Background: an optimization exercise with open tools, aiming at small area, a short achievable clock period and few clock cycles. Do not read the settings as production practice. Where RTL was checked, it was by simulation tests only, not by an equivalence proof against the original. Some runs may be left out. An edit can pass the tests and still lose a function that they never use. For runs 2 to 7, only the layout was checked, not whether the RTL still works.

File: design/flow/design.v
module mem #(
    parameter DATAW = 64,
    parameter DEPTH = 16,
    parameter ADDRW = $clog2(DEPTH)
)(
    input  clk,
    input  [DATAW-1:0] wdata,
    input  [ADDRW-1:0] waddr,
    input  wen,
    input  [ADDRW-1:0] raddr,
    output logic [DATAW-1:0] rdata
);
logic [DATAW-1:0] mem_array [0:DEPTH-1];
always_ff @(posedge clk) begin
    if (wen)
        mem_array[waddr] <= wdata;
    rdata <= mem_array[raddr];
end
endmodule
module dot8 # (
    parameter IWIDTH = 8,
    parameter OWIDTH = 32
)(
    input clk,
    input rst,
    input signed [8*IWIDTH-1:0] vec0,
    input signed [8*IWIDTH-1:0] vec1,
    input ivalid,
    output signed [OWIDTH-1:0] result,
    output ovalid
);
logic signed [IWIDTH-1:0] a0, a1, a2, a3, a4, a5, a6, a7;
logic signed [IWIDTH-1:0] b0, b1, b2, b3, b4, b5, b6, b7;
logic signed [2*IWIDTH+1:0] mul_1, mul_2, mul_3, mul_4, mul_5, mul_6, mul_7, mul_8;
logic signed [2*IWIDTH+2:0] f_add_1, f_add_2, f_add_3, f_add_4;
logic signed [2*IWIDTH+3:0] s_add_1, s_add_2;
logic signed [OWIDTH-1:0] final_result;
logic ro_valid1, ro_valid2, ro_valid3, ro_valid4, ro_valid5;
always_ff @ (posedge clk) begin
    if (rst) begin
        ro_valid1 <= 0;
        ro_valid2 <= 0;
        ro_valid3 <= 0;
        ro_valid4 <= 0;
        ro_valid5 <= 0;
        mul_1 <= 0;
        mul_2 <= 0;
        mul_3 <= 0;
        mul_4 <= 0;
        mul_5 <= 0;
        mul_6 <= 0;
        mul_7 <= 0;
        mul_8 <= 0;
        f_add_1 <= 0;
        f_add_2 <= 0;
        f_add_3 <= 0;
        f_add_4 <= 0;
        s_add_1 <= 0;
        s_add_2 <= 0;
        final_result <= 0;
    end else begin
        ro_valid1 <= ivalid;
        a0 <= vec0[8*IWIDTH-1:7*IWIDTH];
        a1 <= vec0[7*IWIDTH-1:6*IWIDTH];
        a2 <= vec0[6*IWIDTH-1:5*IWIDTH];
        a3 <= vec0[5*IWIDTH-1:4*IWIDTH];
        a4 <= vec0[4*IWIDTH-1:3*IWIDTH];
        a5 <= vec0[3*IWIDTH-1:2*IWIDTH];
        a6 <= vec0[2*IWIDTH-1:1*IWIDTH];
        a7 <= vec0[1*IWIDTH-1:0*IWIDTH];
        b0 <= vec1[8*IWIDTH-1:7*IWIDTH];
        b1 <= vec1[7*IWIDTH-1:6*IWIDTH];
        b2 <= vec1[6*IWIDTH-1:5*IWIDTH];
        b3 <= vec1[5*IWIDTH-1:4*IWIDTH];
        b4 <= vec1[4*IWIDTH-1:3*IWIDTH];
        b5 <= vec1[3*IWIDTH-1:2*IWIDTH];
        b6 <= vec1[2*IWIDTH-1:1*IWIDTH];
        b7 <= vec1[1*IWIDTH-1:0*IWIDTH];
        ro_valid2 <= ro_valid1;
        mul_1 <= a0 * b0;
        mul_2 <= a1 * b1;
        mul_3 <= a2 * b2;
        mul_4 <= a3 * b3;
        mul_5 <= a4 * b4;
        mul_6 <= a5 * b5;
        mul_7 <= a6 * b6;
        mul_8 <= a7 * b7;
        ro_valid3 <= ro_valid2;
        f_add_1 <= mul_1 + mul_2;
        f_add_2 <= mul_3 + mul_4;
        f_add_3 <= mul_5 + mul_6;
        f_add_4 <= mul_7 + mul_8;
        ro_valid4 <= ro_valid3;
        s_add_1 <= f_add_1 + f_add_2;
        s_add_2 <= f_add_3 + f_add_4;
        ro_valid5 <= ro_valid4;
        final_result <= s_add_1 + s_add_2;
    end
end
assign result = final_result;
assign ovalid = ro_valid5;
endmodule
module accum # (
    parameter DATAW = 32,
    parameter ACCUMW = 32
)(
    input  clk,
    input  rst,
    input  signed [DATAW-1:0] data,
    input  ivalid,
    input  first,
    input  last,
    output signed [ACCUMW-1:0] result,
    output ovalid
);
logic signed [ACCUMW-1:0] accum_reg;
logic ovalid_reg;
always_ff @(posedge clk) begin
    if (rst) begin
        accum_reg <= 0;
        ovalid_reg <= 1'b0;
    end else begin
        ovalid_reg <= 1'b0;
        if (ivalid) begin
            if (first) begin
                accum_reg <= data;
            end else begin
                accum_reg <= accum_reg + data;
            end
            if (last) begin
                ovalid_reg <= 1'b1;
            end
        end
    end
end
assign result = accum_reg;
assign ovalid = ovalid_reg;
endmodule
module ctrl # (
    parameter VEC_ADDRW = 8,
    parameter MAT_ADDRW = 9, 
    parameter VEC_SIZEW = VEC_ADDRW + 1,
    parameter MAT_SIZEW = MAT_ADDRW + 1
)(
    input  clk,
    input  rst,
    input  start,
    input  [VEC_ADDRW-1:0] vec_start_addr,
    input  [VEC_SIZEW-1:0] vec_num_words,
    input  [MAT_ADDRW-1:0] mat_start_addr,
    input  [MAT_SIZEW-1:0] mat_num_rows_per_olane,
    output [VEC_ADDRW-1:0] vec_raddr,
    output [MAT_ADDRW-1:0] mat_raddr,
    output accum_first,
    output accum_last,
    output ovalid,
    output busy
);
typedef enum logic {
    IDLE = 1'b0,
    COMPUTE = 1'b1
} state_t;
state_t current_state, next_state;
logic [VEC_ADDRW-1:0] reg_vec_start_addr;
logic [VEC_SIZEW-1:0] reg_vec_num_words;
logic [MAT_ADDRW-1:0] reg_mat_start_addr;
logic [MAT_SIZEW-1:0] reg_mat_num_rows_per_olane;
logic [VEC_SIZEW-1:0] vec_word_counter;
logic [MAT_SIZEW-1:0] mat_row_counter;
logic [VEC_ADDRW-1:0] reg_vec_raddr;
logic [MAT_ADDRW-1:0] reg_mat_raddr;
logic reg_accum_first;
logic reg_accum_last;
logic reg_ovalid;
logic reg_busy;
always_comb begin
    case (current_state)
        IDLE: begin
            if (start)
                next_state = COMPUTE;
            else
                next_state = IDLE;
        end
        COMPUTE: begin
            if ((mat_row_counter == reg_mat_num_rows_per_olane - 1) && 
                (vec_word_counter == reg_vec_num_words - 1))
                next_state = IDLE;
            else
                next_state = COMPUTE;
        end
        default: next_state = IDLE;
    endcase
end
always_ff @(posedge clk) begin
    if (rst) begin
        current_state <= IDLE;
    end else begin
        current_state <= next_state;
    end
end
always_ff @(posedge clk) begin
    if (rst) begin
        reg_vec_start_addr <= 0;
        reg_vec_num_words <= 0;
        reg_mat_start_addr <= 0;
        reg_mat_num_rows_per_olane <= 0;
        vec_word_counter <= 0;
        mat_row_counter <= 0;
        reg_vec_raddr <= 0;
        reg_mat_raddr <= 0;
        reg_accum_first <= 1'b0;
        reg_accum_last <= 1'b0;
        reg_ovalid <= 1'b0;
        reg_busy <= 1'b0;
    end else begin
        case (current_state)
            IDLE: begin
                if (start) begin
                    reg_vec_start_addr <= vec_start_addr;
                    reg_vec_num_words <= vec_num_words;
                    reg_mat_start_addr <= mat_start_addr;
                    reg_mat_num_rows_per_olane <= mat_num_rows_per_olane;
                    vec_word_counter <= 0;
                    mat_row_counter <= 0;
                    reg_vec_raddr <= vec_start_addr;
                    reg_mat_raddr <= mat_start_addr;
                    reg_accum_first <= 1'b1;
                    reg_accum_last <= (vec_num_words == 1);
                    reg_ovalid <= 1'b1;
                    reg_busy <= 1'b1;
                end else begin
                    reg_accum_first <= 1'b0;
                    reg_accum_last <= 1'b0;
                    reg_ovalid <= 1'b0;
                    reg_busy <= 1'b0;
                    reg_ovalid <= 1'b0;
                    reg_accum_first <= 1'b0;
                    reg_accum_last <= 1'b0;
                end
            end
            COMPUTE: begin
                reg_busy <= 1'b1;
                reg_ovalid <= 1'b1;
                if (vec_word_counter == reg_vec_num_words - 1) begin
                    vec_word_counter <= 0;
                    mat_row_counter <= mat_row_counter + 1;
                    reg_vec_raddr <= reg_vec_start_addr;
                    reg_mat_raddr <= reg_mat_start_addr + (mat_row_counter + 1) * reg_vec_num_words;
                    reg_accum_first <= 1'b1;
                    reg_accum_last <= (reg_vec_num_words == 1);
                end else begin
                    vec_word_counter <= vec_word_counter + 1;
                    reg_vec_raddr <= reg_vec_raddr + 1;
                    reg_mat_raddr <= reg_mat_raddr + 1;
                    reg_accum_first <= 1'b0;
                    reg_accum_last <= (vec_word_counter == reg_vec_num_words - 2);
                end
                if ((mat_row_counter == reg_mat_num_rows_per_olane - 1) && 
                    (vec_word_counter == reg_vec_num_words - 1)) begin
                    reg_busy <= 1'b0;
                    reg_ovalid <= 1'b0;
                    reg_accum_first <= 1'b0;
                    reg_accum_last <= 1'b0;
                end
            end
            default: begin
                reg_accum_first <= 1'b0;
                reg_accum_last <= 1'b0;
                reg_ovalid <= 1'b0;
                reg_busy <= 1'b0;
            end
        endcase
    end
end
assign vec_raddr = reg_vec_raddr;
assign mat_raddr = reg_mat_raddr;
assign accum_first = reg_accum_first;
assign accum_last = reg_accum_last;
assign ovalid = reg_ovalid;
assign busy = reg_busy;
endmodule
module mvm # (
    parameter IWIDTH = 8,
    parameter OWIDTH = 32,
    parameter MEM_DATAW = IWIDTH * 8,
    parameter VEC_MEM_DEPTH = 256,
    parameter VEC_ADDRW = $clog2(VEC_MEM_DEPTH),
    parameter MAT_MEM_DEPTH = 512,
    parameter MAT_ADDRW = $clog2(MAT_MEM_DEPTH),
    parameter NUM_OLANES = 8
)(
    input clk,
    input rst,
    input [MEM_DATAW-1:0] i_vec_wdata,
    input [VEC_ADDRW-1:0] i_vec_waddr,
    input i_vec_wen,
    input [MEM_DATAW-1:0] i_mat_wdata,
    input [MAT_ADDRW-1:0] i_mat_waddr,
    input [NUM_OLANES-1:0] i_mat_wen,
    input i_start,
    input [VEC_ADDRW-1:0] i_vec_start_addr,
    input [VEC_ADDRW:0] i_vec_num_words,
    input [MAT_ADDRW-1:0] i_mat_start_addr,
    input [MAT_ADDRW:0] i_mat_num_rows_per_olane,
    output o_busy,
    output [NUM_OLANES*OWIDTH-1:0] o_result,
    output o_valid
);
localparam VEC_SIZEW = VEC_ADDRW + 1;
localparam MAT_SIZEW = MAT_ADDRW + 1;
logic [VEC_ADDRW-1:0] vec_raddr;
logic [MAT_ADDRW-1:0] mat_raddr;
logic accum_first;
logic accum_last;
logic ctrl_ovalid;
logic ctrl_busy;
logic [MEM_DATAW-1:0] vec_rdata;
logic [NUM_OLANES-1:0][MEM_DATAW-1:0] mat_rdata;
logic [NUM_OLANES-1:0][OWIDTH-1:0] dot_result;
logic [NUM_OLANES-1:0] dot_ovalid;
logic [NUM_OLANES-1:0][OWIDTH-1:0] accum_result;
logic [NUM_OLANES-1:0] accum_ovalid;
logic ctrl_ovalid_1;
logic accum_first_1, accum_first_2, accum_first_3, accum_first_4, accum_first_5, accum_first_6;
logic accum_last_1, accum_last_2, accum_last_3, accum_last_4, accum_last_5, accum_last_6;
always_ff @(posedge clk) begin
    if (rst) begin
        ctrl_ovalid_1 <= 0;
        accum_first_1 <= 0;
        accum_first_2 <= 0;
        accum_first_3 <= 0;
        accum_first_4 <= 0;
        accum_first_5 <= 0;
        accum_first_6 <= 0;
        accum_last_1 <= 0;
        accum_last_2 <= 0;
        accum_last_3 <= 0;
        accum_last_4 <= 0;
        accum_last_5 <= 0;
        accum_last_6 <= 0;
    end else begin
        ctrl_ovalid_1 <= ctrl_ovalid;
        accum_first_1 <= accum_first;
        accum_last_1 <= accum_last;
        accum_first_2 <= accum_first_1;
        accum_last_2 <= accum_last_1;
        accum_first_3 <= accum_first_2;
        accum_last_3 <= accum_last_2;
        accum_first_4 <= accum_first_3;
        accum_last_4 <= accum_last_3;
        accum_first_5 <= accum_first_4;
        accum_last_5 <= accum_last_4;
        accum_first_6 <= accum_first_5;
        accum_last_6 <= accum_last_5;
    end
end
mem #(
    .DATAW(MEM_DATAW),
    .DEPTH(VEC_MEM_DEPTH)
) vec_memory (
    .clk(clk),
    .wdata(i_vec_wdata),
    .waddr(i_vec_waddr),
    .wen(i_vec_wen),
    .raddr(vec_raddr),
    .rdata(vec_rdata)
);
genvar i;
generate
    for (i = 0; i < NUM_OLANES; i++) begin : output_lane
        mem #(
            .DATAW(MEM_DATAW),
            .DEPTH(MAT_MEM_DEPTH)
        ) mat_memory (
            .clk(clk),
            .wdata(i_mat_wdata),
            .waddr(i_mat_waddr),
            .wen(i_mat_wen[i]),
            .raddr(mat_raddr),
            .rdata(mat_rdata[i])
        );
        dot8 #(
            .IWIDTH(IWIDTH),
            .OWIDTH(OWIDTH)
        ) dot_unit (
            .clk(clk),
            .rst(rst),
            .vec0(vec_rdata),
            .vec1(mat_rdata[i]),
            .ivalid(ctrl_ovalid_1),
            .result(dot_result[i]),
            .ovalid(dot_ovalid[i])
        );
        accum #(
            .DATAW(OWIDTH),
            .ACCUMW(OWIDTH)
        ) accumulator (
            .clk(clk),
            .rst(rst),
            .data(dot_result[i]),
            .ivalid(dot_ovalid[i]),
            .first(accum_first_6),
            .last(accum_last_6),
            .result(accum_result[i]),
            .ovalid(accum_ovalid[i])
        );
    end
endgenerate
ctrl #(
    .VEC_ADDRW(VEC_ADDRW),
    .MAT_ADDRW(MAT_ADDRW),
    .VEC_SIZEW(VEC_SIZEW),
    .MAT_SIZEW(MAT_SIZEW)
) controller (
    .clk(clk),
    .rst(rst),
    .start(i_start),
    .vec_start_addr(i_vec_start_addr),
    .vec_num_words(i_vec_num_words),
    .mat_start_addr(i_mat_start_addr),
    .mat_num_rows_per_olane(i_mat_num_rows_per_olane),
    .vec_raddr(vec_raddr),
    .mat_raddr(mat_raddr),
    .accum_first(accum_first),
    .accum_last(accum_last),
    .ovalid(ctrl_ovalid),
    .busy(ctrl_busy)
);
assign o_busy = ctrl_busy;
assign o_valid = accum_ovalid[0];
assign o_result = accum_result;
endmodule
module mvm_top (
    input  clk,
    input  rst,
    input  [63:0] i_vec_wdata,
    input  [2:0]  i_vec_waddr,
    input  i_vec_wen,
    input  [63:0] i_mat_wdata,
    input  [3:0]  i_mat_waddr,
    input  [1:0]  i_mat_wen,
    input  i_start,
    input  [2:0]  i_vec_start_addr,
    input  [3:0]  i_vec_num_words,
    input  [3:0]  i_mat_start_addr,
    input  [4:0]  i_mat_num_rows_per_olane,
    output o_busy,
    output [63:0] o_result,
    output o_valid
);
mvm #(
    .IWIDTH(8),
    .OWIDTH(32),
    .VEC_MEM_DEPTH(8),
    .MAT_MEM_DEPTH(16),
    .NUM_OLANES(2)
) u_mvm (
    .clk(clk),
    .rst(rst),
    .i_vec_wdata(i_vec_wdata),
    .i_vec_waddr(i_vec_waddr),
    .i_vec_wen(i_vec_wen),
    .i_mat_wdata(i_mat_wdata),
    .i_mat_waddr(i_mat_waddr),
    .i_mat_wen(i_mat_wen),
    .i_start(i_start),
    .i_vec_start_addr(i_vec_start_addr),
    .i_vec_num_words(i_vec_num_words),
    .i_mat_start_addr(i_mat_start_addr),
    .i_mat_num_rows_per_olane(i_mat_num_rows_per_olane),
    .o_busy(o_busy),
    .o_result(o_result),
    .o_valid(o_valid)
);
endmodule
File: design/flow/config.mk
export PLATFORM = sky130hd
export DESIGN_NAME = mvm_top
export DESIGN_NICKNAME = mvm_top
export VERILOG_FILES = /design/flow/design.v
export SDC_FILE = /design/flow/constraint.sdc
export NUM_CORES = 4
export LEC_CHECK = 0
export CAP_MARGIN = 20
export CORE_MARGIN = 2
export CORE_UTILIZATION = 40
export SLEW_MARGIN = 20
File: design/flow/constraint.sdc
create_clock -name core_clock -period 5.3 [get_ports {clk}]
set_input_delay 1.0600 -clock core_clock [delete_from_list [all_inputs] [get_ports {clk}]]
set_output_delay 1.0600 -clock core_clock [all_outputs]
set_load 0.01 [all_outputs]
File: design/flow/run.sh
#!/bin/bash
# synth_recipe.tcl (not shown) runs the flow's synth.tcl, then flattens the netlist and writes it again
# the make line also repeats each setting of config.mk as NAME=value (left out here)
make -C /OpenROAD-flow-scripts/flow DESIGN_CONFIG=/design/flow/config.mk WORK_HOME=/design/flow/orfs CLKGATE_MAP_FILE= SYNTH_SCRIPT=/design/flow/synth_recipe.tcl finish
### Sequential cells coloured by netlist name, run 1

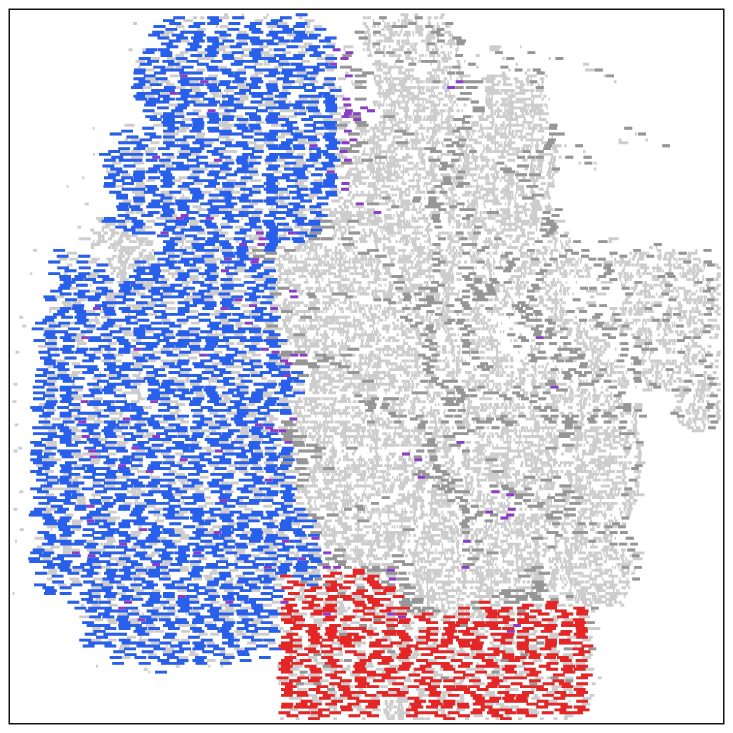
`u_mvm.output_lane.mat_memory.rdata`: in purple, sequential cells 128. `u_mvm.vec_memory.mem_array`: in red, sequential cells 512. `u_mvm.output_lane.mat_memory.mem_array`: in blue, sequential cells 2,048.
Another 904 sequential cells are not coloured.
Final Util: 0.4561
share of the final layout cell area in sequential cells: 0.4982
register area: 99,490 µm²

### Local utilization, run 1

The bar under the picture is 200 µm long. 33 x 33 tiles, from white (low) to dark blue (high), 0 to 100% covered.
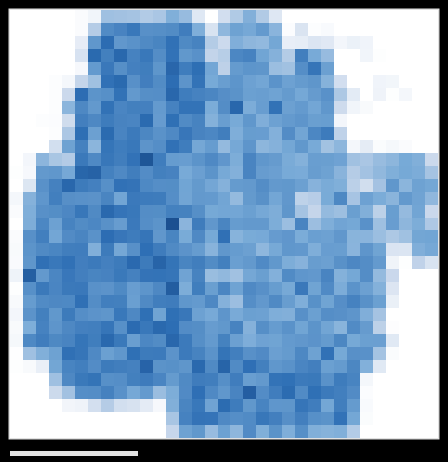
The fullest tile reaches 87%. The mean over all tiles is 43%. 20% of the tiles are nearly empty. 2.9% of the tiles are over 75% full. The emptiest ninth of the die: upper right.
Starting Density: 0.4014
area of the core region: 437,800 µm²

==> impl_metrics.env, run 1 <==
export IMPL_worstPathArrival_ns=5.94
export IMPL_clkTransAtPathRegs_ns=0.06
export IMPL_wire_per_inst_um=22.88
export IMPL_grt_max_degree=159
export IMPL_synth_edf_count=2752
export IMPL_critPathKind="reg -> reg"
export IMPL_mux_contribution_to_synthesized_area=0.1046
export IMPL_pre_cts_setup_slack_ns=0.1078
export IMPL_grt_overflow_total=0
export IMPL_first_global_vias=97521
export IMPL_synth_area_um2=175700
export IMPL_layout_area_overhead_vs_synth_pct=13.63
export IMPL_setup_worst_path_end_class="flop"
export IMPL_grt_pass1_wl_mm=637.7
export IMPL_setup_worst_path_end="u_mvm.output_lane[1].dot_unit.mul_3[16]$_SDFF_PP0_"
export IMPL_async_reset_ff_frac=0
export IMPL_post_synth_xor_xnor_area=0.02208
export IMPL_synth_simple_gate_area_share=0.07431
export IMPL_regMostFlops="u_mvm.output_lane.mat_memory.mem_array"
export IMPL_cts_buffers=379
export IMPL_worst_hold_path_type="reg -> reg"
export IMPL_result_of_the_run="complete, no violations"
export IMPL_timing_critical_path_from="u_mvm.output_lane[0].dot_unit.a2[6]$_DFFE_PN_"
export IMPL_synthAdderAreaFrac=0.1582
export IMPL_r2r_end="u_mvm.output_lane[1].dot_unit.mul_3[16]$_SDFF_PP0_"
export IMPL_synth_sequential_area_ratio=0.5660
export IMPL_timing_fmax_mhz=195.8
export IMPL_detail_route_iter0_violations=7503
export IMPL_hold_path_endpoint="u_mvm.output_lane[1].dot_unit.b0[7]$_DFFE_PN_"
export IMPL_critical_path_depth=20
export IMPL_hold_path_depth=0
export IMPL_clock_path_buffers=4
export IMPL_finalHoldViolCount=0
export IMPL_critical_path_required_time_ns=6.13
export IMPL_drt_pass1_iterations=6
export IMPL_io_buffers=222
export IMPL_drive_above_1_share=0.1420
export IMPL_avg_cell_area_syn_um2=14.67
export IMPL_worst_clock_skew_ns=0.06706
export IMPL_holdCritStartpoint="u_mvm.output_lane[1].mat_memory.rdata[63]$_DFF_P_"
export IMPL_drc_errors=0
export IMPL_clk_insertion_delay_late_ns=0.97
export IMPL_yosys_cell_types=84
export IMPL_rr_worst_depth=20
export IMPL_timing_final_setup_violations=0
export IMPL_number_of_core_rows=243
export IMPL_r2r_start="u_mvm.output_lane[0].dot_unit.a2[6]$_DFFE_PN_"
export IMPL_cts_hold_buffers_added=0
export IMPL_detailroute_via_count=95705
export IMPL_fp_dieH_um=666.8
export IMPL_numPlacedInstances=17804
export IMPL_gp_congestion=0.8473
export IMPL_drt_antenna_violating_nets=0
export IMPL_synth_compound_area_share=0.03617
export IMPL_syn_instance_count=11980
export IMPL_finalCritPeriodShare=0.9636
export IMPL_die_area_um2=444600
export IMPL_post_drt_via_cell_ratio=5.131
export IMPL_die_x_um=666.8
export IMPL_synth_flop_cell="edfxtp_1"
export IMPL_family_with_the_most_delay_on_the_worst_path="adder cells"
export IMPL_ys_warn_count=6
export IMPL_slowest_delay_ns=0.54
export IMPL_worst_path_max_fanout=8
export IMPL_total_detailed_routing_wirelength_mm=426.8
export IMPL_worst_path_max_delay_cell="edfxtp_1"
Testbench counts for the RTL of run 1, summed over its fixed seeds: cycles 22,636.
### Port wiring, run 1

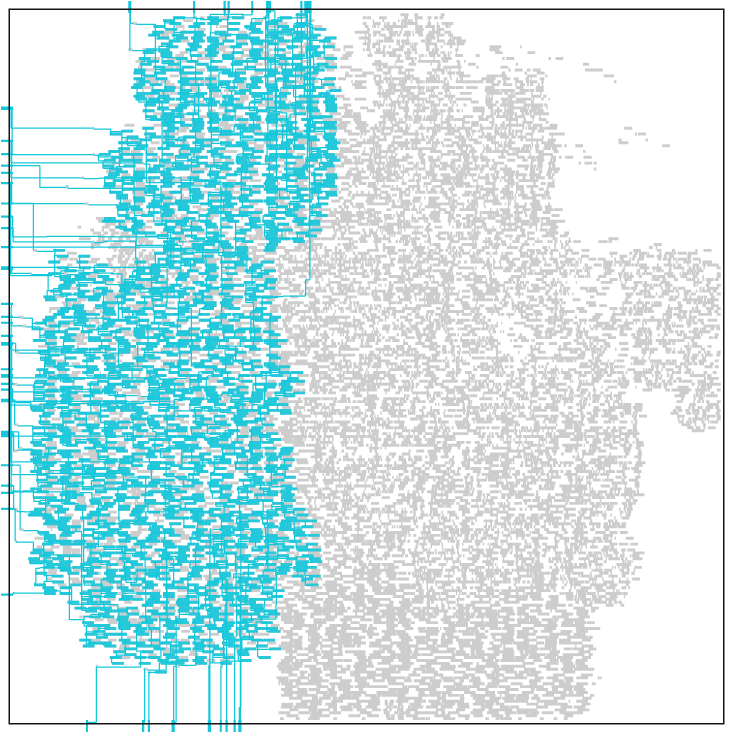
`i_mat_wdata`: in cyan, direction input, end cells 2,048, buffers 65, wire 25.5 mm.

### Path with the least slack, run 1

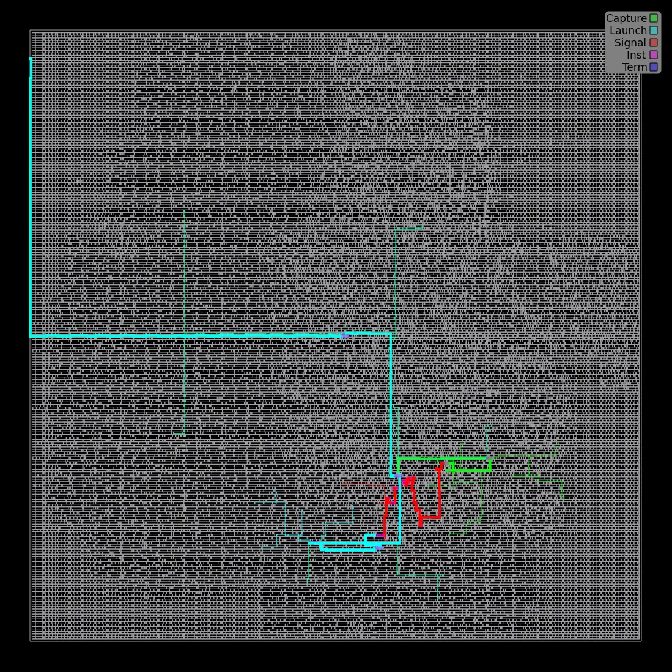
Worst Slack Setup Final: 0.1930 ns
Tmin final: 5.107 ns
count of placed standard cells in the final layout, fillers left out: 18,654
total negative setup slack: 0 ns

run 1: timing repair:
item                                    CTS  global route
endpoints found under the setup margin    0            21
resized for setup                         0             7
buffers inserted                          0            70
run 1: worst reg2reg max path: cells and delay by family (launching register included):
family | cells | cell delay [ns]
AO/OA/AOI/OAI | 6 | 1.18
XOR/XNOR | 1 | 0.26
adder cells (fa/ha/maj) | 5 | 2.28
buffers and inverters | 6 | 0.49
flip-flops | 1 | 0.54
AND/OR/NAND/NOR | 2 | 0.23
run 1: cell type report:
type                    instances  share of cell area
repair buffers                500             0.02441
well taps                    5757             0.03607
multi-input cells            6578              0.3496
inverters                    1448             0.02726
diodes                         71           0.0008898
clock buffers                 514             0.05310
flip-flops and latches       3592              0.4982
clock inverters               194             0.01047
run 1: cells in the mapped netlist, drive strengths merged, types with 100 or more instances:
library cell     n  area (µm²)
nor3           157       785.8
nand2          506        1899
xnor2          300        2628
ha             785        9822
inv           1447        5431
nor2b          298        1864
a21o           105       788.3
fa             898       17980
edfxtp        2752       82640
xor2           143        1252
mux2           102        1149
a21oi          287        1436
mux4           756       17030
o21ai          248        1245
dfxtp          840       16820
clkbuf         296        1111
nand2b         100       625.6
and2           666        4167
nor2           636        2387
run 1: per-stage QoR:
stage               utilization  cell area, µm²  hold slack (ns)   TNS, ns
floorplan                     -          175700           0.3855         0
global route             0.4560          199600           0.4009  -0.01333
global placement         0.4255          186300           0.3860         0
detailed placement       0.4255          186300           0.3887         0
CTS                      0.4545          199000           0.4016         0
finish                   0.4561          199700           0.3979         0
run 1: routing by layer:
metal | wire length [µm] | GRT usage | vias up | part of all wire
met5 | 125 | 0 | - | 0.00029
met4 | 10000 | 0.04645 | 18 | 0.023
met3 | 23420 | 0.02786 | 501 | 0.055
met2 | 205000 | 0.3175 | 2207 | 0.48
met1 | 188200 | 0.2669 | 49312 | 0.44
li1 | - | - | 43667 | -
## Run 2: large edit since run 1, in outline
design/flow/design.v: 475 -> 3953 lines; modules unchanged: 0
  mem: edited, 19 -> 25 lines
  dot8: edited, 83 -> 3516 lines
  accum: edited, 36 -> 159 lines
  ctrl: edited, 143 -> 95 lines
  mvm: edited, 151 -> 121 lines
  mvm_top: edited, 43 -> 37 lines
==> module mvm as of run 2 <==
module mvm (
    input  clk,
    input  rst,
    input  [63:0] i_vec_wdata,
    input  [2:0]  i_vec_waddr,
    input  i_vec_wen,
    input  [63:0] i_mat_wdata,
    input  [3:0]  i_mat_waddr,
    input  [1:0]  i_mat_wen,
    input  i_start,
    input  [2:0]  i_vec_start_addr,
    input  [3:0]  i_vec_num_words,
    input  [3:0]  i_mat_start_addr,
    input  [4:0]  i_mat_num_rows_per_olane,
    output o_busy,
    output [63:0] o_result,
    output o_valid
);
localparam NL = 2;
logic       g_valid, g_first, g_last, psel, mask0, mask1;
logic [1:0] vrow0, vrow1;
logic [2:0] mrow0, mrow1;
ctrl controller (
    .clk(clk),
    .rst(rst),
    .start(i_start),
    .vec_start_addr(i_vec_start_addr),
    .vec_num_words(i_vec_num_words),
    .mat_start_addr(i_mat_start_addr),
    .mat_num_rows_per_olane(i_mat_num_rows_per_olane),
    .g_valid(g_valid),
    .g_first(g_first),
    .g_last(g_last),
    .vrow0(vrow0),
    .vrow1(vrow1),
    .mrow0(mrow0),
    .mrow1(mrow1),
    .psel(psel),
    .mask0(mask0),
    .mask1(mask1),
    .busy(o_busy)
);
logic [63:0] vb0, vb1;
logic [NL-1:0][63:0] mb0, mb1;
mem #(.DATAW(64), .DEPTH(8)) vec_memory (
    .clk(clk),
    .wdata(i_vec_wdata),
    .waddr(i_vec_waddr),
    .wen(i_vec_wen),
    .raddr0(vrow0),
    .raddr1(vrow1),
    .rdata0(vb0),
    .rdata1(vb1)
);
logic valid1, valid2, valid3, first1, first2, first3, last1, last2, last3;
logic out4, out5;
logic [63:0] w_v0, w_v1;
logic [NL-1:0][63:0] w_m0, w_m1;
logic [NL-1:0][21:0] res;
always_ff @(posedge clk) begin
    w_v0 <= (psel ? vb1 : vb0) & {64{!mask0}};
    w_v1 <= (psel ? vb0 : vb1) & {64{!mask1}};
end
genvar i;
generate
    for (i = 0; i < NL; i++) begin : lane
        logic [131:0] rows;
        mem #(.DATAW(64), .DEPTH(16)) mat_memory (
            .clk(clk),
            .wdata(i_mat_wdata),
            .waddr(i_mat_waddr),
            .wen(i_mat_wen[i]),
            .raddr0(mrow0),
            .raddr1(mrow1),
            .rdata0(mb0[i]),
            .rdata1(mb1[i])
        );
        always_ff @(posedge clk) begin
            w_m0[i] <= mb0[i];
            w_m1[i] <= mb1[i];
        end
        dot8 dot_unit (
            .clk(clk),
            .m0(w_m0[i]),
            .m1(w_m1[i]),
            .v0(w_v0),
            .v1(w_v1),
            .rows(rows)
        );
        accum accumulator (
            .clk(clk),
            .rows(rows),
            .first(first3),
            .result(res[i])
        );
        assign o_result[32*i +: 32] = {{10{res[i][21]}}, res[i]};
    end
endgenerate
always_ff @(posedge clk) begin
    first1 <= g_first;
    first2 <= first1;
    first3 <= first2;
    last1 <= g_last;
    last2 <= last1;
    last3 <= last2;
    if (rst) begin
        valid1 <= 1'b0;
        valid2 <= 1'b0;
        valid3 <= 1'b0;
        out4 <= 1'b0;
        out5 <= 1'b0;
    end else begin
        valid1 <= g_valid;
        valid2 <= valid1;
        valid3 <= valid2;
        out4 <= valid3 && last3;
        out5 <= out4;
    end
end
assign o_valid = out5;
endmodule
==> module accum as of run 2 <==
module accum (
    input  clk,
    input  [131:0] rows,
    input  first,
    output logic [21:0] result
);
logic [21:0] acc_s, acc_c;
wire s1 = rows[9] ^ rows[31];
wire c2 = rows[9] & rows[31];
wire s3 = rows[10] ^ rows[32] ^ rows[54];
wire c4 = (rows[10] & rows[32]) | (rows[10] & rows[54]) | (rows[32] & rows[54]);
wire s5 = rows[76] ^ rows[98];
wire c6 = rows[76] & rows[98];
wire s7 = rows[11] ^ rows[33] ^ rows[55];
wire c8 = (rows[11] & rows[33]) | (rows[11] & rows[55]) | (rows[33] & rows[55]);
wire s9 = rows[77] ^ rows[99];
wire c10 = rows[77] & rows[99];
wire s11 = rows[12] ^ rows[34] ^ rows[56];
wire c12 = (rows[12] & rows[34]) | (rows[12] & rows[56]) | (rows[34] & rows[56]);
wire s13 = rows[13] ^ rows[35] ^ rows[57];
wire c14 = (rows[13] & rows[35]) | (rows[13] & rows[57]) | (rows[35] & rows[57]);
wire s15 = rows[14] ^ rows[36] ^ rows[58];
wire c16 = (rows[14] & rows[36]) | (rows[14] & rows[58]) | (rows[36] & rows[58]);
wire s17 = rows[6] ^ rows[28];
wire c18 = rows[6] & rows[28];
wire s19 = rows[7] ^ rows[29] ^ rows[51];
wire c20 = (rows[7] & rows[29]) | (rows[7] & rows[51]) | (rows[29] & rows[51]);
wire s21 = rows[73] ^ (acc_s[7] & ~first);
wire c22 = rows[73] & (acc_s[7] & ~first);
wire s23 = rows[8] ^ rows[30] ^ rows[52];
wire c24 = (rows[8] & rows[30]) | (rows[8] & rows[52]) | (rows[30] & rows[52]);
wire s25 = (acc_s[8] & ~first) ^ (acc_c[8] & ~first);
wire c26 = (acc_s[8] & ~first) & (acc_c[8] & ~first);
wire s27 = s1 ^ rows[53] ^ rows[75];
wire c28 = (s1 & rows[53]) | (s1 & rows[75]) | (rows[53] & rows[75]);
wire s29 = rows[97] ^ (acc_s[9] & ~first) ^ (acc_c[9] & ~first);
wire c30 = (rows[97] & (acc_s[9] & ~first)) | (rows[97] & (acc_c[9] & ~first)) | ((acc_s[9] & ~first) & (acc_c[9] & ~first));
wire s31 = c2 ^ s3 ^ s5;
wire c32 = (c2 & s3) | (c2 & s5) | (s3 & s5);
wire s33 = rows[120] ^ (acc_s[10] & ~first) ^ (acc_c[10] & ~first);
wire c34 = (rows[120] & (acc_s[10] & ~first)) | (rows[120] & (acc_c[10] & ~first)) | ((acc_s[10] & ~first) & (acc_c[10] & ~first));
wire s35 = c4 ^ c6 ^ s7;
wire c36 = (c4 & c6) | (c4 & s7) | (c6 & s7);
wire s37 = s9 ^ (acc_s[11] & ~first) ^ (acc_c[11] & ~first);
wire c38 = (s9 & (acc_s[11] & ~first)) | (s9 & (acc_c[11] & ~first)) | ((acc_s[11] & ~first) & (acc_c[11] & ~first));
wire s39 = c8 ^ c10 ^ s11;
wire c40 = (c8 & c10) | (c8 & s11) | (c10 & s11);
wire s41 = rows[78] ^ (acc_s[12] & ~first) ^ (acc_c[12] & ~first);
wire c42 = (rows[78] & (acc_s[12] & ~first)) | (rows[78] & (acc_c[12] & ~first)) | ((acc_s[12] & ~first) & (acc_c[12] & ~first));
wire s43 = c12 ^ s13 ^ rows[79];
wire c44 = (c12 & s13) | (c12 & rows[79]) | (s13 & rows[79]);
wire s45 = rows[101] ^ (acc_s[13] & ~first) ^ (acc_c[13] & ~first);
wire c46 = (rows[101] & (acc_s[13] & ~first)) | (rows[101] & (acc_c[13] & ~first)) | ((acc_s[13] & ~first) & (acc_c[13] & ~first));
wire s47 = c14 ^ s15 ^ rows[80];
wire c48 = (c14 & s15) | (c14 & rows[80]) | (s15 & rows[80]);
wire s49 = rows[102] ^ (acc_s[14] & ~first) ^ (acc_c[14] & ~first);
wire c50 = (rows[102] & (acc_s[14] & ~first)) | (rows[102] & (acc_c[14] & ~first)) | ((acc_s[14] & ~first) & (acc_c[14] & ~first));
wire s51 = c16 ^ rows[15] ^ rows[37];
wire c52 = (c16 & rows[15]) | (c16 & rows[37]) | (rows[15] & rows[37]);
wire s53 = rows[59] ^ (acc_s[15] & ~first) ^ (acc_c[15] & ~first);
wire c54 = (rows[59] & (acc_s[15] & ~first)) | (rows[59] & (acc_c[15] & ~first)) | ((acc_s[15] & ~first) & (acc_c[15] & ~first));
wire s55 = rows[16] ^ rows[38] ^ (acc_s[16] & ~first);
wire c56 = (rows[16] & rows[38]) | (rows[16] & (acc_s[16] & ~first)) | (rows[38] & (acc_s[16] & ~first));
wire s57 = rows[17] ^ rows[39] ^ rows[61];
wire c58 = (rows[17] & rows[39]) | (rows[17] & rows[61]) | (rows[39] & rows[61]);
wire s59 = rows[0] ^ rows[22];
wire c60 = rows[0] & rows[22];
wire s61 = rows[1] ^ (acc_s[1] & ~first);
wire c62 = rows[1] & (acc_s[1] & ~first);
wire s63 = rows[2] ^ (acc_s[2] & ~first);
wire c64 = rows[2] & (acc_s[2] & ~first);
wire s65 = rows[3] ^ (acc_s[3] & ~first);
wire c66 = rows[3] & (acc_s[3] & ~first);
wire s67 = rows[4] ^ rows[26] ^ (acc_s[4] & ~first);
wire c68 = (rows[4] & rows[26]) | (rows[4] & (acc_s[4] & ~first)) | (rows[26] & (acc_s[4] & ~first));
wire s69 = rows[5] ^ (acc_s[5] & ~first);
wire c70 = rows[5] & (acc_s[5] & ~first);
wire s71 = s17 ^ rows[50] ^ (acc_s[6] & ~first);
wire c72 = (s17 & rows[50]) | (s17 & (acc_s[6] & ~first)) | (rows[50] & (acc_s[6] & ~first));
wire s73 = c18 ^ s19 ^ s21;
wire c74 = (c18 & s19) | (c18 & s21) | (s19 & s21);
wire s75 = c20 ^ c22 ^ s23;
wire c76 = (c20 & c22) | (c20 & s23) | (c22 & s23);
wire s77 = c24 ^ c26 ^ s27;
wire c78 = (c24 & c26) | (c24 & s27) | (c26 & s27);
wire s79 = c28 ^ c30 ^ s31;
wire c80 = (c28 & c30) | (c28 & s31) | (c30 & s31);
wire s81 = c32 ^ c34 ^ s35;
wire c82 = (c32 & c34) | (c32 & s35) | (c34 & s35);
wire s83 = c36 ^ c38 ^ s39;
wire c84 = (c36 & c38) | (c36 & s39) | (c38 & s39);
wire s85 = c40 ^ c42 ^ s43;
wire c86 = (c40 & c42) | (c40 & s43) | (c42 & s43);
wire s87 = c44 ^ c46 ^ s47;
wire c88 = (c44 & c46) | (c44 & s47) | (c46 & s47);
wire s89 = c48 ^ c50 ^ s51;
wire c90 = (c48 & c50) | (c48 & s51) | (c50 & s51);
wire s91 = c52 ^ c54 ^ s55;
wire c92 = (c52 & c54) | (c52 & s55) | (c54 & s55);
wire s93 = c56 ^ s57 ^ (acc_s[17] & ~first);
wire c94 = (c56 & s57) | (c56 & (acc_s[17] & ~first)) | (s57 & (acc_s[17] & ~first));
wire s95 = c58 ^ rows[18] ^ (acc_s[18] & ~first);
wire c96 = (c58 & rows[18]) | (c58 & (acc_s[18] & ~first)) | (rows[18] & (acc_s[18] & ~first));
wire s97 = rows[19] ^ (acc_s[19] & ~first);
wire c98 = rows[19] & (acc_s[19] & ~first);
wire s99 = rows[20] ^ (acc_s[20] & ~first);
wire c100 = rows[20] & (acc_s[20] & ~first);
wire s101 = rows[21] ^ (acc_s[21] & ~first);
wire c102 = rows[21] & (acc_s[21] & ~first);
wire s103 = s59 ^ (acc_s[0] & ~first);
wire c104 = s59 & (acc_s[0] & ~first);
wire s105 = c60 ^ s61 ^ (acc_c[1] & ~first);
wire c106 = (c60 & s61) | (c60 & (acc_c[1] & ~first)) | (s61 & (acc_c[1] & ~first));
wire s107 = c62 ^ s63 ^ (acc_c[2] & ~first);
wire c108 = (c62 & s63) | (c62 & (acc_c[2] & ~first)) | (s63 & (acc_c[2] & ~first));
wire s109 = c64 ^ s65 ^ (acc_c[3] & ~first);
wire c110 = (c64 & s65) | (c64 & (acc_c[3] & ~first)) | (s65 & (acc_c[3] & ~first));
wire s111 = c66 ^ s67 ^ (acc_c[4] & ~first);
wire c112 = (c66 & s67) | (c66 & (acc_c[4] & ~first)) | (s67 & (acc_c[4] & ~first));
wire s113 = c68 ^ s69 ^ (acc_c[5] & ~first);
wire c114 = (c68 & s69) | (c68 & (acc_c[5] & ~first)) | (s69 & (acc_c[5] & ~first));
wire s115 = c70 ^ s71 ^ (acc_c[6] & ~first);
wire c116 = (c70 & s71) | (c70 & (acc_c[6] & ~first)) | (s71 & (acc_c[6] & ~first));
wire s117 = c72 ^ s73 ^ (acc_c[7] & ~first);
wire c118 = (c72 & s73) | (c72 & (acc_c[7] & ~first)) | (s73 & (acc_c[7] & ~first));
wire s119 = c74 ^ s75 ^ s25;
wire c120 = (c74 & s75) | (c74 & s25) | (s75 & s25);
wire s121 = c76 ^ s77 ^ s29;
wire c122 = (c76 & s77) | (c76 & s29) | (s77 & s29);
wire s123 = c78 ^ s79 ^ s33;
wire c124 = (c78 & s79) | (c78 & s33) | (s79 & s33);
wire s125 = c80 ^ s81 ^ s37;
wire c126 = (c80 & s81) | (c80 & s37) | (s81 & s37);
wire s127 = c82 ^ s83 ^ s41;
wire c128 = (c82 & s83) | (c82 & s41) | (s83 & s41);
wire s129 = c84 ^ s85 ^ s45;
wire c130 = (c84 & s85) | (c84 & s45) | (s85 & s45);
wire s131 = c86 ^ s87 ^ s49;
wire c132 = (c86 & s87) | (c86 & s49) | (s87 & s49);
wire s133 = c88 ^ s89 ^ s53;
wire c134 = (c88 & s89) | (c88 & s53) | (s89 & s53);
wire s135 = c90 ^ s91 ^ (acc_c[16] & ~first);
wire c136 = (c90 & s91) | (c90 & (acc_c[16] & ~first)) | (s91 & (acc_c[16] & ~first));
wire s137 = c92 ^ s93 ^ (acc_c[17] & ~first);
wire c138 = (c92 & s93) | (c92 & (acc_c[17] & ~first)) | (s93 & (acc_c[17] & ~first));
wire s139 = c94 ^ s95 ^ (acc_c[18] & ~first);
wire c140 = (c94 & s95) | (c94 & (acc_c[18] & ~first)) | (s95 & (acc_c[18] & ~first));
wire s141 = c96 ^ s97 ^ (acc_c[19] & ~first);
wire c142 = (c96 & s97) | (c96 & (acc_c[19] & ~first)) | (s97 & (acc_c[19] & ~first));
wire s143 = c98 ^ s99 ^ (acc_c[20] & ~first);
wire c144 = (c98 & s99) | (c98 & (acc_c[20] & ~first)) | (s99 & (acc_c[20] & ~first));
wire s145 = c100 ^ s101 ^ (acc_c[21] & ~first);
wire c146 = (c100 & s101) | (c100 & (acc_c[21] & ~first)) | (s101 & (acc_c[21] & ~first));
always_ff @(posedge clk) begin
    acc_s <= {c144, c142, c140, c138, c136, c134, c132, c130, c128, c126, c124, c122, c120, c118, c116, c114, c112, c110, c108, c106, c104, s103};
    acc_c <= {s145, s143, s141, s139, s137, s135, s133, s131, s129, s127, s125, s123, s121, s119, s117, s115, s113, s111, s109, s107, s105, (acc_c[0] & ~first)};
    result <= acc_s + acc_c;
end
endmodule
==> module ctrl as of run 2 <==
module ctrl (
    input  clk,
    input  rst,
    input  start,
    input  [2:0] vec_start_addr,
    input  [3:0] vec_num_words,
    input  [3:0] mat_start_addr,
    input  [4:0] mat_num_rows_per_olane,
    output logic       g_valid,
    output logic       g_first,      
    output logic       g_last,       
    output logic [1:0] vrow0,        
    output logic [1:0] vrow1,
    output logic [2:0] mrow0,        
    output logic [2:0] mrow1,
    output logic       psel,         
    output logic       mask0,        
    output logic       mask1,        
    output logic       busy
);
logic [2:0] j_vs;
logic [1:0] j_g;        
logic       j_odd;      
logic [4:0] r;          
logic [1:0] g;          
logic [2:0] va;         
logic [3:0] ma;         
logic       n_valid, n_first, n_last;
logic [4:0] n_r;
logic [1:0] n_g;
logic [2:0] n_va;
logic [3:0] n_ma;
logic       accept;
assign accept = start && !busy;
always_comb begin
    n_valid = g_valid;
    n_r = r;
    n_g = g;
    n_va = va;
    n_ma = ma;
    n_first = 1'b0;
    if (accept) begin
        n_valid = 1'b1;
        n_r = mat_num_rows_per_olane - 5'd1;
        n_g = 2'((vec_num_words - 4'd1) >> 1);
        n_va = vec_start_addr;
        n_ma = mat_start_addr;
        n_first = 1'b1;
    end else if (g_valid) begin
        if (g == 2'd0) begin
            if (r == 5'd0) begin
                n_valid = 1'b0;
            end else begin
                n_r = r - 5'd1;
                n_g = j_g;
                n_va = j_vs;
                n_ma = ma + (j_odd ? 4'd1 : 4'd2);
                n_first = 1'b1;
            end
        end else begin
            n_g = g - 2'd1;
            n_va = va + 3'd2;
            n_ma = ma + 4'd2;
        end
    end
    n_last = (n_g == 2'd0);
end
always_ff @(posedge clk) begin
    if (accept) begin
        j_vs <= vec_start_addr;
        j_g <= 2'((vec_num_words - 4'd1) >> 1);
        j_odd <= vec_num_words[0];
    end
    r <= n_r;
    g <= n_g;
    va <= n_va;
    ma <= n_ma;
    g_first <= n_first;
    g_last <= n_last;
    vrow0 <= 2'((n_va + 3'd1) >> 1);
    vrow1 <= n_va[2:1];
    mrow0 <= 3'((n_ma + 4'd1) >> 1);
    mrow1 <= n_ma[3:1];
    psel <= n_va[0] ^ n_ma[0];
    mask0 <= n_last && (accept ? vec_num_words[0] : j_odd) && n_ma[0];
    mask1 <= n_last && (accept ? vec_num_words[0] : j_odd) && !n_ma[0];
    if (rst) begin
        g_valid <= 1'b0;
        busy <= 1'b0;
    end else begin
        g_valid <= n_valid;
        busy <= n_valid && !(n_g == 2'd0 && n_r == 5'd0);
    end
end
endmodule
==> module mvm_top as of run 2 <==
module mvm_top (
    input  clk,
    input  rst,
    input  [63:0] i_vec_wdata,
    input  [2:0]  i_vec_waddr,
    input  i_vec_wen,
    input  [63:0] i_mat_wdata,
    input  [3:0]  i_mat_waddr,
    input  [1:0]  i_mat_wen,
    input  i_start,
    input  [2:0]  i_vec_start_addr,
    input  [3:0]  i_vec_num_words,
    input  [3:0]  i_mat_start_addr,
    input  [4:0]  i_mat_num_rows_per_olane,
    output o_busy,
    output [63:0] o_result,
    output o_valid
);
mvm u_mvm (
    .clk(clk),
    .rst(rst),
    .i_vec_wdata(i_vec_wdata),
    .i_vec_waddr(i_vec_waddr),
    .i_vec_wen(i_vec_wen),
    .i_mat_wdata(i_mat_wdata),
    .i_mat_waddr(i_mat_waddr),
    .i_mat_wen(i_mat_wen),
    .i_start(i_start),
    .i_vec_start_addr(i_vec_start_addr),
    .i_vec_num_words(i_vec_num_words),
    .i_mat_start_addr(i_mat_start_addr),
    .i_mat_num_rows_per_olane(i_mat_num_rows_per_olane),
    .o_busy(o_busy),
    .o_result(o_result),
    .o_valid(o_valid)
);
endmodule
--- a/design/flow/config.mk
+++ b/design/flow/config.mk
@@ -6,4 +6,5 @@
 export NUM_CORES = 4
 export LEC_CHECK = 0
+export ABC_CLOCK_PERIOD_IN_PS = 2500
 export CAP_MARGIN = 20
 export CORE_MARGIN = 2
### Port wiring, run 2

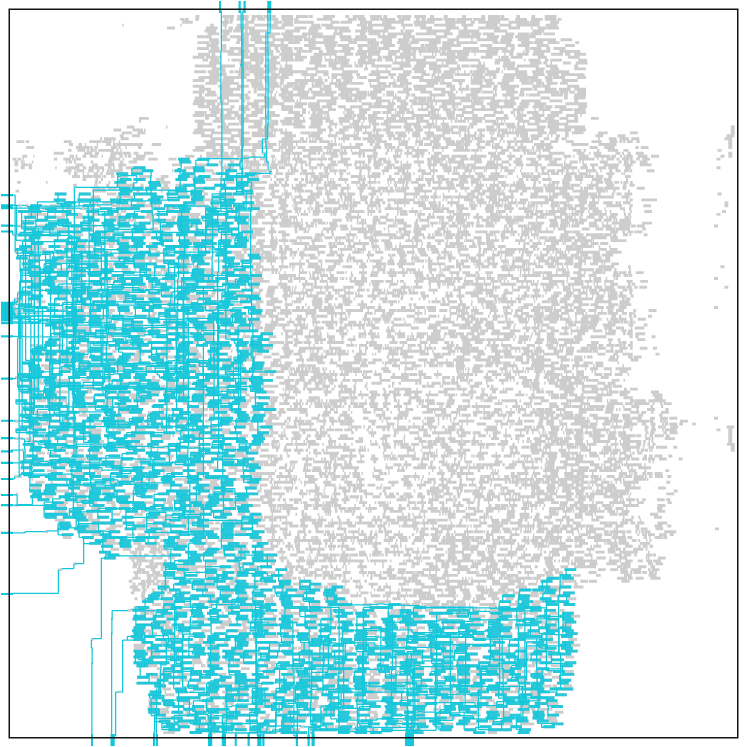
`i_mat_wdata`: in cyan, direction input, end cells 2,048, buffers 99, wire 34.6 mm.
Boundary Pins: 223
I/O Buffers: 221

### Clock network drawn from the DEF, run 2

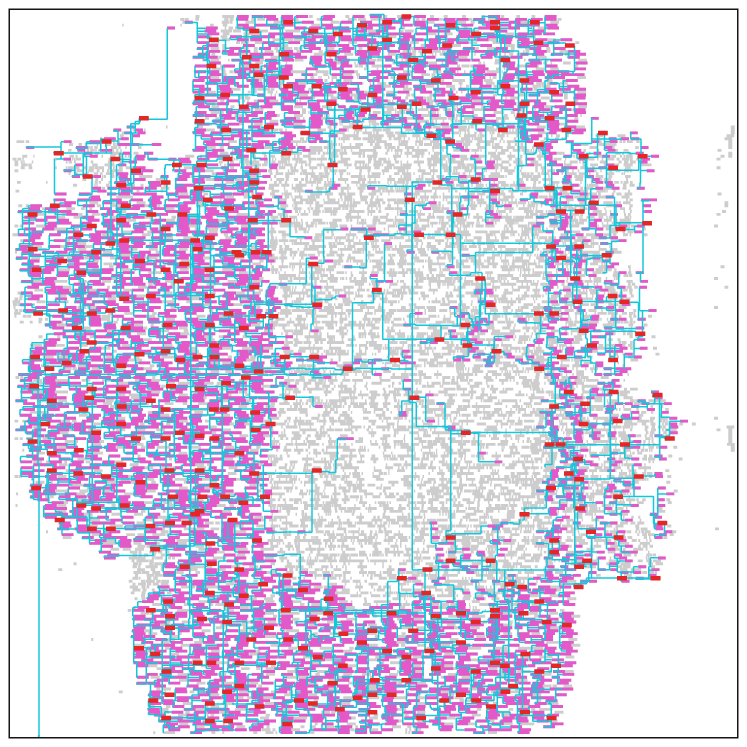
cells driving clock nets: in red, count 376. flip-flops: in magenta, count 3,663. clock wires: in cyan, length 44.9 mm.
Position of the flops: all over the die. There are 377 routed clock nets.
worst skew pair latency: 1.05 ns
final clock skew: 0.1180 ns

==> impl_metrics.env, run 2 <==
export IMPL_result_of_the_run="complete, no violations"
export IMPL_grt_pass1_wl_mm=786.9
export IMPL_layout_area_overhead_vs_synth_pct=13.17
export IMPL_first_global_vias=101149
export IMPL_drt_pass1_iterations=6
export IMPL_drive_above_1_share=0.1455
export IMPL_timing_fmax_mhz=248.5
export IMPL_timing_final_setup_violations=0
export IMPL_syn_instance_count=11867
export IMPL_fin_tns_setup_ns=0
export IMPL_cts_resized_gates=0
export IMPL_maxCapViolCount=0
export IMPL_finalCritPeriodShare=0.7593
export IMPL_gp_congestion=1.027
export IMPL_detailed_place_area_um2=193300
export IMPL_numPlacedInstances=17949
export IMPL_synth_edf_count=2565
export IMPL_clock_path_buffers=4
export IMPL_layout_net_count=14636
export IMPL_synth_sequential_area_ratio=0.5429
export IMPL_cts_buffers=376
export IMPL_die_x_um=679.2
export IMPL_start_util=0.4022
export IMPL_synth_area_um2=182400
export IMPL_postCtsSetupRepairBufs=0
export IMPL_depth_of_the_cts_h_tree=5
export IMPL_register_area_um2=99050
export IMPL_wire_per_inst_um=30.16
export IMPL_worst_path_max_fanout=8
export IMPL_synth_top_area_cell="edfxtp_1"
export IMPL_final_design_area_excluding_fillers_um2=206400
export IMPL_total_detailed_routing_wirelength_mm=566.2
export IMPL_clkTransAtPathRegs_ns=0.06
export IMPL_fin_hold_ws_ns=0.3089
export IMPL_detail_route_iter0_violations=10455
export IMPL_n_fill_cell=39661
export IMPL_cts_hold_buffers_added=0
export IMPL_synth_top_cells_by_count="edfxtp_1, fa_1, inv_1"
export IMPL_synthMostInstantiatedCell="edfxtp_1"
export IMPL_finalHoldViolCount=0
export IMPL_drc_errors=0
export IMPL_post_drt_via_cell_ratio=5.256
export IMPL_number_of_core_rows=247
export IMPL_worst_hold_path_type="reg -> reg"
export IMPL_drt_antenna_violating_nets=0
export IMPL_grt_overflow_total=0
export IMPL_synth_flop_cell="edfxtp_1"
export IMPL_setup_worst_path_end_class="flop"
export IMPL_critPathKind="reg -> reg"
export IMPL_grt_max_degree=108
export IMPL_yosys_cell_types=64
export IMPL_die_area_um2=461300
export IMPL_ys_warn_count=6
export IMPL_critical_path_required_time_ns=6.16
export IMPL_async_reset_ff_frac=0
export IMPL_pre_cts_setup_slack_ns=1.477
export IMPL_placeableCoreArea_um2=453400
export IMPL_worstPathArrival_ns=4.88
export IMPL_avg_cell_area_syn_um2=15.37
export IMPL_detailroute_via_count=98680
export IMPL_yosys_top_cells_area="edfxtp_1, fa_1, dfxtp_1, mux4_2, inv_1"
export IMPL_fp_dieH_um=679.2
export IMPL_yosys_area_top_type_share=0.4224
### Local utilization, run 2

The bar under the picture is 200 µm long. 34 x 34 tiles, from white (low) to dark blue (high), 0 to 100% covered.
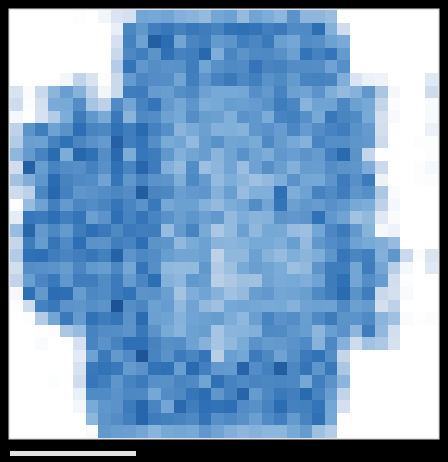
21% of the tiles are nearly empty. The fullest tile reaches 86%. 2.8% of the tiles are over 75% full. The mean over all tiles is 43%.

### Path with the least slack, run 2

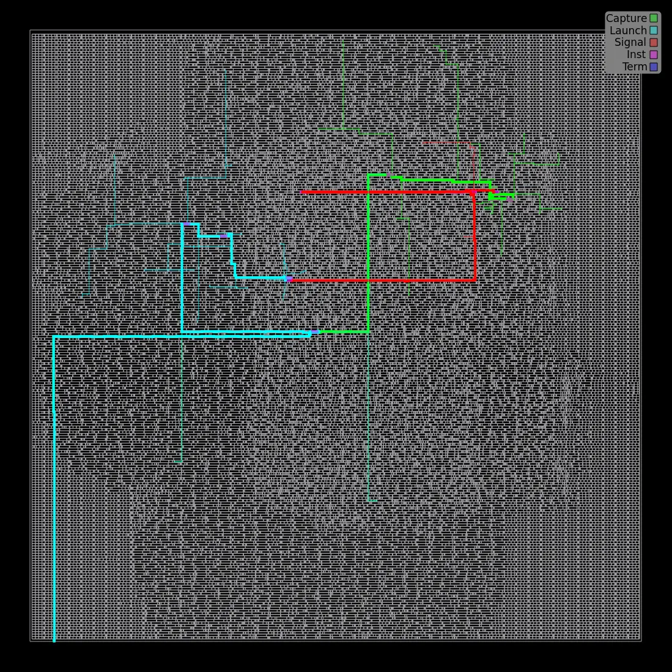
Tmin final: 4.025 ns
count of placed standard cells in the final layout, fillers left out: 18,775
Worst Slack Setup Final: 1.276 ns
Final Util: 0.4552

-- run 2: changes by cell type after synthesis, moves of 241 or more --
cell / previous run / this run
a21oi_1: 287 / 46
and2_1: 666 / 1037
dfxtp_1: 840 / 1098
fa_1: 898 / 2051
ha_1: 785 / 76
inv_1: 1447 / 2018
nand2_1: 506 / 1053
nor2_1: 636 / 210
nor2b_1: 298 / 55
xnor2_1: 300 / 23
-- run 2: cell type report --
class,count,area share
Inverter,2018,0.03670
Multi-Input combinational cell,5805,0.3610
Antenna cell,121,0.001467
Clock inverter,183,0.01068
Timing Repair Buffer,488,0.02258
Clock buffer,521,0.05141
Sequential cell,3663,0.4799
Tap cell,5976,0.03623
-- run 2: path summary, 6_finish.rpt --
kind,from,cells after the start,endpoint,slack (ns)
worst min register to register,u_mvm.controller.g_first$_SDFF_PP1_,0,u_mvm.first1$_DFF_P_,0.31
worst min-delay path,u_mvm.controller.g_first$_SDFF_PP1_,0,u_mvm.first1$_DFF_P_,0.31
worst max-delay path,u_mvm.w_m1[61]$_DFF_P_,6,u_mvm.lane[0].dot_unit.ra_c9_21$_DFF_P_,1.28
worst max register to register,u_mvm.w_m1[61]$_DFF_P_,6,u_mvm.lane[0].dot_unit.ra_c9_21$_DFF_P_,1.28
-- run 2: per-layer routing --
metal / up-vias / GRT usage / part of all wire
met5: - / 0 / 0.00031
met4: 28 / 0.08764 / 0.040
met3: 998 / 0.07081 / 0.10
met2: 4469 / 0.3635 / 0.44
met1: 53097 / 0.3434 / 0.42
li1: 40088 / - / -
-- run 2: kinds of logic after synthesis --
family	after synthesis	share of synthesized area
flip-flops	3663	0.5429
AND/OR/NAND/NOR	2448	0.06670
buffers and inverters	2399	0.05026
adder cells (fa/ha/maj)	2127	0.2304
multiplexers	1026	0.1020
AO/OA/AOI/OAI	155	0.005441
XOR/XNOR	49	0.002353
-- run 2: critical path: stages (launching register included) --
cell and delay [ns]:
dfxtp_1 1.01, nand2_1 0.20, fa_1 0.68, fa_1 0.85, inv_1 0.11, fa_1 0.47
fa_1 0.52
--- run 3 (diff from run 2) ---
--- a/design/flow/config.mk
+++ b/design/flow/config.mk
@@ -10,3 +10,4 @@
 export CORE_MARGIN = 2
 export CORE_UTILIZATION = 40
+export SETUP_SLACK_MARGIN = 2.5
 export SLEW_MARGIN = 20
### Clock network drawn from the DEF, run 3

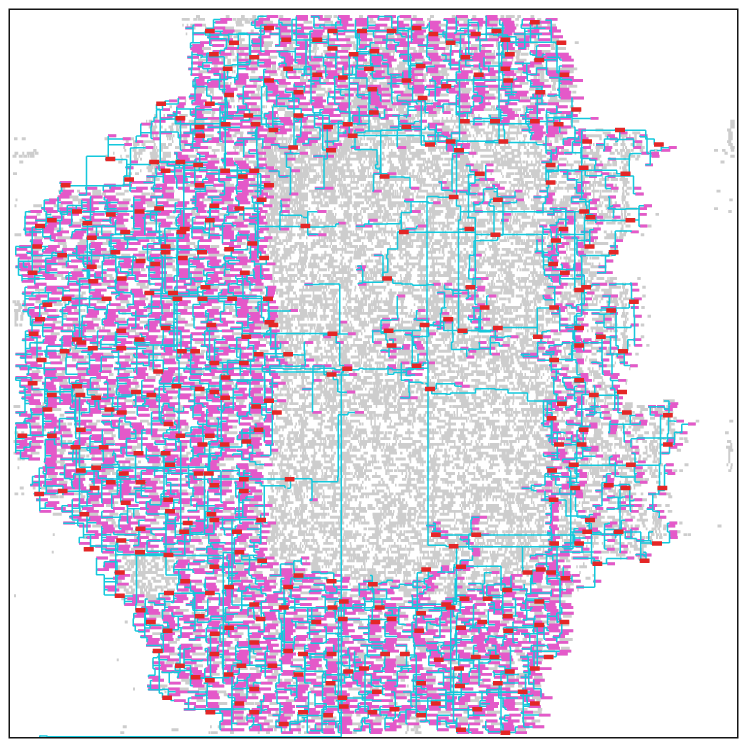
clock wires: in cyan, length 43.8 mm. cells driving clock nets: in red, count 382. flip-flops: in magenta, count 3,663.
There are 383 routed clock nets. Position of the flops: all over the die.
worst skew pair latency: 1.06 ns
final clock skew: 0.1051 ns

### Local utilization, run 3

The bar under the picture is 200 µm long. 34 x 34 tiles, from white (low) to dark blue (high), 0 to 100% covered.
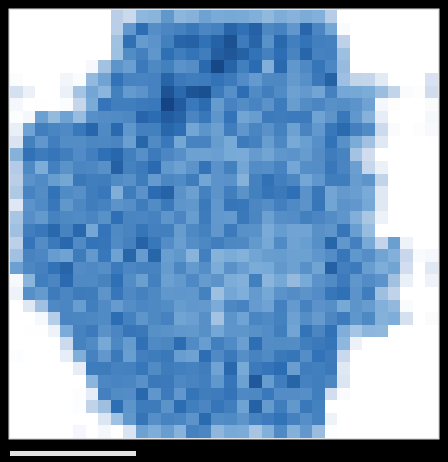
5.6% of the tiles are over 75% full. 22% of the tiles are nearly empty. The emptiest ninth of the die: lower right. The fullest tile reaches 92%. The mean over all tiles is 45%.
Final Util: 0.4776
Starting Density: 0.4022
area of the core region: 453,400 µm²

==> impl_metrics.env, run 3 <==
export IMPL_layout_commonest_cell="edfxtp_1"
export IMPL_synth_flop_cell="edfxtp_1"
export IMPL_worst_path_max_fanout=4
export IMPL_critical_path_required_time_ns=6.21
export IMPL_layout_net_count=15033
export IMPL_detail_route_iter0_violations=11740
export IMPL_syn_instance_count=11867
export IMPL_total_detailed_routing_wirelength_mm=604.9
export IMPL_path_buf_inv=4
export IMPL_io_buffers=221
export IMPL_setup_worst_path_end_class="flop"
export IMPL_drt_antenna_violating_nets=1
export IMPL_yosys_cell_types=64
export IMPL_cts_buffers=382
export IMPL_fin_tns_setup_ns=0
export IMPL_report_final_slew_viol_count=0
export IMPL_worstPathArrival_ns=4.18
export IMPL_holdCritStartpoint="u_mvm.lane[1].dot_unit.ra_c13_12$_DFF_P_"
export IMPL_synth_area_um2=182400
export IMPL_drive_above_1_share=0.3278
export IMPL_grt_overflow_total=0
export IMPL_first_global_vias=102976
export IMPL_commonest_non_fill_non_tap_cells_in_the_layout="edfxtp_1, inv_1, fa_1"
export IMPL_yosys_area_top_type_share=0.4224
export IMPL_depth_of_the_cts_h_tree=5
export IMPL_so_faults="antenna rules"
export IMPL_clkTransAtPathRegs_ns=0.07
export IMPL_synth_edf_count=2565
export IMPL_synth_sequential_area_ratio=0.5429
export IMPL_detailroute_via_count=101925
export IMPL_timing_critical_path_from="u_mvm.w_v0[60]$_DFF_P_"
export IMPL_worst_hold_path_type="reg -> reg"
export IMPL_post_drt_via_cell_ratio=5.321
export IMPL_register_area_um2=99990
export IMPL_wire_per_inst_um=31.58
export IMPL_r2r_start="u_mvm.w_v0[60]$_DFF_P_"
export IMPL_critPathKind="reg -> reg"
export IMPL_drc_errors=0
export IMPL_timing_fmax_mhz=306.4
export IMPL_layout_area_overhead_vs_synth_pct=18.74
export IMPL_cts_hold_buffers_added=0
export IMPL_hpwlAfterDp_mm=423.4
export IMPL_worst_path_max_delay_cell="fa_2"
export IMPL_ys_warn_count=6
export IMPL_async_reset_ff_frac=0
export IMPL_timing_final_setup_violations=0
export IMPL_boundaryPins=223
export IMPL_gp_congestion=1.035
export IMPL_fp_dieH_um=679.2
export IMPL_maxCapViolCount=0
export IMPL_slowest_delay_ns=0.61
export IMPL_die_x_um=679.2
export IMPL_drt_pass1_iterations=6
export IMPL_crit_path_start_kind="flop"
export IMPL_grt_max_degree=79
export IMPL_die_area_um2=461300
export IMPL_synth_top_area_cell="edfxtp_1"
export IMPL_clock_path_buffers=4
export IMPL_pre_cts_setup_slack_ns=1.442
export IMPL_finalCritPeriodShare=0.6159
export IMPL_yosys_top_cells_area="edfxtp_1, fa_1, dfxtp_1, mux4_2, inv_1"
export IMPL_result_of_the_run="complete, but fails checks"
export IMPL_family_with_the_most_delay_on_the_worst_path="adder cells"
export IMPL_number_of_core_rows=247
export IMPL_synth_top_cells_by_count="edfxtp_1, fa_1, inv_1"
export IMPL_finalHoldViolCount=0
export IMPL_worstPathCellList="buf_6, nand2_4, fa_1, inv_2, fa_1, inv_1, fa_2, inv_2, fa_2"
export IMPL_avg_cell_area_syn_um2=15.37
export IMPL_synthMostInstantiatedCell="edfxtp_1"
### Sequential cells coloured by netlist name, run 3

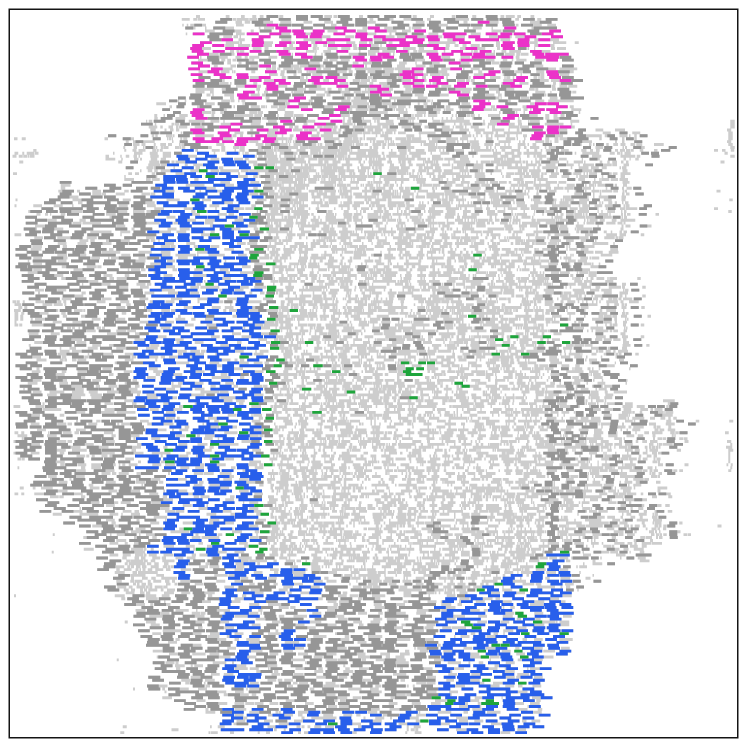
`u_mvm.w_m1`: in green, sequential cells 128. `u_mvm.lane.mat_memory.bank1`: in blue, sequential cells 1,024. `u_mvm.vec_memory.bank1`: in magenta, sequential cells 256, where top centre.

### Path with the least slack, run 3

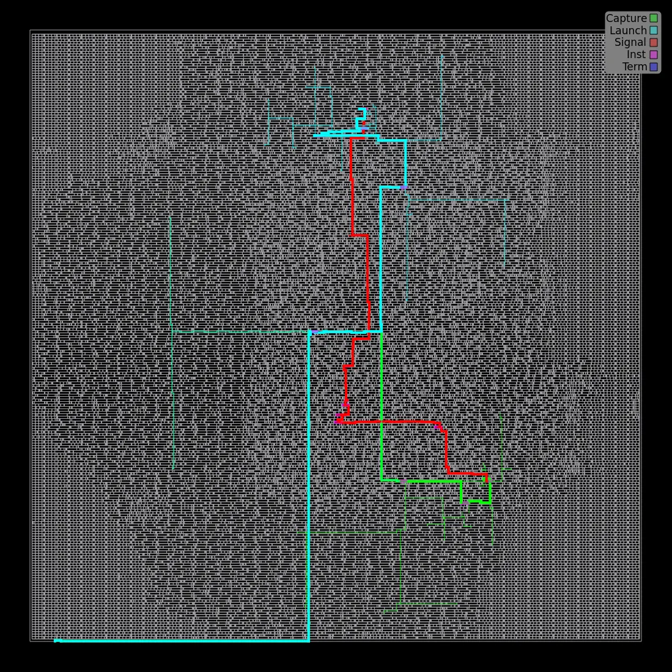
Worst Slack Setup Final: 2.036 ns
Tmin final: 3.264 ns
count of placed standard cells in the final layout, fillers left out: 19,154

[run 3: cell families after synthesis]
group	count (synthesis)	share of synthesized area
flip-flops	3663	0.5429
AND/OR/NAND/NOR	2448	0.06670
buffers and inverters	2399	0.05026
adder cells (fa/ha/maj)	2127	0.2304
multiplexers	1026	0.1020
AO/OA/AOI/OAI	155	0.005441
XOR/XNOR	49	0.002353
[run 3: final cells by class]
class | instances | share of cell area
clock inverter | 215 | 0.01123
clock buffer | 501 | 0.04855
tap | 5976 | 0.03453
timing repair buffer | 879 | 0.04857
sequential | 3663 | 0.4618
antenna | 97 | 0.001121
multi-input combinational | 5805 | 0.3590
inverter | 2018 | 0.03525
[run 3: layer usage]
| layer | track usage | vias up | share of wire | wire (µm) |
|---|---|---|---|---|
| li1 | - | 40922 | - | - |
| met3 | 0.07779 | 1494 | 0.11 | 65310 |
| met4 | 0.1352 | 12 | 0.069 | 41810 |
| met2 | 0.3716 | 5274 | 0.43 | 260100 |
| met1 | 0.3451 | 54223 | 0.39 | 237400 |
| met5 | 0.003541 | - | 0.00045 | 272 |
[run 3: path summary, 6_finish.rpt]
kind,depth (start not counted),endpoint,slack (ns)
max,9,u_mvm.lane[1].dot_unit.ra_c7_18$_DFF_P_,2.04
min,0,u_mvm.lane[1].dot_unit.rb_c13_4$_DFF_P_,0.27
max reg2reg,9,u_mvm.lane[1].dot_unit.ra_c7_18$_DFF_P_,2.04
min reg2reg,0,u_mvm.lane[1].dot_unit.rb_c13_4$_DFF_P_,0.27
[run 3: per-stage QoR]
stage / hold WS (ns) / std cells / instance area [µm²]
after detailed placement: 0.3121 / 17941 / 193200
after CTS: 0.2619 / 18924 / 212500
after floorplan: 0.3096 / 11867 / 182700
final: 0.2730 / 19154 / 216500
after global routing: 0.2666 / 19116 / 216400
after global placement: 0.3134 / 17941 / 193200
[run 3: timing repair]
item / CTS / global route
buffers inserted: 264 / 125
setup endpoints to repair: 504 / 383
cloned: 3 / 8
resized for setup: 1653 / 1100
pin swaps: 349 / 630
hold endpoints to repair: 0 / 0
==> run 4: too many edits to list; what changed since run 3 <==
design/flow/design.v: 3953 -> 3963 lines; modules unchanged: 4
  dot8: edited, 3516 -> 3516 lines
  fa: new, 10 lines
  accum: edited, 159 -> 159 lines
==> module fa as of run 4 <==
module fa (
    input  a,
    input  b,
    input  c,
    output s,
    output co
);
assign s = a ^ b ^ c;
assign co = (a & b) | (a & c) | (b & c);
endmodule
==> module accum as of run 4 <==
module accum (
    input  clk,
    input  [131:0] rows,
    input  first,
    output logic [21:0] result
);
logic [21:0] acc_s, acc_c;
wire s2961 = ~(rows[9] ^ rows[31]);
wire c2962 = rows[9] | rows[31];
wire s2963, c2964;
fa u_s2963 (.a(rows[10]), .b(rows[32]), .c(rows[54]), .s(s2963), .co(c2964));
wire s2965 = ~(rows[76] ^ rows[98]);
wire c2966 = rows[76] | rows[98];
wire s2967, c2968;
fa u_s2967 (.a(rows[11]), .b(rows[33]), .c(rows[55]), .s(s2967), .co(c2968));
wire s2969 = ~(rows[77] ^ rows[99]);
wire c2970 = rows[77] | rows[99];
wire s2971, c2972;
fa u_s2971 (.a(rows[12]), .b(rows[34]), .c(rows[56]), .s(s2971), .co(c2972));
wire s2973, c2974;
fa u_s2973 (.a(rows[13]), .b(rows[35]), .c(rows[57]), .s(s2973), .co(c2974));
wire s2975, c2976;
fa u_s2975 (.a(rows[14]), .b(rows[36]), .c(rows[58]), .s(s2975), .co(c2976));
wire s2977 = ~(rows[6] ^ rows[28]);
wire c2978 = rows[6] | rows[28];
wire s2979, c2980;
fa u_s2979 (.a(rows[7]), .b(rows[29]), .c(rows[51]), .s(s2979), .co(c2980));
wire s2981 = ~(rows[73] ^ (acc_s[7] | first));
wire c2982 = rows[73] | (acc_s[7] | first);
wire s2983, c2984;
fa u_s2983 (.a(rows[8]), .b(rows[30]), .c(rows[52]), .s(s2983), .co(c2984));
wire s2985 = ~((acc_s[8] | first) ^ (acc_c[8] | first));
wire c2986 = (acc_s[8] | first) | (acc_c[8] | first);
wire s2987, c2988;
fa u_s2987 (.a(s2961), .b(rows[53]), .c(rows[75]), .s(s2987), .co(c2988));
wire s2989, c2990;
fa u_s2989 (.a(rows[97]), .b((acc_s[9] | first)), .c((acc_c[9] | first)), .s(s2989), .co(c2990));
wire s2991, c2992;
fa u_s2991 (.a(c2962), .b(s2963), .c(s2965), .s(s2991), .co(c2992));
wire s2993, c2994;
fa u_s2993 (.a(rows[120]), .b((acc_s[10] | first)), .c((acc_c[10] | first)), .s(s2993), .co(c2994));
wire s2995, c2996;
fa u_s2995 (.a(c2964), .b(c2966), .c(s2967), .s(s2995), .co(c2996));
wire s2997, c2998;
fa u_s2997 (.a(s2969), .b((acc_s[11] | first)), .c((acc_c[11] | first)), .s(s2997), .co(c2998));
wire s2999, c3000;
fa u_s2999 (.a(c2968), .b(c2970), .c(s2971), .s(s2999), .co(c3000));
wire s3001, c3002;
fa u_s3001 (.a(rows[78]), .b((acc_s[12] | first)), .c((acc_c[12] | first)), .s(s3001), .co(c3002));
wire s3003, c3004;
fa u_s3003 (.a(c2972), .b(s2973), .c(rows[79]), .s(s3003), .co(c3004));
wire s3005, c3006;
fa u_s3005 (.a(rows[101]), .b((acc_s[13] | first)), .c((acc_c[13] | first)), .s(s3005), .co(c3006));
wire s3007, c3008;
fa u_s3007 (.a(c2974), .b(s2975), .c(rows[80]), .s(s3007), .co(c3008));
wire s3009, c3010;
fa u_s3009 (.a(rows[102]), .b((acc_s[14] | first)), .c((acc_c[14] | first)), .s(s3009), .co(c3010));
wire s3011, c3012;
fa u_s3011 (.a(c2976), .b(rows[15]), .c(rows[37]), .s(s3011), .co(c3012));
wire s3013, c3014;
fa u_s3013 (.a(rows[59]), .b((acc_s[15] | first)), .c((acc_c[15] | first)), .s(s3013), .co(c3014));
wire s3015, c3016;
fa u_s3015 (.a(rows[16]), .b(rows[38]), .c((acc_s[16] | first)), .s(s3015), .co(c3016));
wire s3017, c3018;
fa u_s3017 (.a(rows[17]), .b(rows[39]), .c(rows[61]), .s(s3017), .co(c3018));
wire s3019 = ~(rows[0] ^ rows[22]);
wire c3020 = rows[0] | rows[22];
wire s3021 = ~(rows[1] ^ (acc_s[1] | first));
wire c3022 = rows[1] | (acc_s[1] | first);
wire s3023 = ~(rows[2] ^ (acc_s[2] | first));
wire c3024 = rows[2] | (acc_s[2] | first);
wire s3025 = ~(rows[3] ^ (acc_s[3] | first));
wire c3026 = rows[3] | (acc_s[3] | first);
wire s3027, c3028;
fa u_s3027 (.a(rows[4]), .b(rows[26]), .c((acc_s[4] | first)), .s(s3027), .co(c3028));
wire s3029 = ~(rows[5] ^ (acc_s[5] | first));
wire c3030 = rows[5] | (acc_s[5] | first);
wire s3031, c3032;
fa u_s3031 (.a(s2977), .b(rows[50]), .c((acc_s[6] | first)), .s(s3031), .co(c3032));
wire s3033, c3034;
fa u_s3033 (.a(c2978), .b(s2979), .c(s2981), .s(s3033), .co(c3034));
wire s3035, c3036;
fa u_s3035 (.a(c2980), .b(c2982), .c(s2983), .s(s3035), .co(c3036));
wire s3037, c3038;
fa u_s3037 (.a(c2984), .b(c2986), .c(s2987), .s(s3037), .co(c3038));
wire s3039, c3040;
fa u_s3039 (.a(c2988), .b(c2990), .c(s2991), .s(s3039), .co(c3040));
wire s3041, c3042;
fa u_s3041 (.a(c2992), .b(c2994), .c(s2995), .s(s3041), .co(c3042));
wire s3043, c3044;
fa u_s3043 (.a(c2996), .b(c2998), .c(s2999), .s(s3043), .co(c3044));
wire s3045, c3046;
fa u_s3045 (.a(c3000), .b(c3002), .c(s3003), .s(s3045), .co(c3046));
wire s3047, c3048;
fa u_s3047 (.a(c3004), .b(c3006), .c(s3007), .s(s3047), .co(c3048));
wire s3049, c3050;
fa u_s3049 (.a(c3008), .b(c3010), .c(s3011), .s(s3049), .co(c3050));
wire s3051, c3052;
fa u_s3051 (.a(c3012), .b(c3014), .c(s3015), .s(s3051), .co(c3052));
wire s3053, c3054;
fa u_s3053 (.a(c3016), .b(s3017), .c((acc_s[17] | first)), .s(s3053), .co(c3054));
wire s3055, c3056;
fa u_s3055 (.a(c3018), .b(rows[18]), .c((acc_s[18] | first)), .s(s3055), .co(c3056));
wire s3057 = ~(acc_s[19] | first);
wire c3058 = (acc_s[19] | first);
wire s3059 = ~(acc_s[20] | first);
wire c3060 = (acc_s[20] | first);
wire s3061 = ~(acc_s[21] | first);
wire c3062 = (acc_s[21] | first);
wire s3063 = ~(s3019 ^ (acc_s[0] | first));
wire c3064 = s3019 | (acc_s[0] | first);
wire s3065, c3066;
fa u_s3065 (.a(c3020), .b(s3021), .c((acc_c[1] | first)), .s(s3065), .co(c3066));
wire s3067, c3068;
fa u_s3067 (.a(c3022), .b(s3023), .c((acc_c[2] | first)), .s(s3067), .co(c3068));
wire s3069, c3070;
fa u_s3069 (.a(c3024), .b(s3025), .c((acc_c[3] | first)), .s(s3069), .co(c3070));
wire s3071, c3072;
fa u_s3071 (.a(c3026), .b(s3027), .c((acc_c[4] | first)), .s(s3071), .co(c3072));
wire s3073, c3074;
fa u_s3073 (.a(c3028), .b(s3029), .c((acc_c[5] | first)), .s(s3073), .co(c3074));
wire s3075, c3076;
fa u_s3075 (.a(c3030), .b(s3031), .c((acc_c[6] | first)), .s(s3075), .co(c3076));
wire s3077, c3078;
fa u_s3077 (.a(c3032), .b(s3033), .c((acc_c[7] | first)), .s(s3077), .co(c3078));
wire s3079, c3080;
fa u_s3079 (.a(c3034), .b(s3035), .c(s2985), .s(s3079), .co(c3080));
wire s3081, c3082;
fa u_s3081 (.a(c3036), .b(s3037), .c(s2989), .s(s3081), .co(c3082));
wire s3083, c3084;
fa u_s3083 (.a(c3038), .b(s3039), .c(s2993), .s(s3083), .co(c3084));
wire s3085, c3086;
fa u_s3085 (.a(c3040), .b(s3041), .c(s2997), .s(s3085), .co(c3086));
wire s3087, c3088;
fa u_s3087 (.a(c3042), .b(s3043), .c(s3001), .s(s3087), .co(c3088));
wire s3089, c3090;
fa u_s3089 (.a(c3044), .b(s3045), .c(s3005), .s(s3089), .co(c3090));
wire s3091, c3092;
fa u_s3091 (.a(c3046), .b(s3047), .c(s3009), .s(s3091), .co(c3092));
wire s3093, c3094;
fa u_s3093 (.a(c3048), .b(s3049), .c(s3013), .s(s3093), .co(c3094));
wire s3095, c3096;
fa u_s3095 (.a(c3050), .b(s3051), .c((acc_c[16] | first)), .s(s3095), .co(c3096));
wire s3097, c3098;
fa u_s3097 (.a(c3052), .b(s3053), .c((acc_c[17] | first)), .s(s3097), .co(c3098));
wire s3099, c3100;
fa u_s3099 (.a(c3054), .b(s3055), .c((acc_c[18] | first)), .s(s3099), .co(c3100));
wire s3101, c3102;
fa u_s3101 (.a(c3056), .b(s3057), .c((acc_c[19] | first)), .s(s3101), .co(c3102));
wire s3103, c3104;
fa u_s3103 (.a(c3058), .b(s3059), .c((acc_c[20] | first)), .s(s3103), .co(c3104));
wire s3105, c3106;
fa u_s3105 (.a(c3060), .b(s3061), .c((acc_c[21] | first)), .s(s3105), .co(c3106));
always_ff @(posedge clk) begin
    acc_s <= {c3104, c3102, c3100, c3098, c3096, c3094, c3092, c3090, c3088, c3086, c3084, c3082, c3080, c3078, c3076, c3074, c3072, c3070, c3068, c3066, c3064, s3063};
    acc_c <= {s3105, s3103, s3101, s3099, s3097, s3095, s3093, s3091, s3089, s3087, s3085, s3083, s3081, s3079, s3077, s3075, s3073, s3071, s3069, s3067, s3065, (acc_c[0] | first)};
    result <= ~(acc_s + acc_c + 22'd1);
end
endmodule
--- a/design/flow/config.mk
+++ b/design/flow/config.mk
@@ -6,8 +6,8 @@
 export NUM_CORES = 4
 export LEC_CHECK = 0
-export ABC_CLOCK_PERIOD_IN_PS = 2500
 export CAP_MARGIN = 20
 export CORE_MARGIN = 2
 export CORE_UTILIZATION = 40
-export SETUP_SLACK_MARGIN = 2.5
 export SLEW_MARGIN = 20
+export SYNTH_HIERARCHICAL = 1
+export SYNTH_MINIMUM_KEEP_SIZE = 0
### Clock network drawn from the DEF, run 4

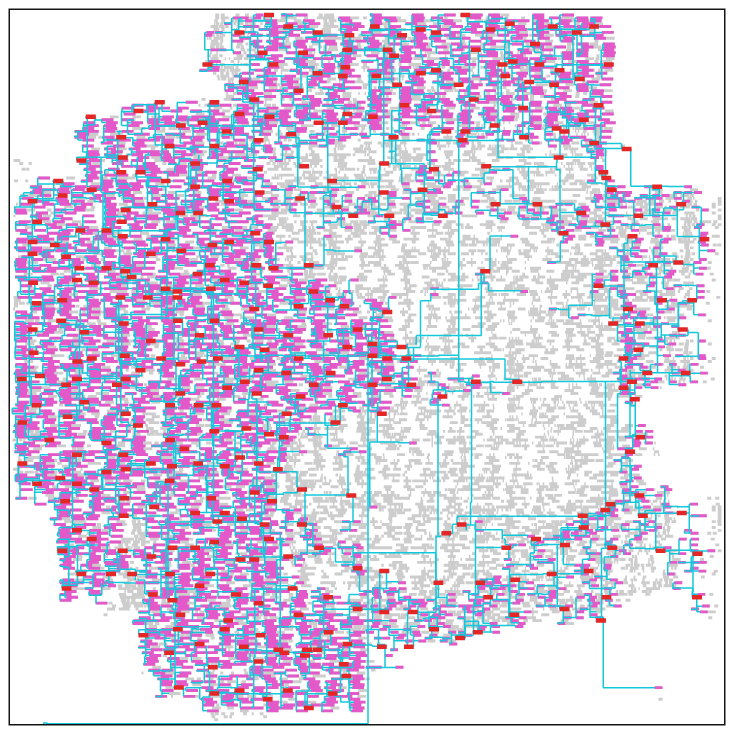
cells driving clock nets: in red, count 382. clock wires: in cyan, length 43.8 mm. flip-flops: in magenta, count 3,663.
Position of the flops: all over the die.
final clock skew: 0.08876 ns
worst skew pair latency: 1.00 ns

### Port wiring, run 4

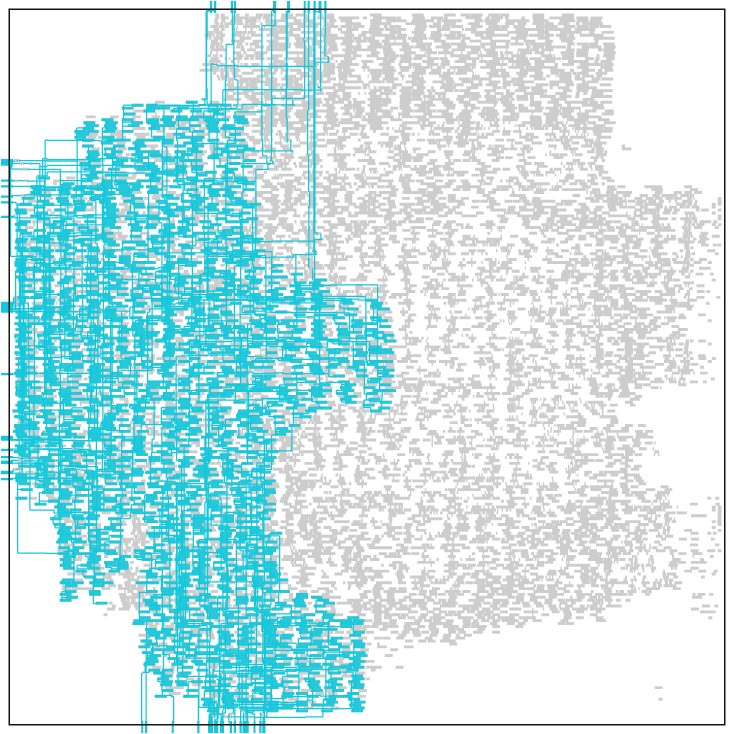
`i_mat_wdata`: in cyan, direction input, end cells 2,048, buffers 114, wire 37.8 mm.

==> impl_metrics.env, run 4 <==
export IMPL_result_of_the_run="complete, no violations"
export IMPL_worstPathCellList="and2_1, fa_1, fa_1, fa_1, fa_1"
export IMPL_boundaryPins=223
export IMPL_setup_worst_path_end_class="flop"
export IMPL_worstPathArrival_ns=4.67
export IMPL_fp_dieH_um=666.9
export IMPL_drt_antenna_violating_nets=0
export IMPL_synth_area_um2=175800
export IMPL_die_x_um=666.9
export IMPL_post_drt_via_cell_ratio=5.740
export IMPL_grt_total_usage=0.2679
export IMPL_commonest_non_fill_non_tap_cells_in_the_layout="edfxtp_1, fa_1, nand2_1"
export IMPL_worst_hold_path_type="reg -> reg"
export IMPL_cts_buffers=382
export IMPL_gp_congestion=1.043
export IMPL_report_final_slew_viol_count=0
export IMPL_worst_path_max_fanout=8
export IMPL_slowest_delay_ns=1.15
export IMPL_io_buffers=221
export IMPL_cts_resized_gates=0
export IMPL_critPathKind="reg -> reg"
export IMPL_finalCritPeriodShare=0.7287
export IMPL_maxCapViolCount=0
export IMPL_path_buf_inv=0
export IMPL_critical_path_required_time_ns=6.11
export IMPL_fin_tns_setup_ns=0
export IMPL_grt_antenna_before_repair=94
export IMPL_ys_warn_count=12
export IMPL_grt_overflow_total=0
export IMPL_timing_final_setup_violations=0
export IMPL_drc_errors=0
export IMPL_drt_pass1_iterations=7
export IMPL_number_of_core_rows=243
export IMPL_clkTransAtPathRegs_ns=0.06
export IMPL_crit_path_start_kind="flop"
export IMPL_finalHoldViolCount=0
export IMPL_total_detailed_routing_wirelength_mm=597.0
export IMPL_cts_hold_buffers_added=0
export IMPL_depth_of_the_cts_h_tree=5
export IMPL_use_met3=0.07468
export IMPL_layout_area_overhead_vs_synth_pct=12.67
export IMPL_drive_above_1_share=0.1855
export IMPL_cp_common_cell="fa_1"
export IMPL_layout_net_count=12720
export IMPL_hpwlAfterDp_mm=430.1
export IMPL_avg_cell_area_syn_um2=17.55
export IMPL_detail_route_iter0_violations=11758
export IMPL_detailroute_via_count=95291
export IMPL_grtUsageMet2=0.4035
export IMPL_syn_instance_count=10019
export IMPL_timing_fmax_mhz=258.9
export IMPL_worst_path_max_delay_cell="dfxtp_1"
export IMPL_final_design_area_excluding_fillers_um2=198100
### Path with the least slack, run 4

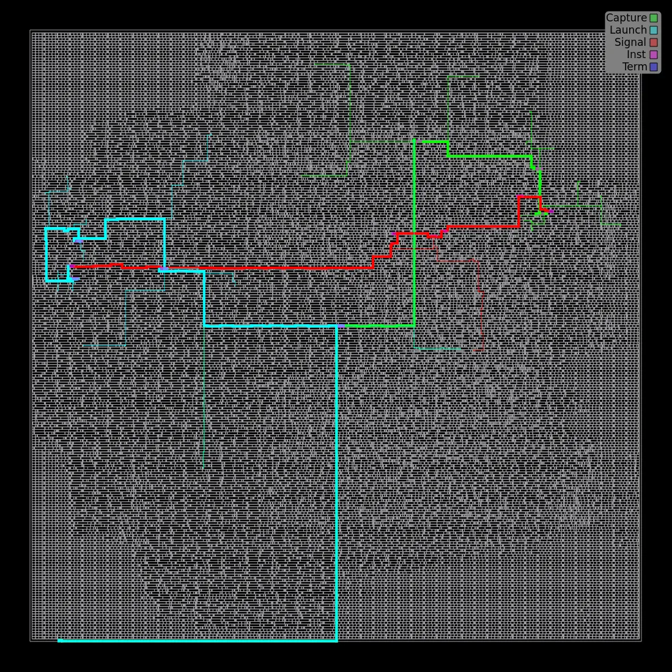
Tmin final: 3.862 ns
Final Util: 0.4524
count of placed standard cells in the final layout, fillers left out: 16,601
Worst Slack Setup Final: 1.438 ns

### Local utilization, run 4

The bar under the picture is 200 µm long. 33 x 33 tiles, from white (low) to dark blue (high), 0 to 100% covered.
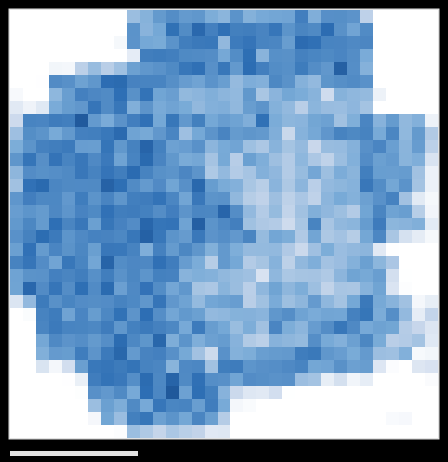
The densest ninth of the die: middle left. The fullest tile reaches 84%. The emptiest ninth of the die: lower right. The mean over all tiles is 43%.
area of the core region: 437,800 µm²
Starting Density: 0.4015

[run 4: cell types whose count changed in the layout (fill, tap and decap cells not counted), moves of 72 or more]
cell / delta
and2_1: -371
buf_12: -149
inv_1: -1461
and2_4: -213
inv_2: -435
dfxtp_1: +282
dfxtp_4: -194
nand2_2: -72
fa_2: -862
fa_1: +864
buf_6: -154
clkdlybuf4s50_1: +84
nand2_1: +700
dfxtp_2: -88
[run 4: per-layer routing]
| layer | wire length (µm) | vias to the layer above |
|---|---|---|
| li1 | - | 36263 |
| met1 | 233000 | 51870 |
| met2 | 264900 | 5789 |
| met3 | 63620 | 1337 |
| met4 | 35190 | 32 |
| met5 | 266 | - |
[run 4: final timing paths]
kind | slack [ns] | from | depth (start not counted) | endpoint
worst max-delay path | 1.44 | u_mvm.w_m0[16]$_DFF_P_ | 5 | u_mvm.lane[0].dot_unit.ra_c7_17$_DFF_P_
worst min-delay path | 0.32 | u_mvm.first1$_DFF_P_ | 0 | u_mvm.first2$_DFF_P_
worst max register to register | 1.44 | u_mvm.w_m0[16]$_DFF_P_ | 5 | u_mvm.lane[0].dot_unit.ra_c7_17$_DFF_P_
worst min register to register | 0.32 | u_mvm.first1$_DFF_P_ | 0 | u_mvm.first2$_DFF_P_
[run 4: area by class of cell]
class	instances	area, µm²
well taps	5757	7203
clock inverters	197	2267
flip-flops and latches	3663	99150
repair buffers	479	4772
multi-input cells	5804	73310
fillers	37466	239800
inverters	104	390.4
diodes	77	192.7
clock buffers	520	10770
[run 4: through the flow]
stage	cells	setup WS [ns]	hold WS (ns)
floorplan	10019	0.1050	0.3096
global placement	15805	1.265	0.3102
detailed placement	15806	1.226	0.3121
CTS	16523	1.539	0.3231
global route	16531	1.424	0.3300
finish	16601	1.438	0.3238
--- run 5 (diff from run 4) ---
--- a/design/flow/config.mk
+++ b/design/flow/config.mk
@@ -8,5 +8,6 @@
 export CAP_MARGIN = 20
 export CORE_MARGIN = 2
-export CORE_UTILIZATION = 40
+export CORE_UTILIZATION = 60
+export CTS_CLUSTER_SIZE = 30
 export SLEW_MARGIN = 20
 export SYNTH_HIERARCHICAL = 1
### Clock network drawn from the DEF, run 5

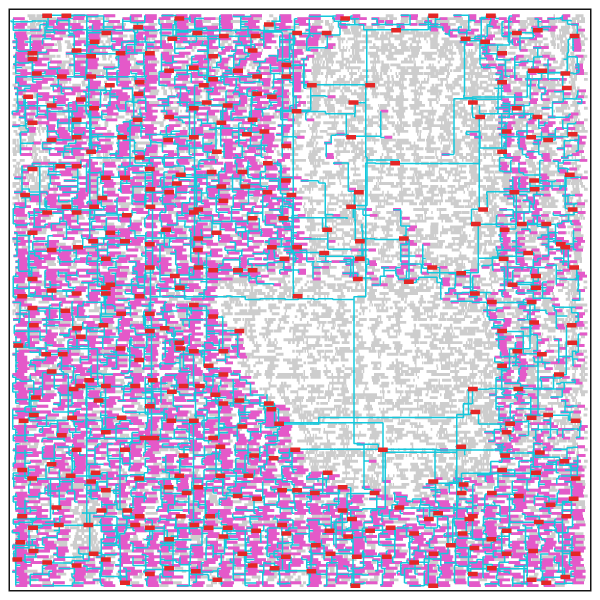
clock wires: in cyan, length 40.0 mm. cells driving clock nets: in red, count 372. flip-flops: in magenta, count 3,663.
There are 373 routed clock nets.

### Path with the least slack, run 5

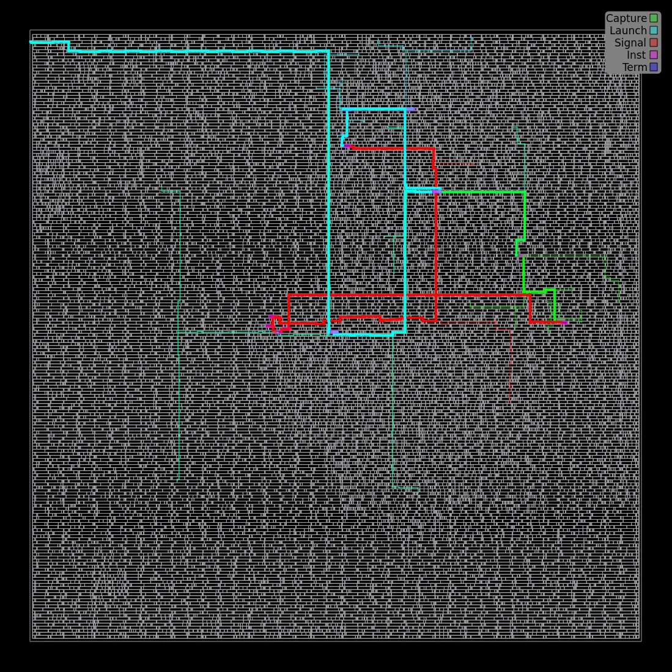
count of placed standard cells in the final layout, fillers left out: 14,775
Final Util: 0.6696
Worst Slack Setup Final: 1.312 ns
Tmin final: 3.988 ns

==> impl_metrics.env, run 5 <==
export IMPL_placeableCoreArea_um2=291300
export IMPL_drc_errors=0
export IMPL_path_buf_inv=0
export IMPL_worst_clock_skew_ns=0.1051
export IMPL_n_fill_cell=19637
export IMPL_avg_cell_area_syn_um2=17.55
export IMPL_numPlacedInstances=13958
export IMPL_first_global_vias=99207
export IMPL_gp_congestion=1.079
export IMPL_fp_dieH_um=545.3
export IMPL_start_util=0.6034
export IMPL_report_final_slew_viol_count=0
export IMPL_cts_hold_buffers_added=0
export IMPL_syn_instance_count=10019
export IMPL_r2r_start="u_mvm.w_v1[47]$_DFF_P_"
export IMPL_cts_buffers=372
export IMPL_worstPathCellList="nand2_1, fa_1, fa_1, fa_1, fa_1"
export IMPL_worst_hold_path_type="reg -> reg"
export IMPL_drive_above_1_share=0.1773
export IMPL_timing_final_setup_violations=0
export IMPL_r2r_end="u_mvm.lane[1].dot_unit.ra_c14_9$_DFF_P_"
export IMPL_commonest_non_fill_non_tap_cells_in_the_layout="edfxtp_1, fa_1, nand2_1"
export IMPL_worst_path_max_fanout=9
export IMPL_layout_area_overhead_vs_synth_pct=10.97
export IMPL_use_met3=0.1491
export IMPL_total_area_of_multi_input_combinational_cells_um2=73310
export IMPL_maxCapViolCount=0
export IMPL_worstPathArrival_ns=4.77
export IMPL_finalCritPeriodShare=0.7525
export IMPL_drt_pass1_iterations=8
export IMPL_tightest_slew_ns=1.386
export IMPL_worst_path_max_delay_cell="dfxtp_1"
export IMPL_setup_worst_path_end_class="flop"
export IMPL_holdCritStartpoint="u_mvm.controller.g_first$_SDFF_PP1_"
export IMPL_fin_tns_setup_ns=0
export IMPL_ys_warn_count=12
export IMPL_crit_path_start_kind="flop"
export IMPL_hpwlAfterDp_mm=404.0
export IMPL_grt_antenna_before_repair=111
export IMPL_hold_path_endpoint="u_mvm.first1$_DFF_P_"
export IMPL_result_of_the_run="complete, no violations"
export IMPL_number_of_core_rows=198
export IMPL_hold_path_depth=0
export IMPL_rr_worst_depth=5
export IMPL_boundaryPins=223
export IMPL_cp_common_cell="fa_1"
export IMPL_layout_net_count=12719
export IMPL_grt_total_usage=0.3768
export IMPL_grtUsageMet2=0.5273
export IMPL_depth_of_the_cts_h_tree=5
export IMPL_detailroute_via_count=96159
export IMPL_cts_resized_gates=0
export IMPL_critPathKind="reg -> reg"
export IMPL_grt_overflow_total=0
export IMPL_io_buffers=221
export IMPL_fin_hold_ws_ns=0.3269
export IMPL_finalHoldViolCount=0
export IMPL_critical_path_required_time_ns=6.08
export IMPL_die_x_um=545.3
export IMPL_post_drt_via_cell_ratio=6.508
export IMPL_total_detailed_routing_wirelength_mm=553.8
export IMPL_slowest_delay_ns=1.20
export IMPL_synth_fp_nets=12305
export IMPL_cts_tree="yes"
export IMPL_synth_area_um2=175800
export IMPL_grt_max_degree=101
### Local utilization, run 5

The bar under the picture is 200 µm long. 27 x 27 tiles, from white (low) to dark blue (high), 0 to 100% covered.
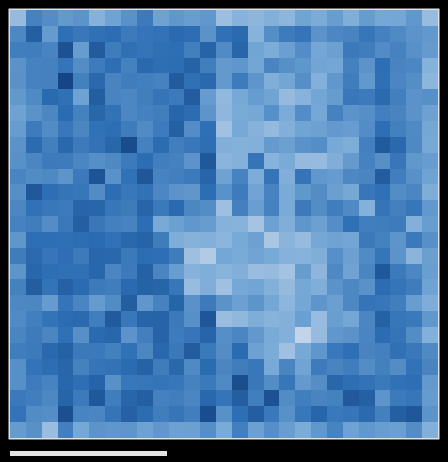
17% of the tiles are over 75% full. The mean over all tiles is 64%. The fullest tile reaches 91%.

### Sequential cells coloured by netlist name, run 5

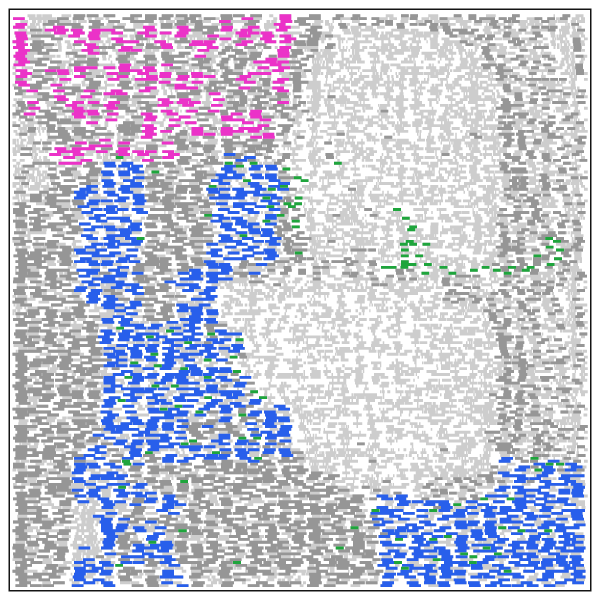
`u_mvm.lane.mat_memory.bank1`: in blue, sequential cells 1,024. `u_mvm.w_m1`: in green, sequential cells 128. `u_mvm.vec_memory.bank1`: in magenta, sequential cells 256.
Another 2,255 sequential cells are not coloured.
register area: 99,070 µm²
share of the final layout cell area in sequential cells: 0.5079

[run 5: worst max-delay path by stage]
stage,start,end,slack (ns),cells after the start
5_1_grt,u_mvm.w_v0[7]$_DFF_P_,u_mvm.lane[1].dot_unit.ra_c14_9$_DFF_P_,1.35,5
3_5_place_dp,i_mat_waddr[3],u_mvm.lane[0].mat_memory.bank0[7][56]$_DFFE_PP_,1.36,4
6_report,u_mvm.w_v1[47]$_DFF_P_,u_mvm.lane[1].dot_unit.ra_c14_9$_DFF_P_,1.31,5
4_1_cts,u_mvm.w_v0[22]$_DFF_P_,u_mvm.lane[1].dot_unit.ra_c13_12$_DFF_P_,1.50,5
3_3_place_gp,i_mat_waddr[3],u_mvm.lane[0].mat_memory.bank0[7][56]$_DFFE_PP_,1.41,4
2_1_floorplan,i_vec_waddr[1],u_mvm.vec_memory.bank0[0][0]$_DFFE_PP_,0.11,1
[run 5: worst reg2reg max path: stages, from the launching register on]
cell,delay [ns]
dfxtp_1,1.20
nand2_1,0.22
fa_1,0.59
fa_1,0.44
fa_1,0.49
fa_1,0.89
[run 5: per-stage QoR]
stage | worst slack, ns | area (µm²)
detailed placement | 1.357 | 182400
floorplan | 0.1050 | 175900
global placement | 1.410 | 182400
CTS | 1.505 | 194800
finish | 1.312 | 195100
global route | 1.348 | 194900
[run 5: routing by layer]
metal,vias to the layer above,share of wire
li1,36290,-
met1,51480,0.38
met2,6853,0.42
met3,1489,0.15
met4,47,0.049
met5,-,0.0019
[run 5: cell type report]
type	count	share of cell area
clock buffer	535	0.05444
timing repair buffer	488	0.02430
sequential	3663	0.5079
multi-input combinational	5804	0.3758
antenna	128	0.001642
clock inverter	153	0.008903
tap	3900	0.02502
inverter	104	0.002001
--- run 6 (diff from run 5) ---
--- a/design/flow/design.v
+++ b/design/flow/design.v
@@ -3858,6 +3858,10 @@
     .rdata1(vb1)
 );
-logic valid1, valid2, valid3, first1, first2, first3, last1, last2, last3;
-logic out4, out5;
+localparam TREE_STAGES = 2;
+localparam ROWW = 132;                
+localparam TD = TREE_STAGES + 1;      
+logic [TD:1] valid_d, first_d, last_d;
+logic out_a, out_b;
+wire  first_t = first_d[TD];
 logic [63:0] w_v0, w_v1;
 logic [NL-1:0][63:0] w_m0, w_m1;
@@ -3870,5 +3874,5 @@
 generate
     for (i = 0; i < NL; i++) begin : lane
-        logic [131:0] rows;
+        logic [ROWW-1:0] rows;
         mem #(.DATAW(64), .DEPTH(16)) mat_memory (
             .clk(clk),
@@ -3896,5 +3900,5 @@
             .clk(clk),
             .rows(rows),
-            .first(first3),
+            .first(first_t),
             .result(res[i])
         );
@@ -3903,25 +3907,17 @@
 endgenerate
 always_ff @(posedge clk) begin
-    first1 <= g_first;
-    first2 <= first1;
-    first3 <= first2;
-    last1 <= g_last;
-    last2 <= last1;
-    last3 <= last2;
+    first_d <= {first_d[TD-1:1], g_first};
+    last_d <= {last_d[TD-1:1], g_last};
     if (rst) begin
-        valid1 <= 1'b0;
-        valid2 <= 1'b0;
-        valid3 <= 1'b0;
-        out4 <= 1'b0;
-        out5 <= 1'b0;
+        valid_d <= '0;
+        out_a <= 1'b0;
+        out_b <= 1'b0;
     end else begin
-        valid1 <= g_valid;
-        valid2 <= valid1;
-        valid3 <= valid2;
-        out4 <= valid3 && last3;
-        out5 <= out4;
+        valid_d <= {valid_d[TD-1:1], g_valid};
+        out_a <= valid_d[TD] && last_d[TD];    
+        out_b <= out_a;                        
     end
 end
-assign o_valid = out5;
+assign o_valid = out_b;
 endmodule
 module mvm_top (
--- a/design/flow/config.mk
+++ b/design/flow/config.mk
@@ -8,6 +8,6 @@
 export CAP_MARGIN = 20
 export CORE_MARGIN = 2
-export CORE_UTILIZATION = 60
-export CTS_CLUSTER_SIZE = 30
+export CORE_UTILIZATION = 40
+export SETUP_SLACK_MARGIN = 2.3
 export SLEW_MARGIN = 20
 export SYNTH_HIERARCHICAL = 1
### Sequential cells coloured by netlist name, run 6

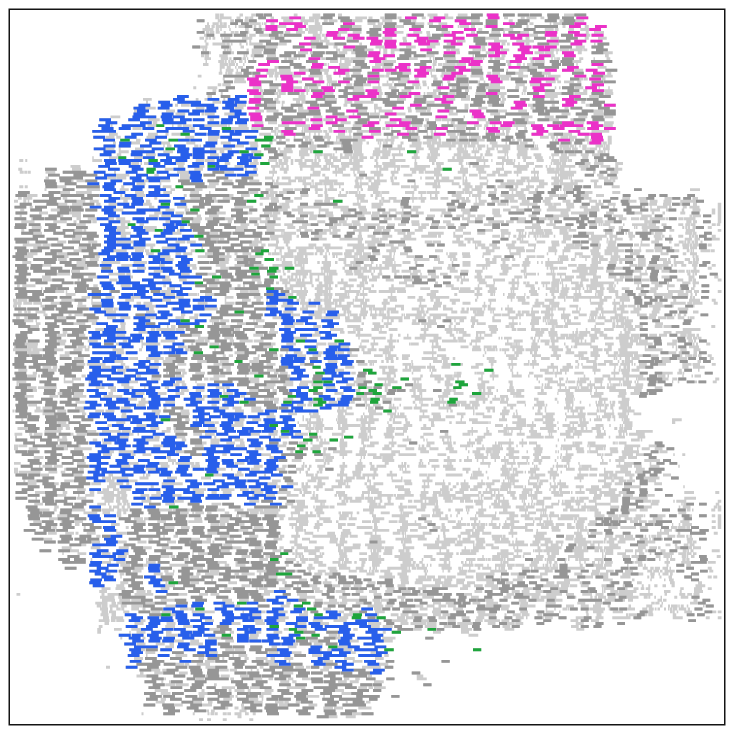
`u_mvm.lane.mat_memory.bank1`: in blue, sequential cells 1,024. `u_mvm.vec_memory.bank1`: in magenta, sequential cells 256. `u_mvm.w_m1`: in green, sequential cells 128.
share of the final layout cell area in sequential cells: 0.4829
Final Util: 0.4735
register area: 100,100 µm²

### Clock network drawn from the DEF, run 6

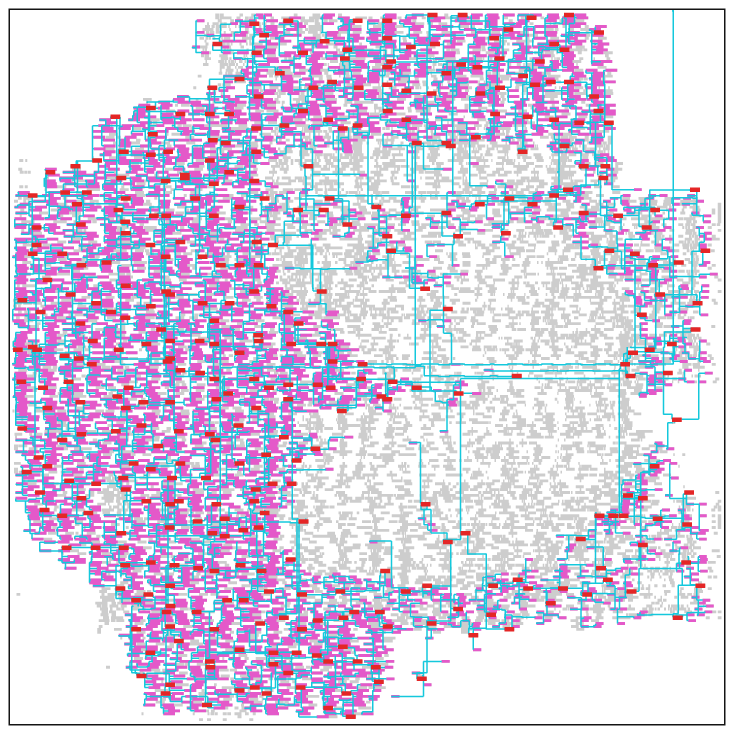
clock wires: in cyan, length 43.8 mm. flip-flops: in magenta, count 3,663. cells driving clock nets: in red, count 383.
Position of the flops: all over the die.
worst skew pair latency: 1.03 ns
final clock skew: 0.1059 ns

==> impl_metrics.env, run 6 <==
export IMPL_result_of_the_run="complete, no violations"
export IMPL_die_x_um=666.9
export IMPL_clock_sinks=3663
export IMPL_layout_commonest_cell="edfxtp_1"
export IMPL_number_of_core_rows=243
export IMPL_die_area_um2=444800
export IMPL_synth_fp_nets=12305
export IMPL_critPathKind="reg -> reg"
export IMPL_crit_path_start_kind="flop"
export IMPL_detail_route_iter0_violations=11689
export IMPL_grt_max_degree=94
export IMPL_fin_hold_ws_ns=0.3237
export IMPL_placeableCoreArea_um2=437800
export IMPL_pre_cts_setup_slack_ns=1.366
export IMPL_grt_util_met1=0.3734
export IMPL_drive_above_1_share=0.2878
export IMPL_ctsRootBufferMaster="clkbuf_16"
export IMPL_setup_ws_ns=2.092
export IMPL_syn_instance_count=10019
export IMPL_drc_errors=0
export IMPL_cts_tree="yes"
export IMPL_worst_path_max_fanout=7
export IMPL_report_final_slew_viol_count=0
export IMPL_cts_buffers=383
export IMPL_finalCritPeriodShare=0.6052
export IMPL_drt_antenna_violating_nets=0
export IMPL_maxCapViolCount=0
export IMPL_timing_max_slew_rel_slack=0.2760
export IMPL_drt_pass1_iterations=6
export IMPL_numPlacedInstances=15817
export IMPL_fp_dieH_um=666.9
export IMPL_post_route_min_period_ns=3.208
export IMPL_post_drt_via_cell_ratio=5.678
export IMPL_avg_cell_area_syn_um2=17.55
export IMPL_grt_antenna_before_repair=76
export IMPL_final_cell_count_no_fill=17027
export IMPL_timing_final_setup_violations=0
export IMPL_detailroute_via_count=96684
export IMPL_use_met3=0.07532
export IMPL_commonest_non_fill_non_tap_cells_in_the_layout="edfxtp_1, fa_1, nand2_1"
export IMPL_grt_pass1_wl_mm=840.1
export IMPL_rsz0062_at_grt="true"
export IMPL_boundaryPins=223
export IMPL_timing_fmax_mhz=311.8
export IMPL_synth_area_um2=175800
export IMPL_worstPathArrival_ns=4.05
export IMPL_worst_hold_path_type="reg -> reg"
export IMPL_setup_worst_path_end_class="flop"
export IMPL_grt_total_usage=0.2787
export IMPL_tightest_slew_ns=1.083
export IMPL_grt_busiest_layer="met2"
export IMPL_layout_area_overhead_vs_synth_pct=17.92
export IMPL_io_buffers=221
export IMPL_layout_net_count=13167
export IMPL_wire_per_inst_um=37.22
export IMPL_first_global_vias=100848
export IMPL_gp_congestion=1.009
export IMPL_clkTransAtPathRegs_ns=0.06
export IMPL_clock_path_buffers=4
export IMPL_fin_tns_setup_ns=0
export IMPL_total_detailed_routing_wirelength_mm=633.7
export IMPL_ys_warn_count=12
export IMPL_hpwlAfterDp_mm=435.6
export IMPL_grtUsageMet2=0.4201
export IMPL_critical_path_required_time_ns=6.14
export IMPL_start_util=0.4015
export IMPL_depth_of_the_cts_h_tree=5
export IMPL_grt_overflow_total=0
export IMPL_finalHoldViolCount=0
### Local utilization, run 6

The bar under the picture is 200 µm long. 33 x 33 tiles, from white (low) to dark blue (high), 0 to 100% covered.
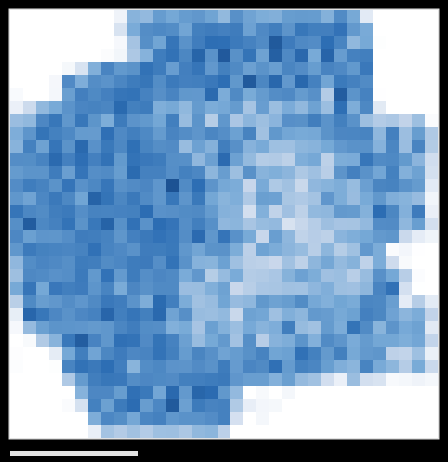
The densest ninth of the die: middle left. The emptiest ninth of the die: lower right. 16% of the tiles are nearly empty. 3.4% of the tiles are over 75% full. The mean over all tiles is 45%. The fullest tile reaches 86%.

### Port wiring, run 6

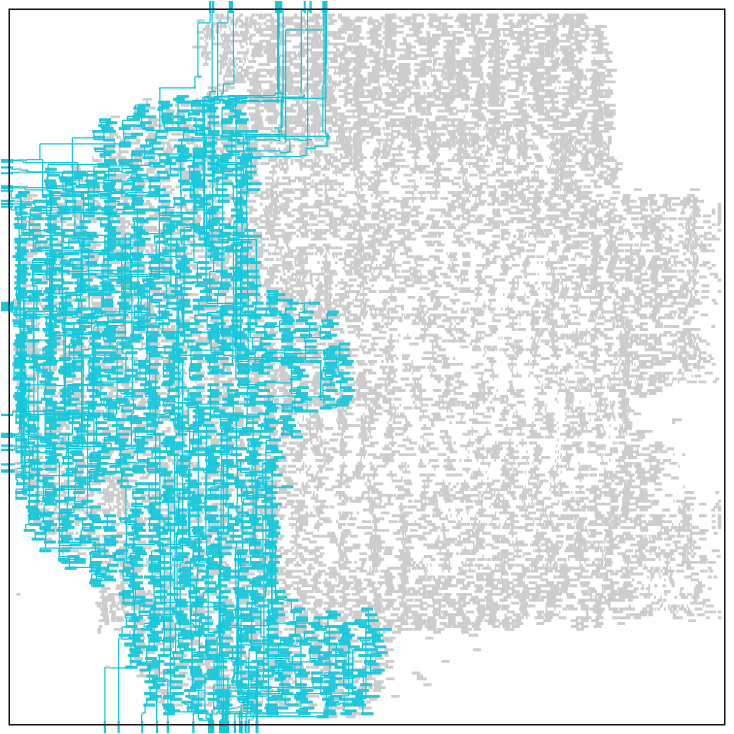
`i_mat_wdata`: in cyan, direction input, end cells 2,048, buffers 111, wire 36.7 mm.

run 6: worst max-delay path, cell delays in order, from the launching register on:
cell	delay (ns)
dfxtp_4	0.35
buf_12	0.16
and2_1	0.18
fa_1	0.60
fa_2	0.50
fa_1	0.52
fa_2	0.75
run 6: through the flow:
stage | instance area, µm² | utilization
floorplan | 176100 | -
global placement | 184800 | 0.4222
detailed placement | 184900 | 0.4222
CTS | 204200 | 0.4664
global route | 207200 | 0.4731
finish | 207300 | 0.4735
run 6: cell type report:
| type | instances | area, µm² |
|---|---|---|
| Antenna cell | 64 | 160.2 |
| Clock buffer | 529 | 10640 |
| Clock inverter | 181 | 2247 |
| Fill cell | 36647 | 230500 |
| Inverter | 104 | 390.4 |
| Multi-Input combinational cell | 5804 | 74820 |
| Sequential cell | 3663 | 100100 |
| Tap cell | 5757 | 7203 |
| Timing Repair Buffer | 925 | 11730 |
run 6: worst paths after layout:
| check | start | to | slack (ns) | depth (start not counted) |
|---|---|---|---|---|
| setup / recovery | u_mvm.w_v0[39]$_DFF_P_ | u_mvm.lane[0].dot_unit.ra_c13_12$_DFF_P_ | 2.09 | 6 |
| setup reg to reg | u_mvm.w_v0[39]$_DFF_P_ | u_mvm.lane[0].dot_unit.ra_c13_12$_DFF_P_ | 2.09 | 6 |
| hold reg to reg | u_mvm.lane[1].dot_unit.ra_c1_0$_DFF_P_ | u_mvm.lane[1].dot_unit.rb_c1_0$_DFF_P_ | 0.32 | 0 |
| hold / removal | u_mvm.lane[1].dot_unit.ra_c1_0$_DFF_P_ | u_mvm.lane[1].dot_unit.rb_c1_0$_DFF_P_ | 0.32 | 0 |
run 6: metal layers:
layer / part of all wire / vias to the layer above
met3: 0.10 / 1402
met5: 0.00056 / -
li1: - / 37135
met1: 0.39 / 52634
met2: 0.44 / 5482
met4: 0.065 / 31
run 6: what timing repair did:
| item | CTS | global route |
|---|---|---|
| pin swaps | 225 | 398 |
| buffers inserted | 327 | 88 |
| gates resized for setup | 873 | 457 |
| cloned | 3 | 18 |
| setup endpoints to repair | 431 | 197 |
| hold buffers | 0 | 0 |
--- run 7: outline of the changes from run 6 ---
design/flow/design.v: 3959 -> 4358 lines; modules unchanged: 4
  dot8: edited, 3516 -> 3926 lines
  accum: edited, 159 -> 135 lines
  mvm: edited, 117 -> 130 lines
--- a/design/flow/config.mk
+++ b/design/flow/config.mk
@@ -9,5 +9,5 @@
 export CORE_MARGIN = 2
 export CORE_UTILIZATION = 40
-export SETUP_SLACK_MARGIN = 2.3
+export SETUP_SLACK_MARGIN = 2.8
 export SLEW_MARGIN = 20
 export SYNTH_HIERARCHICAL = 1
### Port wiring, run 7

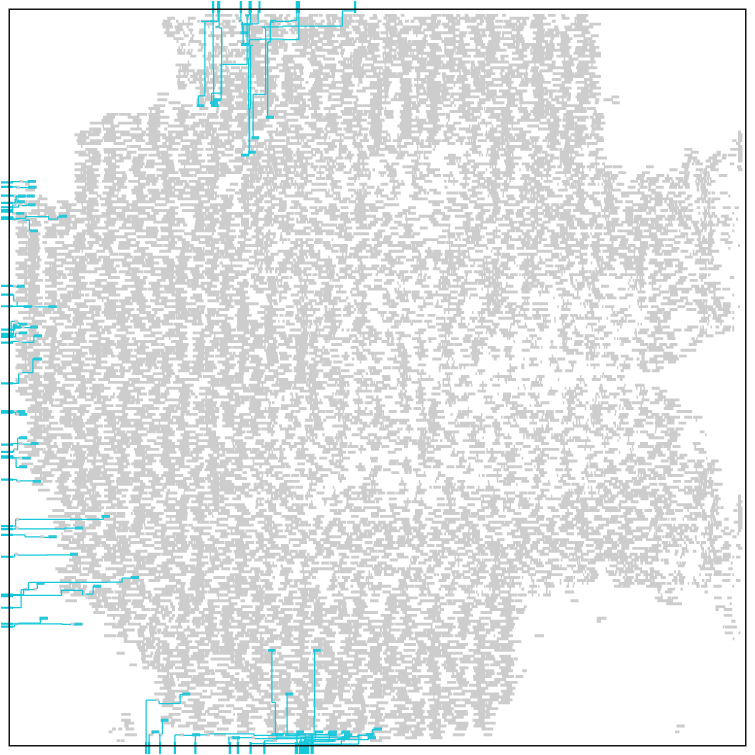
`i_mat_wdata`: in cyan, direction input, end cells 64, buffers 64, wire 3,390 µm.

### Sequential cells coloured by netlist name, run 7

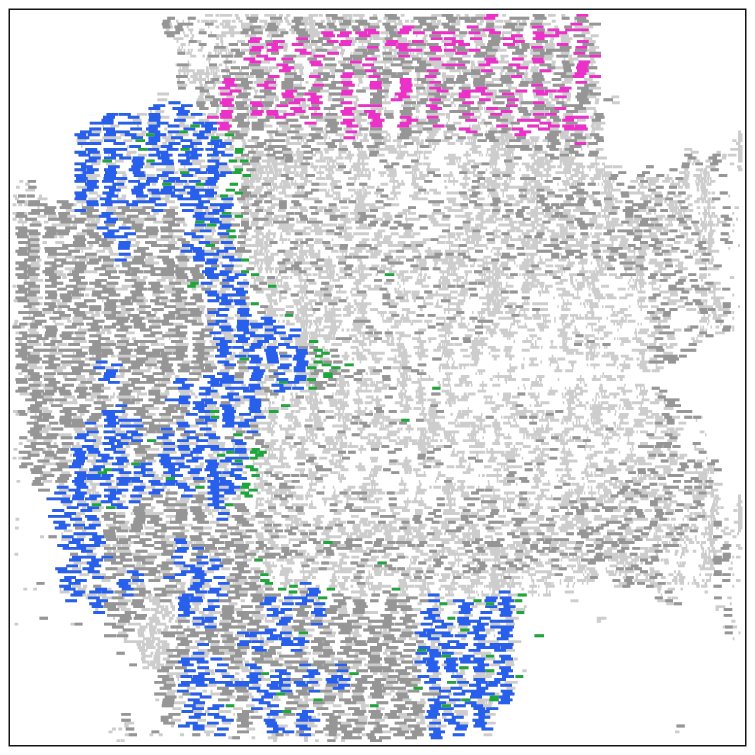
`u_mvm.w_m1`: in green, sequential cells 128. `u_mvm.vec_memory.bank1`: in magenta, sequential cells 256. `u_mvm.lane.mat_memory.bank1`: in blue, sequential cells 1,024.

==> impl_metrics.env, run 7 <==
export IMPL_hold_path_endpoint="u_mvm.lane[0].dot_unit.rc_c9_3$_DFF_P_"
export IMPL_critical_path_required_time_ns=4.24
export IMPL_worst_path_max_fanout=5
export IMPL_cts_tree="yes"
export IMPL_die_area_um2=471100
export IMPL_maxCapViolCount=0
export IMPL_wire_per_inst_um=35.71
export IMPL_layout_area_overhead_vs_synth_pct=16.58
export IMPL_total_detailed_routing_wirelength_mm=642.1
export IMPL_regToRegSetupSlack_ns=2.50
export IMPL_grt_total_usage=0.2693
export IMPL_drc_errors=0
export IMPL_finalHoldViolCount=0
export IMPL_synth_area_um2=186200
export IMPL_ctsRootBufferMaster="clkbuf_16"
export IMPL_r2r_end="u_mvm.lane[0].mat_memory.bank0[3][29]$_DFFE_PP_"
export IMPL_postCtsSetupRepairBufs=311
export IMPL_timing_final_setup_violations=0
export IMPL_r2r_start="u_mvm.wr_maddr[2]$_DFF_P_"
export IMPL_die_x_um=686.4
export IMPL_gp_congestion=0.9894
export IMPL_hold_path_depth=0
export IMPL_syn_instance_count=10535
export IMPL_grt_antenna_before_repair=86
export IMPL_grt_max_degree=92
export IMPL_number_of_core_rows=250
export IMPL_finalCritPeriodShare=0.5337
export IMPL_holdCritStartpoint="u_mvm.lane[0].dot_unit.rb_c9_9$_DFF_P_"
export IMPL_fin_tns_setup_ns=0
export IMPL_commonest_non_fill_non_tap_cells_in_the_layout="edfxtp_1, fa_1, nand2_1"
export IMPL_result_of_the_run="complete, no violations"
export IMPL_detailroute_via_count=99684
### Path with the least slack, run 7

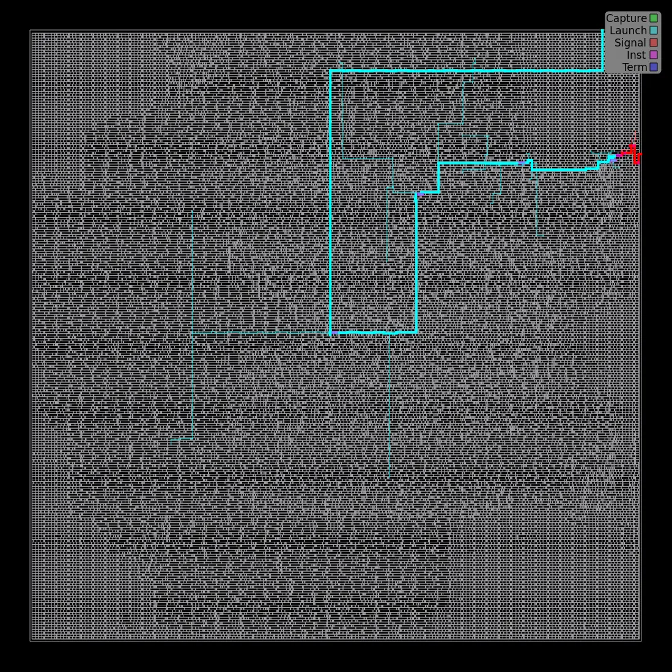
Worst Slack Setup Final: 2.471 ns
Tmin final: 2.829 ns
Final Util: 0.4684

### Clock network drawn from the DEF, run 7

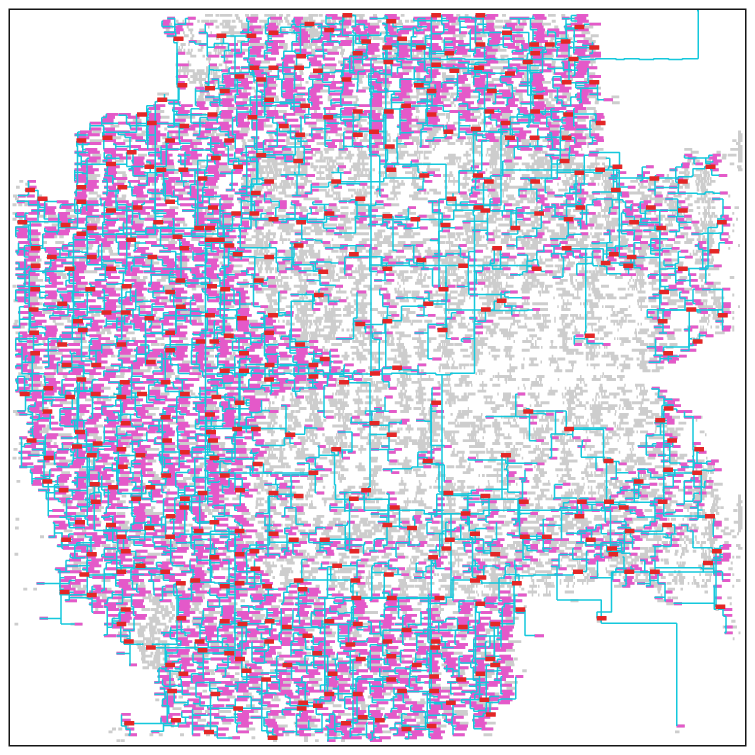
flip-flops: in magenta, count 4,190. clock wires: in cyan, length 50.9 mm. cells driving clock nets: in red, count 438.
There are 439 routed clock nets.

[run 7: how the worst max path moves through the flow]
stage                                                             from                                               to  slack [ns]  cells past startpoint
final                     u_mvm.lane[0].accumulator.result[21]$_DFF_P_                                     o_result[22]        2.47                      3
after global placement                          u_mvm.w_v1[39]$_DFF_P_          u_mvm.lane[0].dot_unit.ra_c8_33$_DFF_P_        2.03                      5
after floorplan                              u_mvm.wr_vaddr[0]$_DFF_P_           u_mvm.vec_memory.bank1[0][0]$_DFFE_PP_        2.26                      1
after CTS                 u_mvm.lane[1].accumulator.result[21]$_DFF_P_                                     o_result[63]        2.38                      2
after global routing                         u_mvm.wr_maddr[2]$_DFF_P_  u_mvm.lane[0].mat_memory.bank0[7][37]$_DFFE_PP_        2.39                      3
after detailed placement                                       i_start                 u_mvm.controller.busy$_SDFF_PP0_        2.07                      7
[run 7: area by class of cell]
class	instances	area, µm²
Fill cell	38987	246400
Sequential cell	4190	110700
Multi-Input combinational cell	5815	73740
Clock buffer	584	12170
Timing Repair Buffer	763	9400
Tap cell	6174	7725
Clock inverter	246	2715
Inverter	106	397.9
Antenna cell	104	260.3
[run 7: per-layer routing]
metal / global-route usage / up-vias / routed length, µm
met2: 0.3987 / 5737 / 282800
met3: 0.07165 / 1186 / 67720
met5: 0 / - / 123
li1: - / 38696 / -
met4: 0.1414 / 20 / 40080
met1: 0.3659 / 54045 / 251400
[run 7: per-stage QoR]
stage | util | hold WS, ns | instance area, µm² | std cells
after floorplan | - | 0.3096 | 186600 | 10535
after global placement | 0.4213 | 0.3116 | 195300 | 16689
after detailed placement | 0.4214 | 0.3121 | 195300 | 16691
after CTS | 0.4650 | 0.2875 | 215500 | 17833
after global routing | 0.4681 | 0.3046 | 217000 | 17925
final | 0.4684 | 0.3117 | 217100 | 17982

separate check: timing with driven ports:
The flow's constraints put no driver on any port. The routed layouts listed below were extracted and timed again, unchanged, in two steps. Step 1: set_driving_cell puts a clkbuf_16 on clk and a buf_2 on each other input, an assumption about the parent block. Step 2 times the ports against the registers' clock, not the clock port: input delays grow and output delays shrink by t, the midpoint of the rising clock arrivals with the driver on. Three values: ideal, step 1, step 2; two values: the first two.
run	t (ns)	setup slack, ns	worst setup path at the end	worst slew at a driven data input, ns	cell pins on the clock port's net
run 1	1.056	0.193 / 0.193 / 0.193	register to register	0.34	1
run 2	1.112	1.276 / 1.276 / 1.276	register to register	0.16	1
run 3	1.111	2.036 / 2.036 / 1.537	input to register	0.12	1
run 4	1.066	1.438 / 1.438 / 1.220	input to register	0.23	1
run 5	1.062	1.312 / 1.312 / 1.312	register to register	0.18	1
run 6	1.099	2.092 / 2.092 / 1.448	input to register	0.15	1
run 7	1.148	2.471 / 2.344 / 1.980	input to register	0.11	1
The setup slack of run 6, which loses most, moves by 0.000 ns with the drivers and by -0.644 ns with both steps.
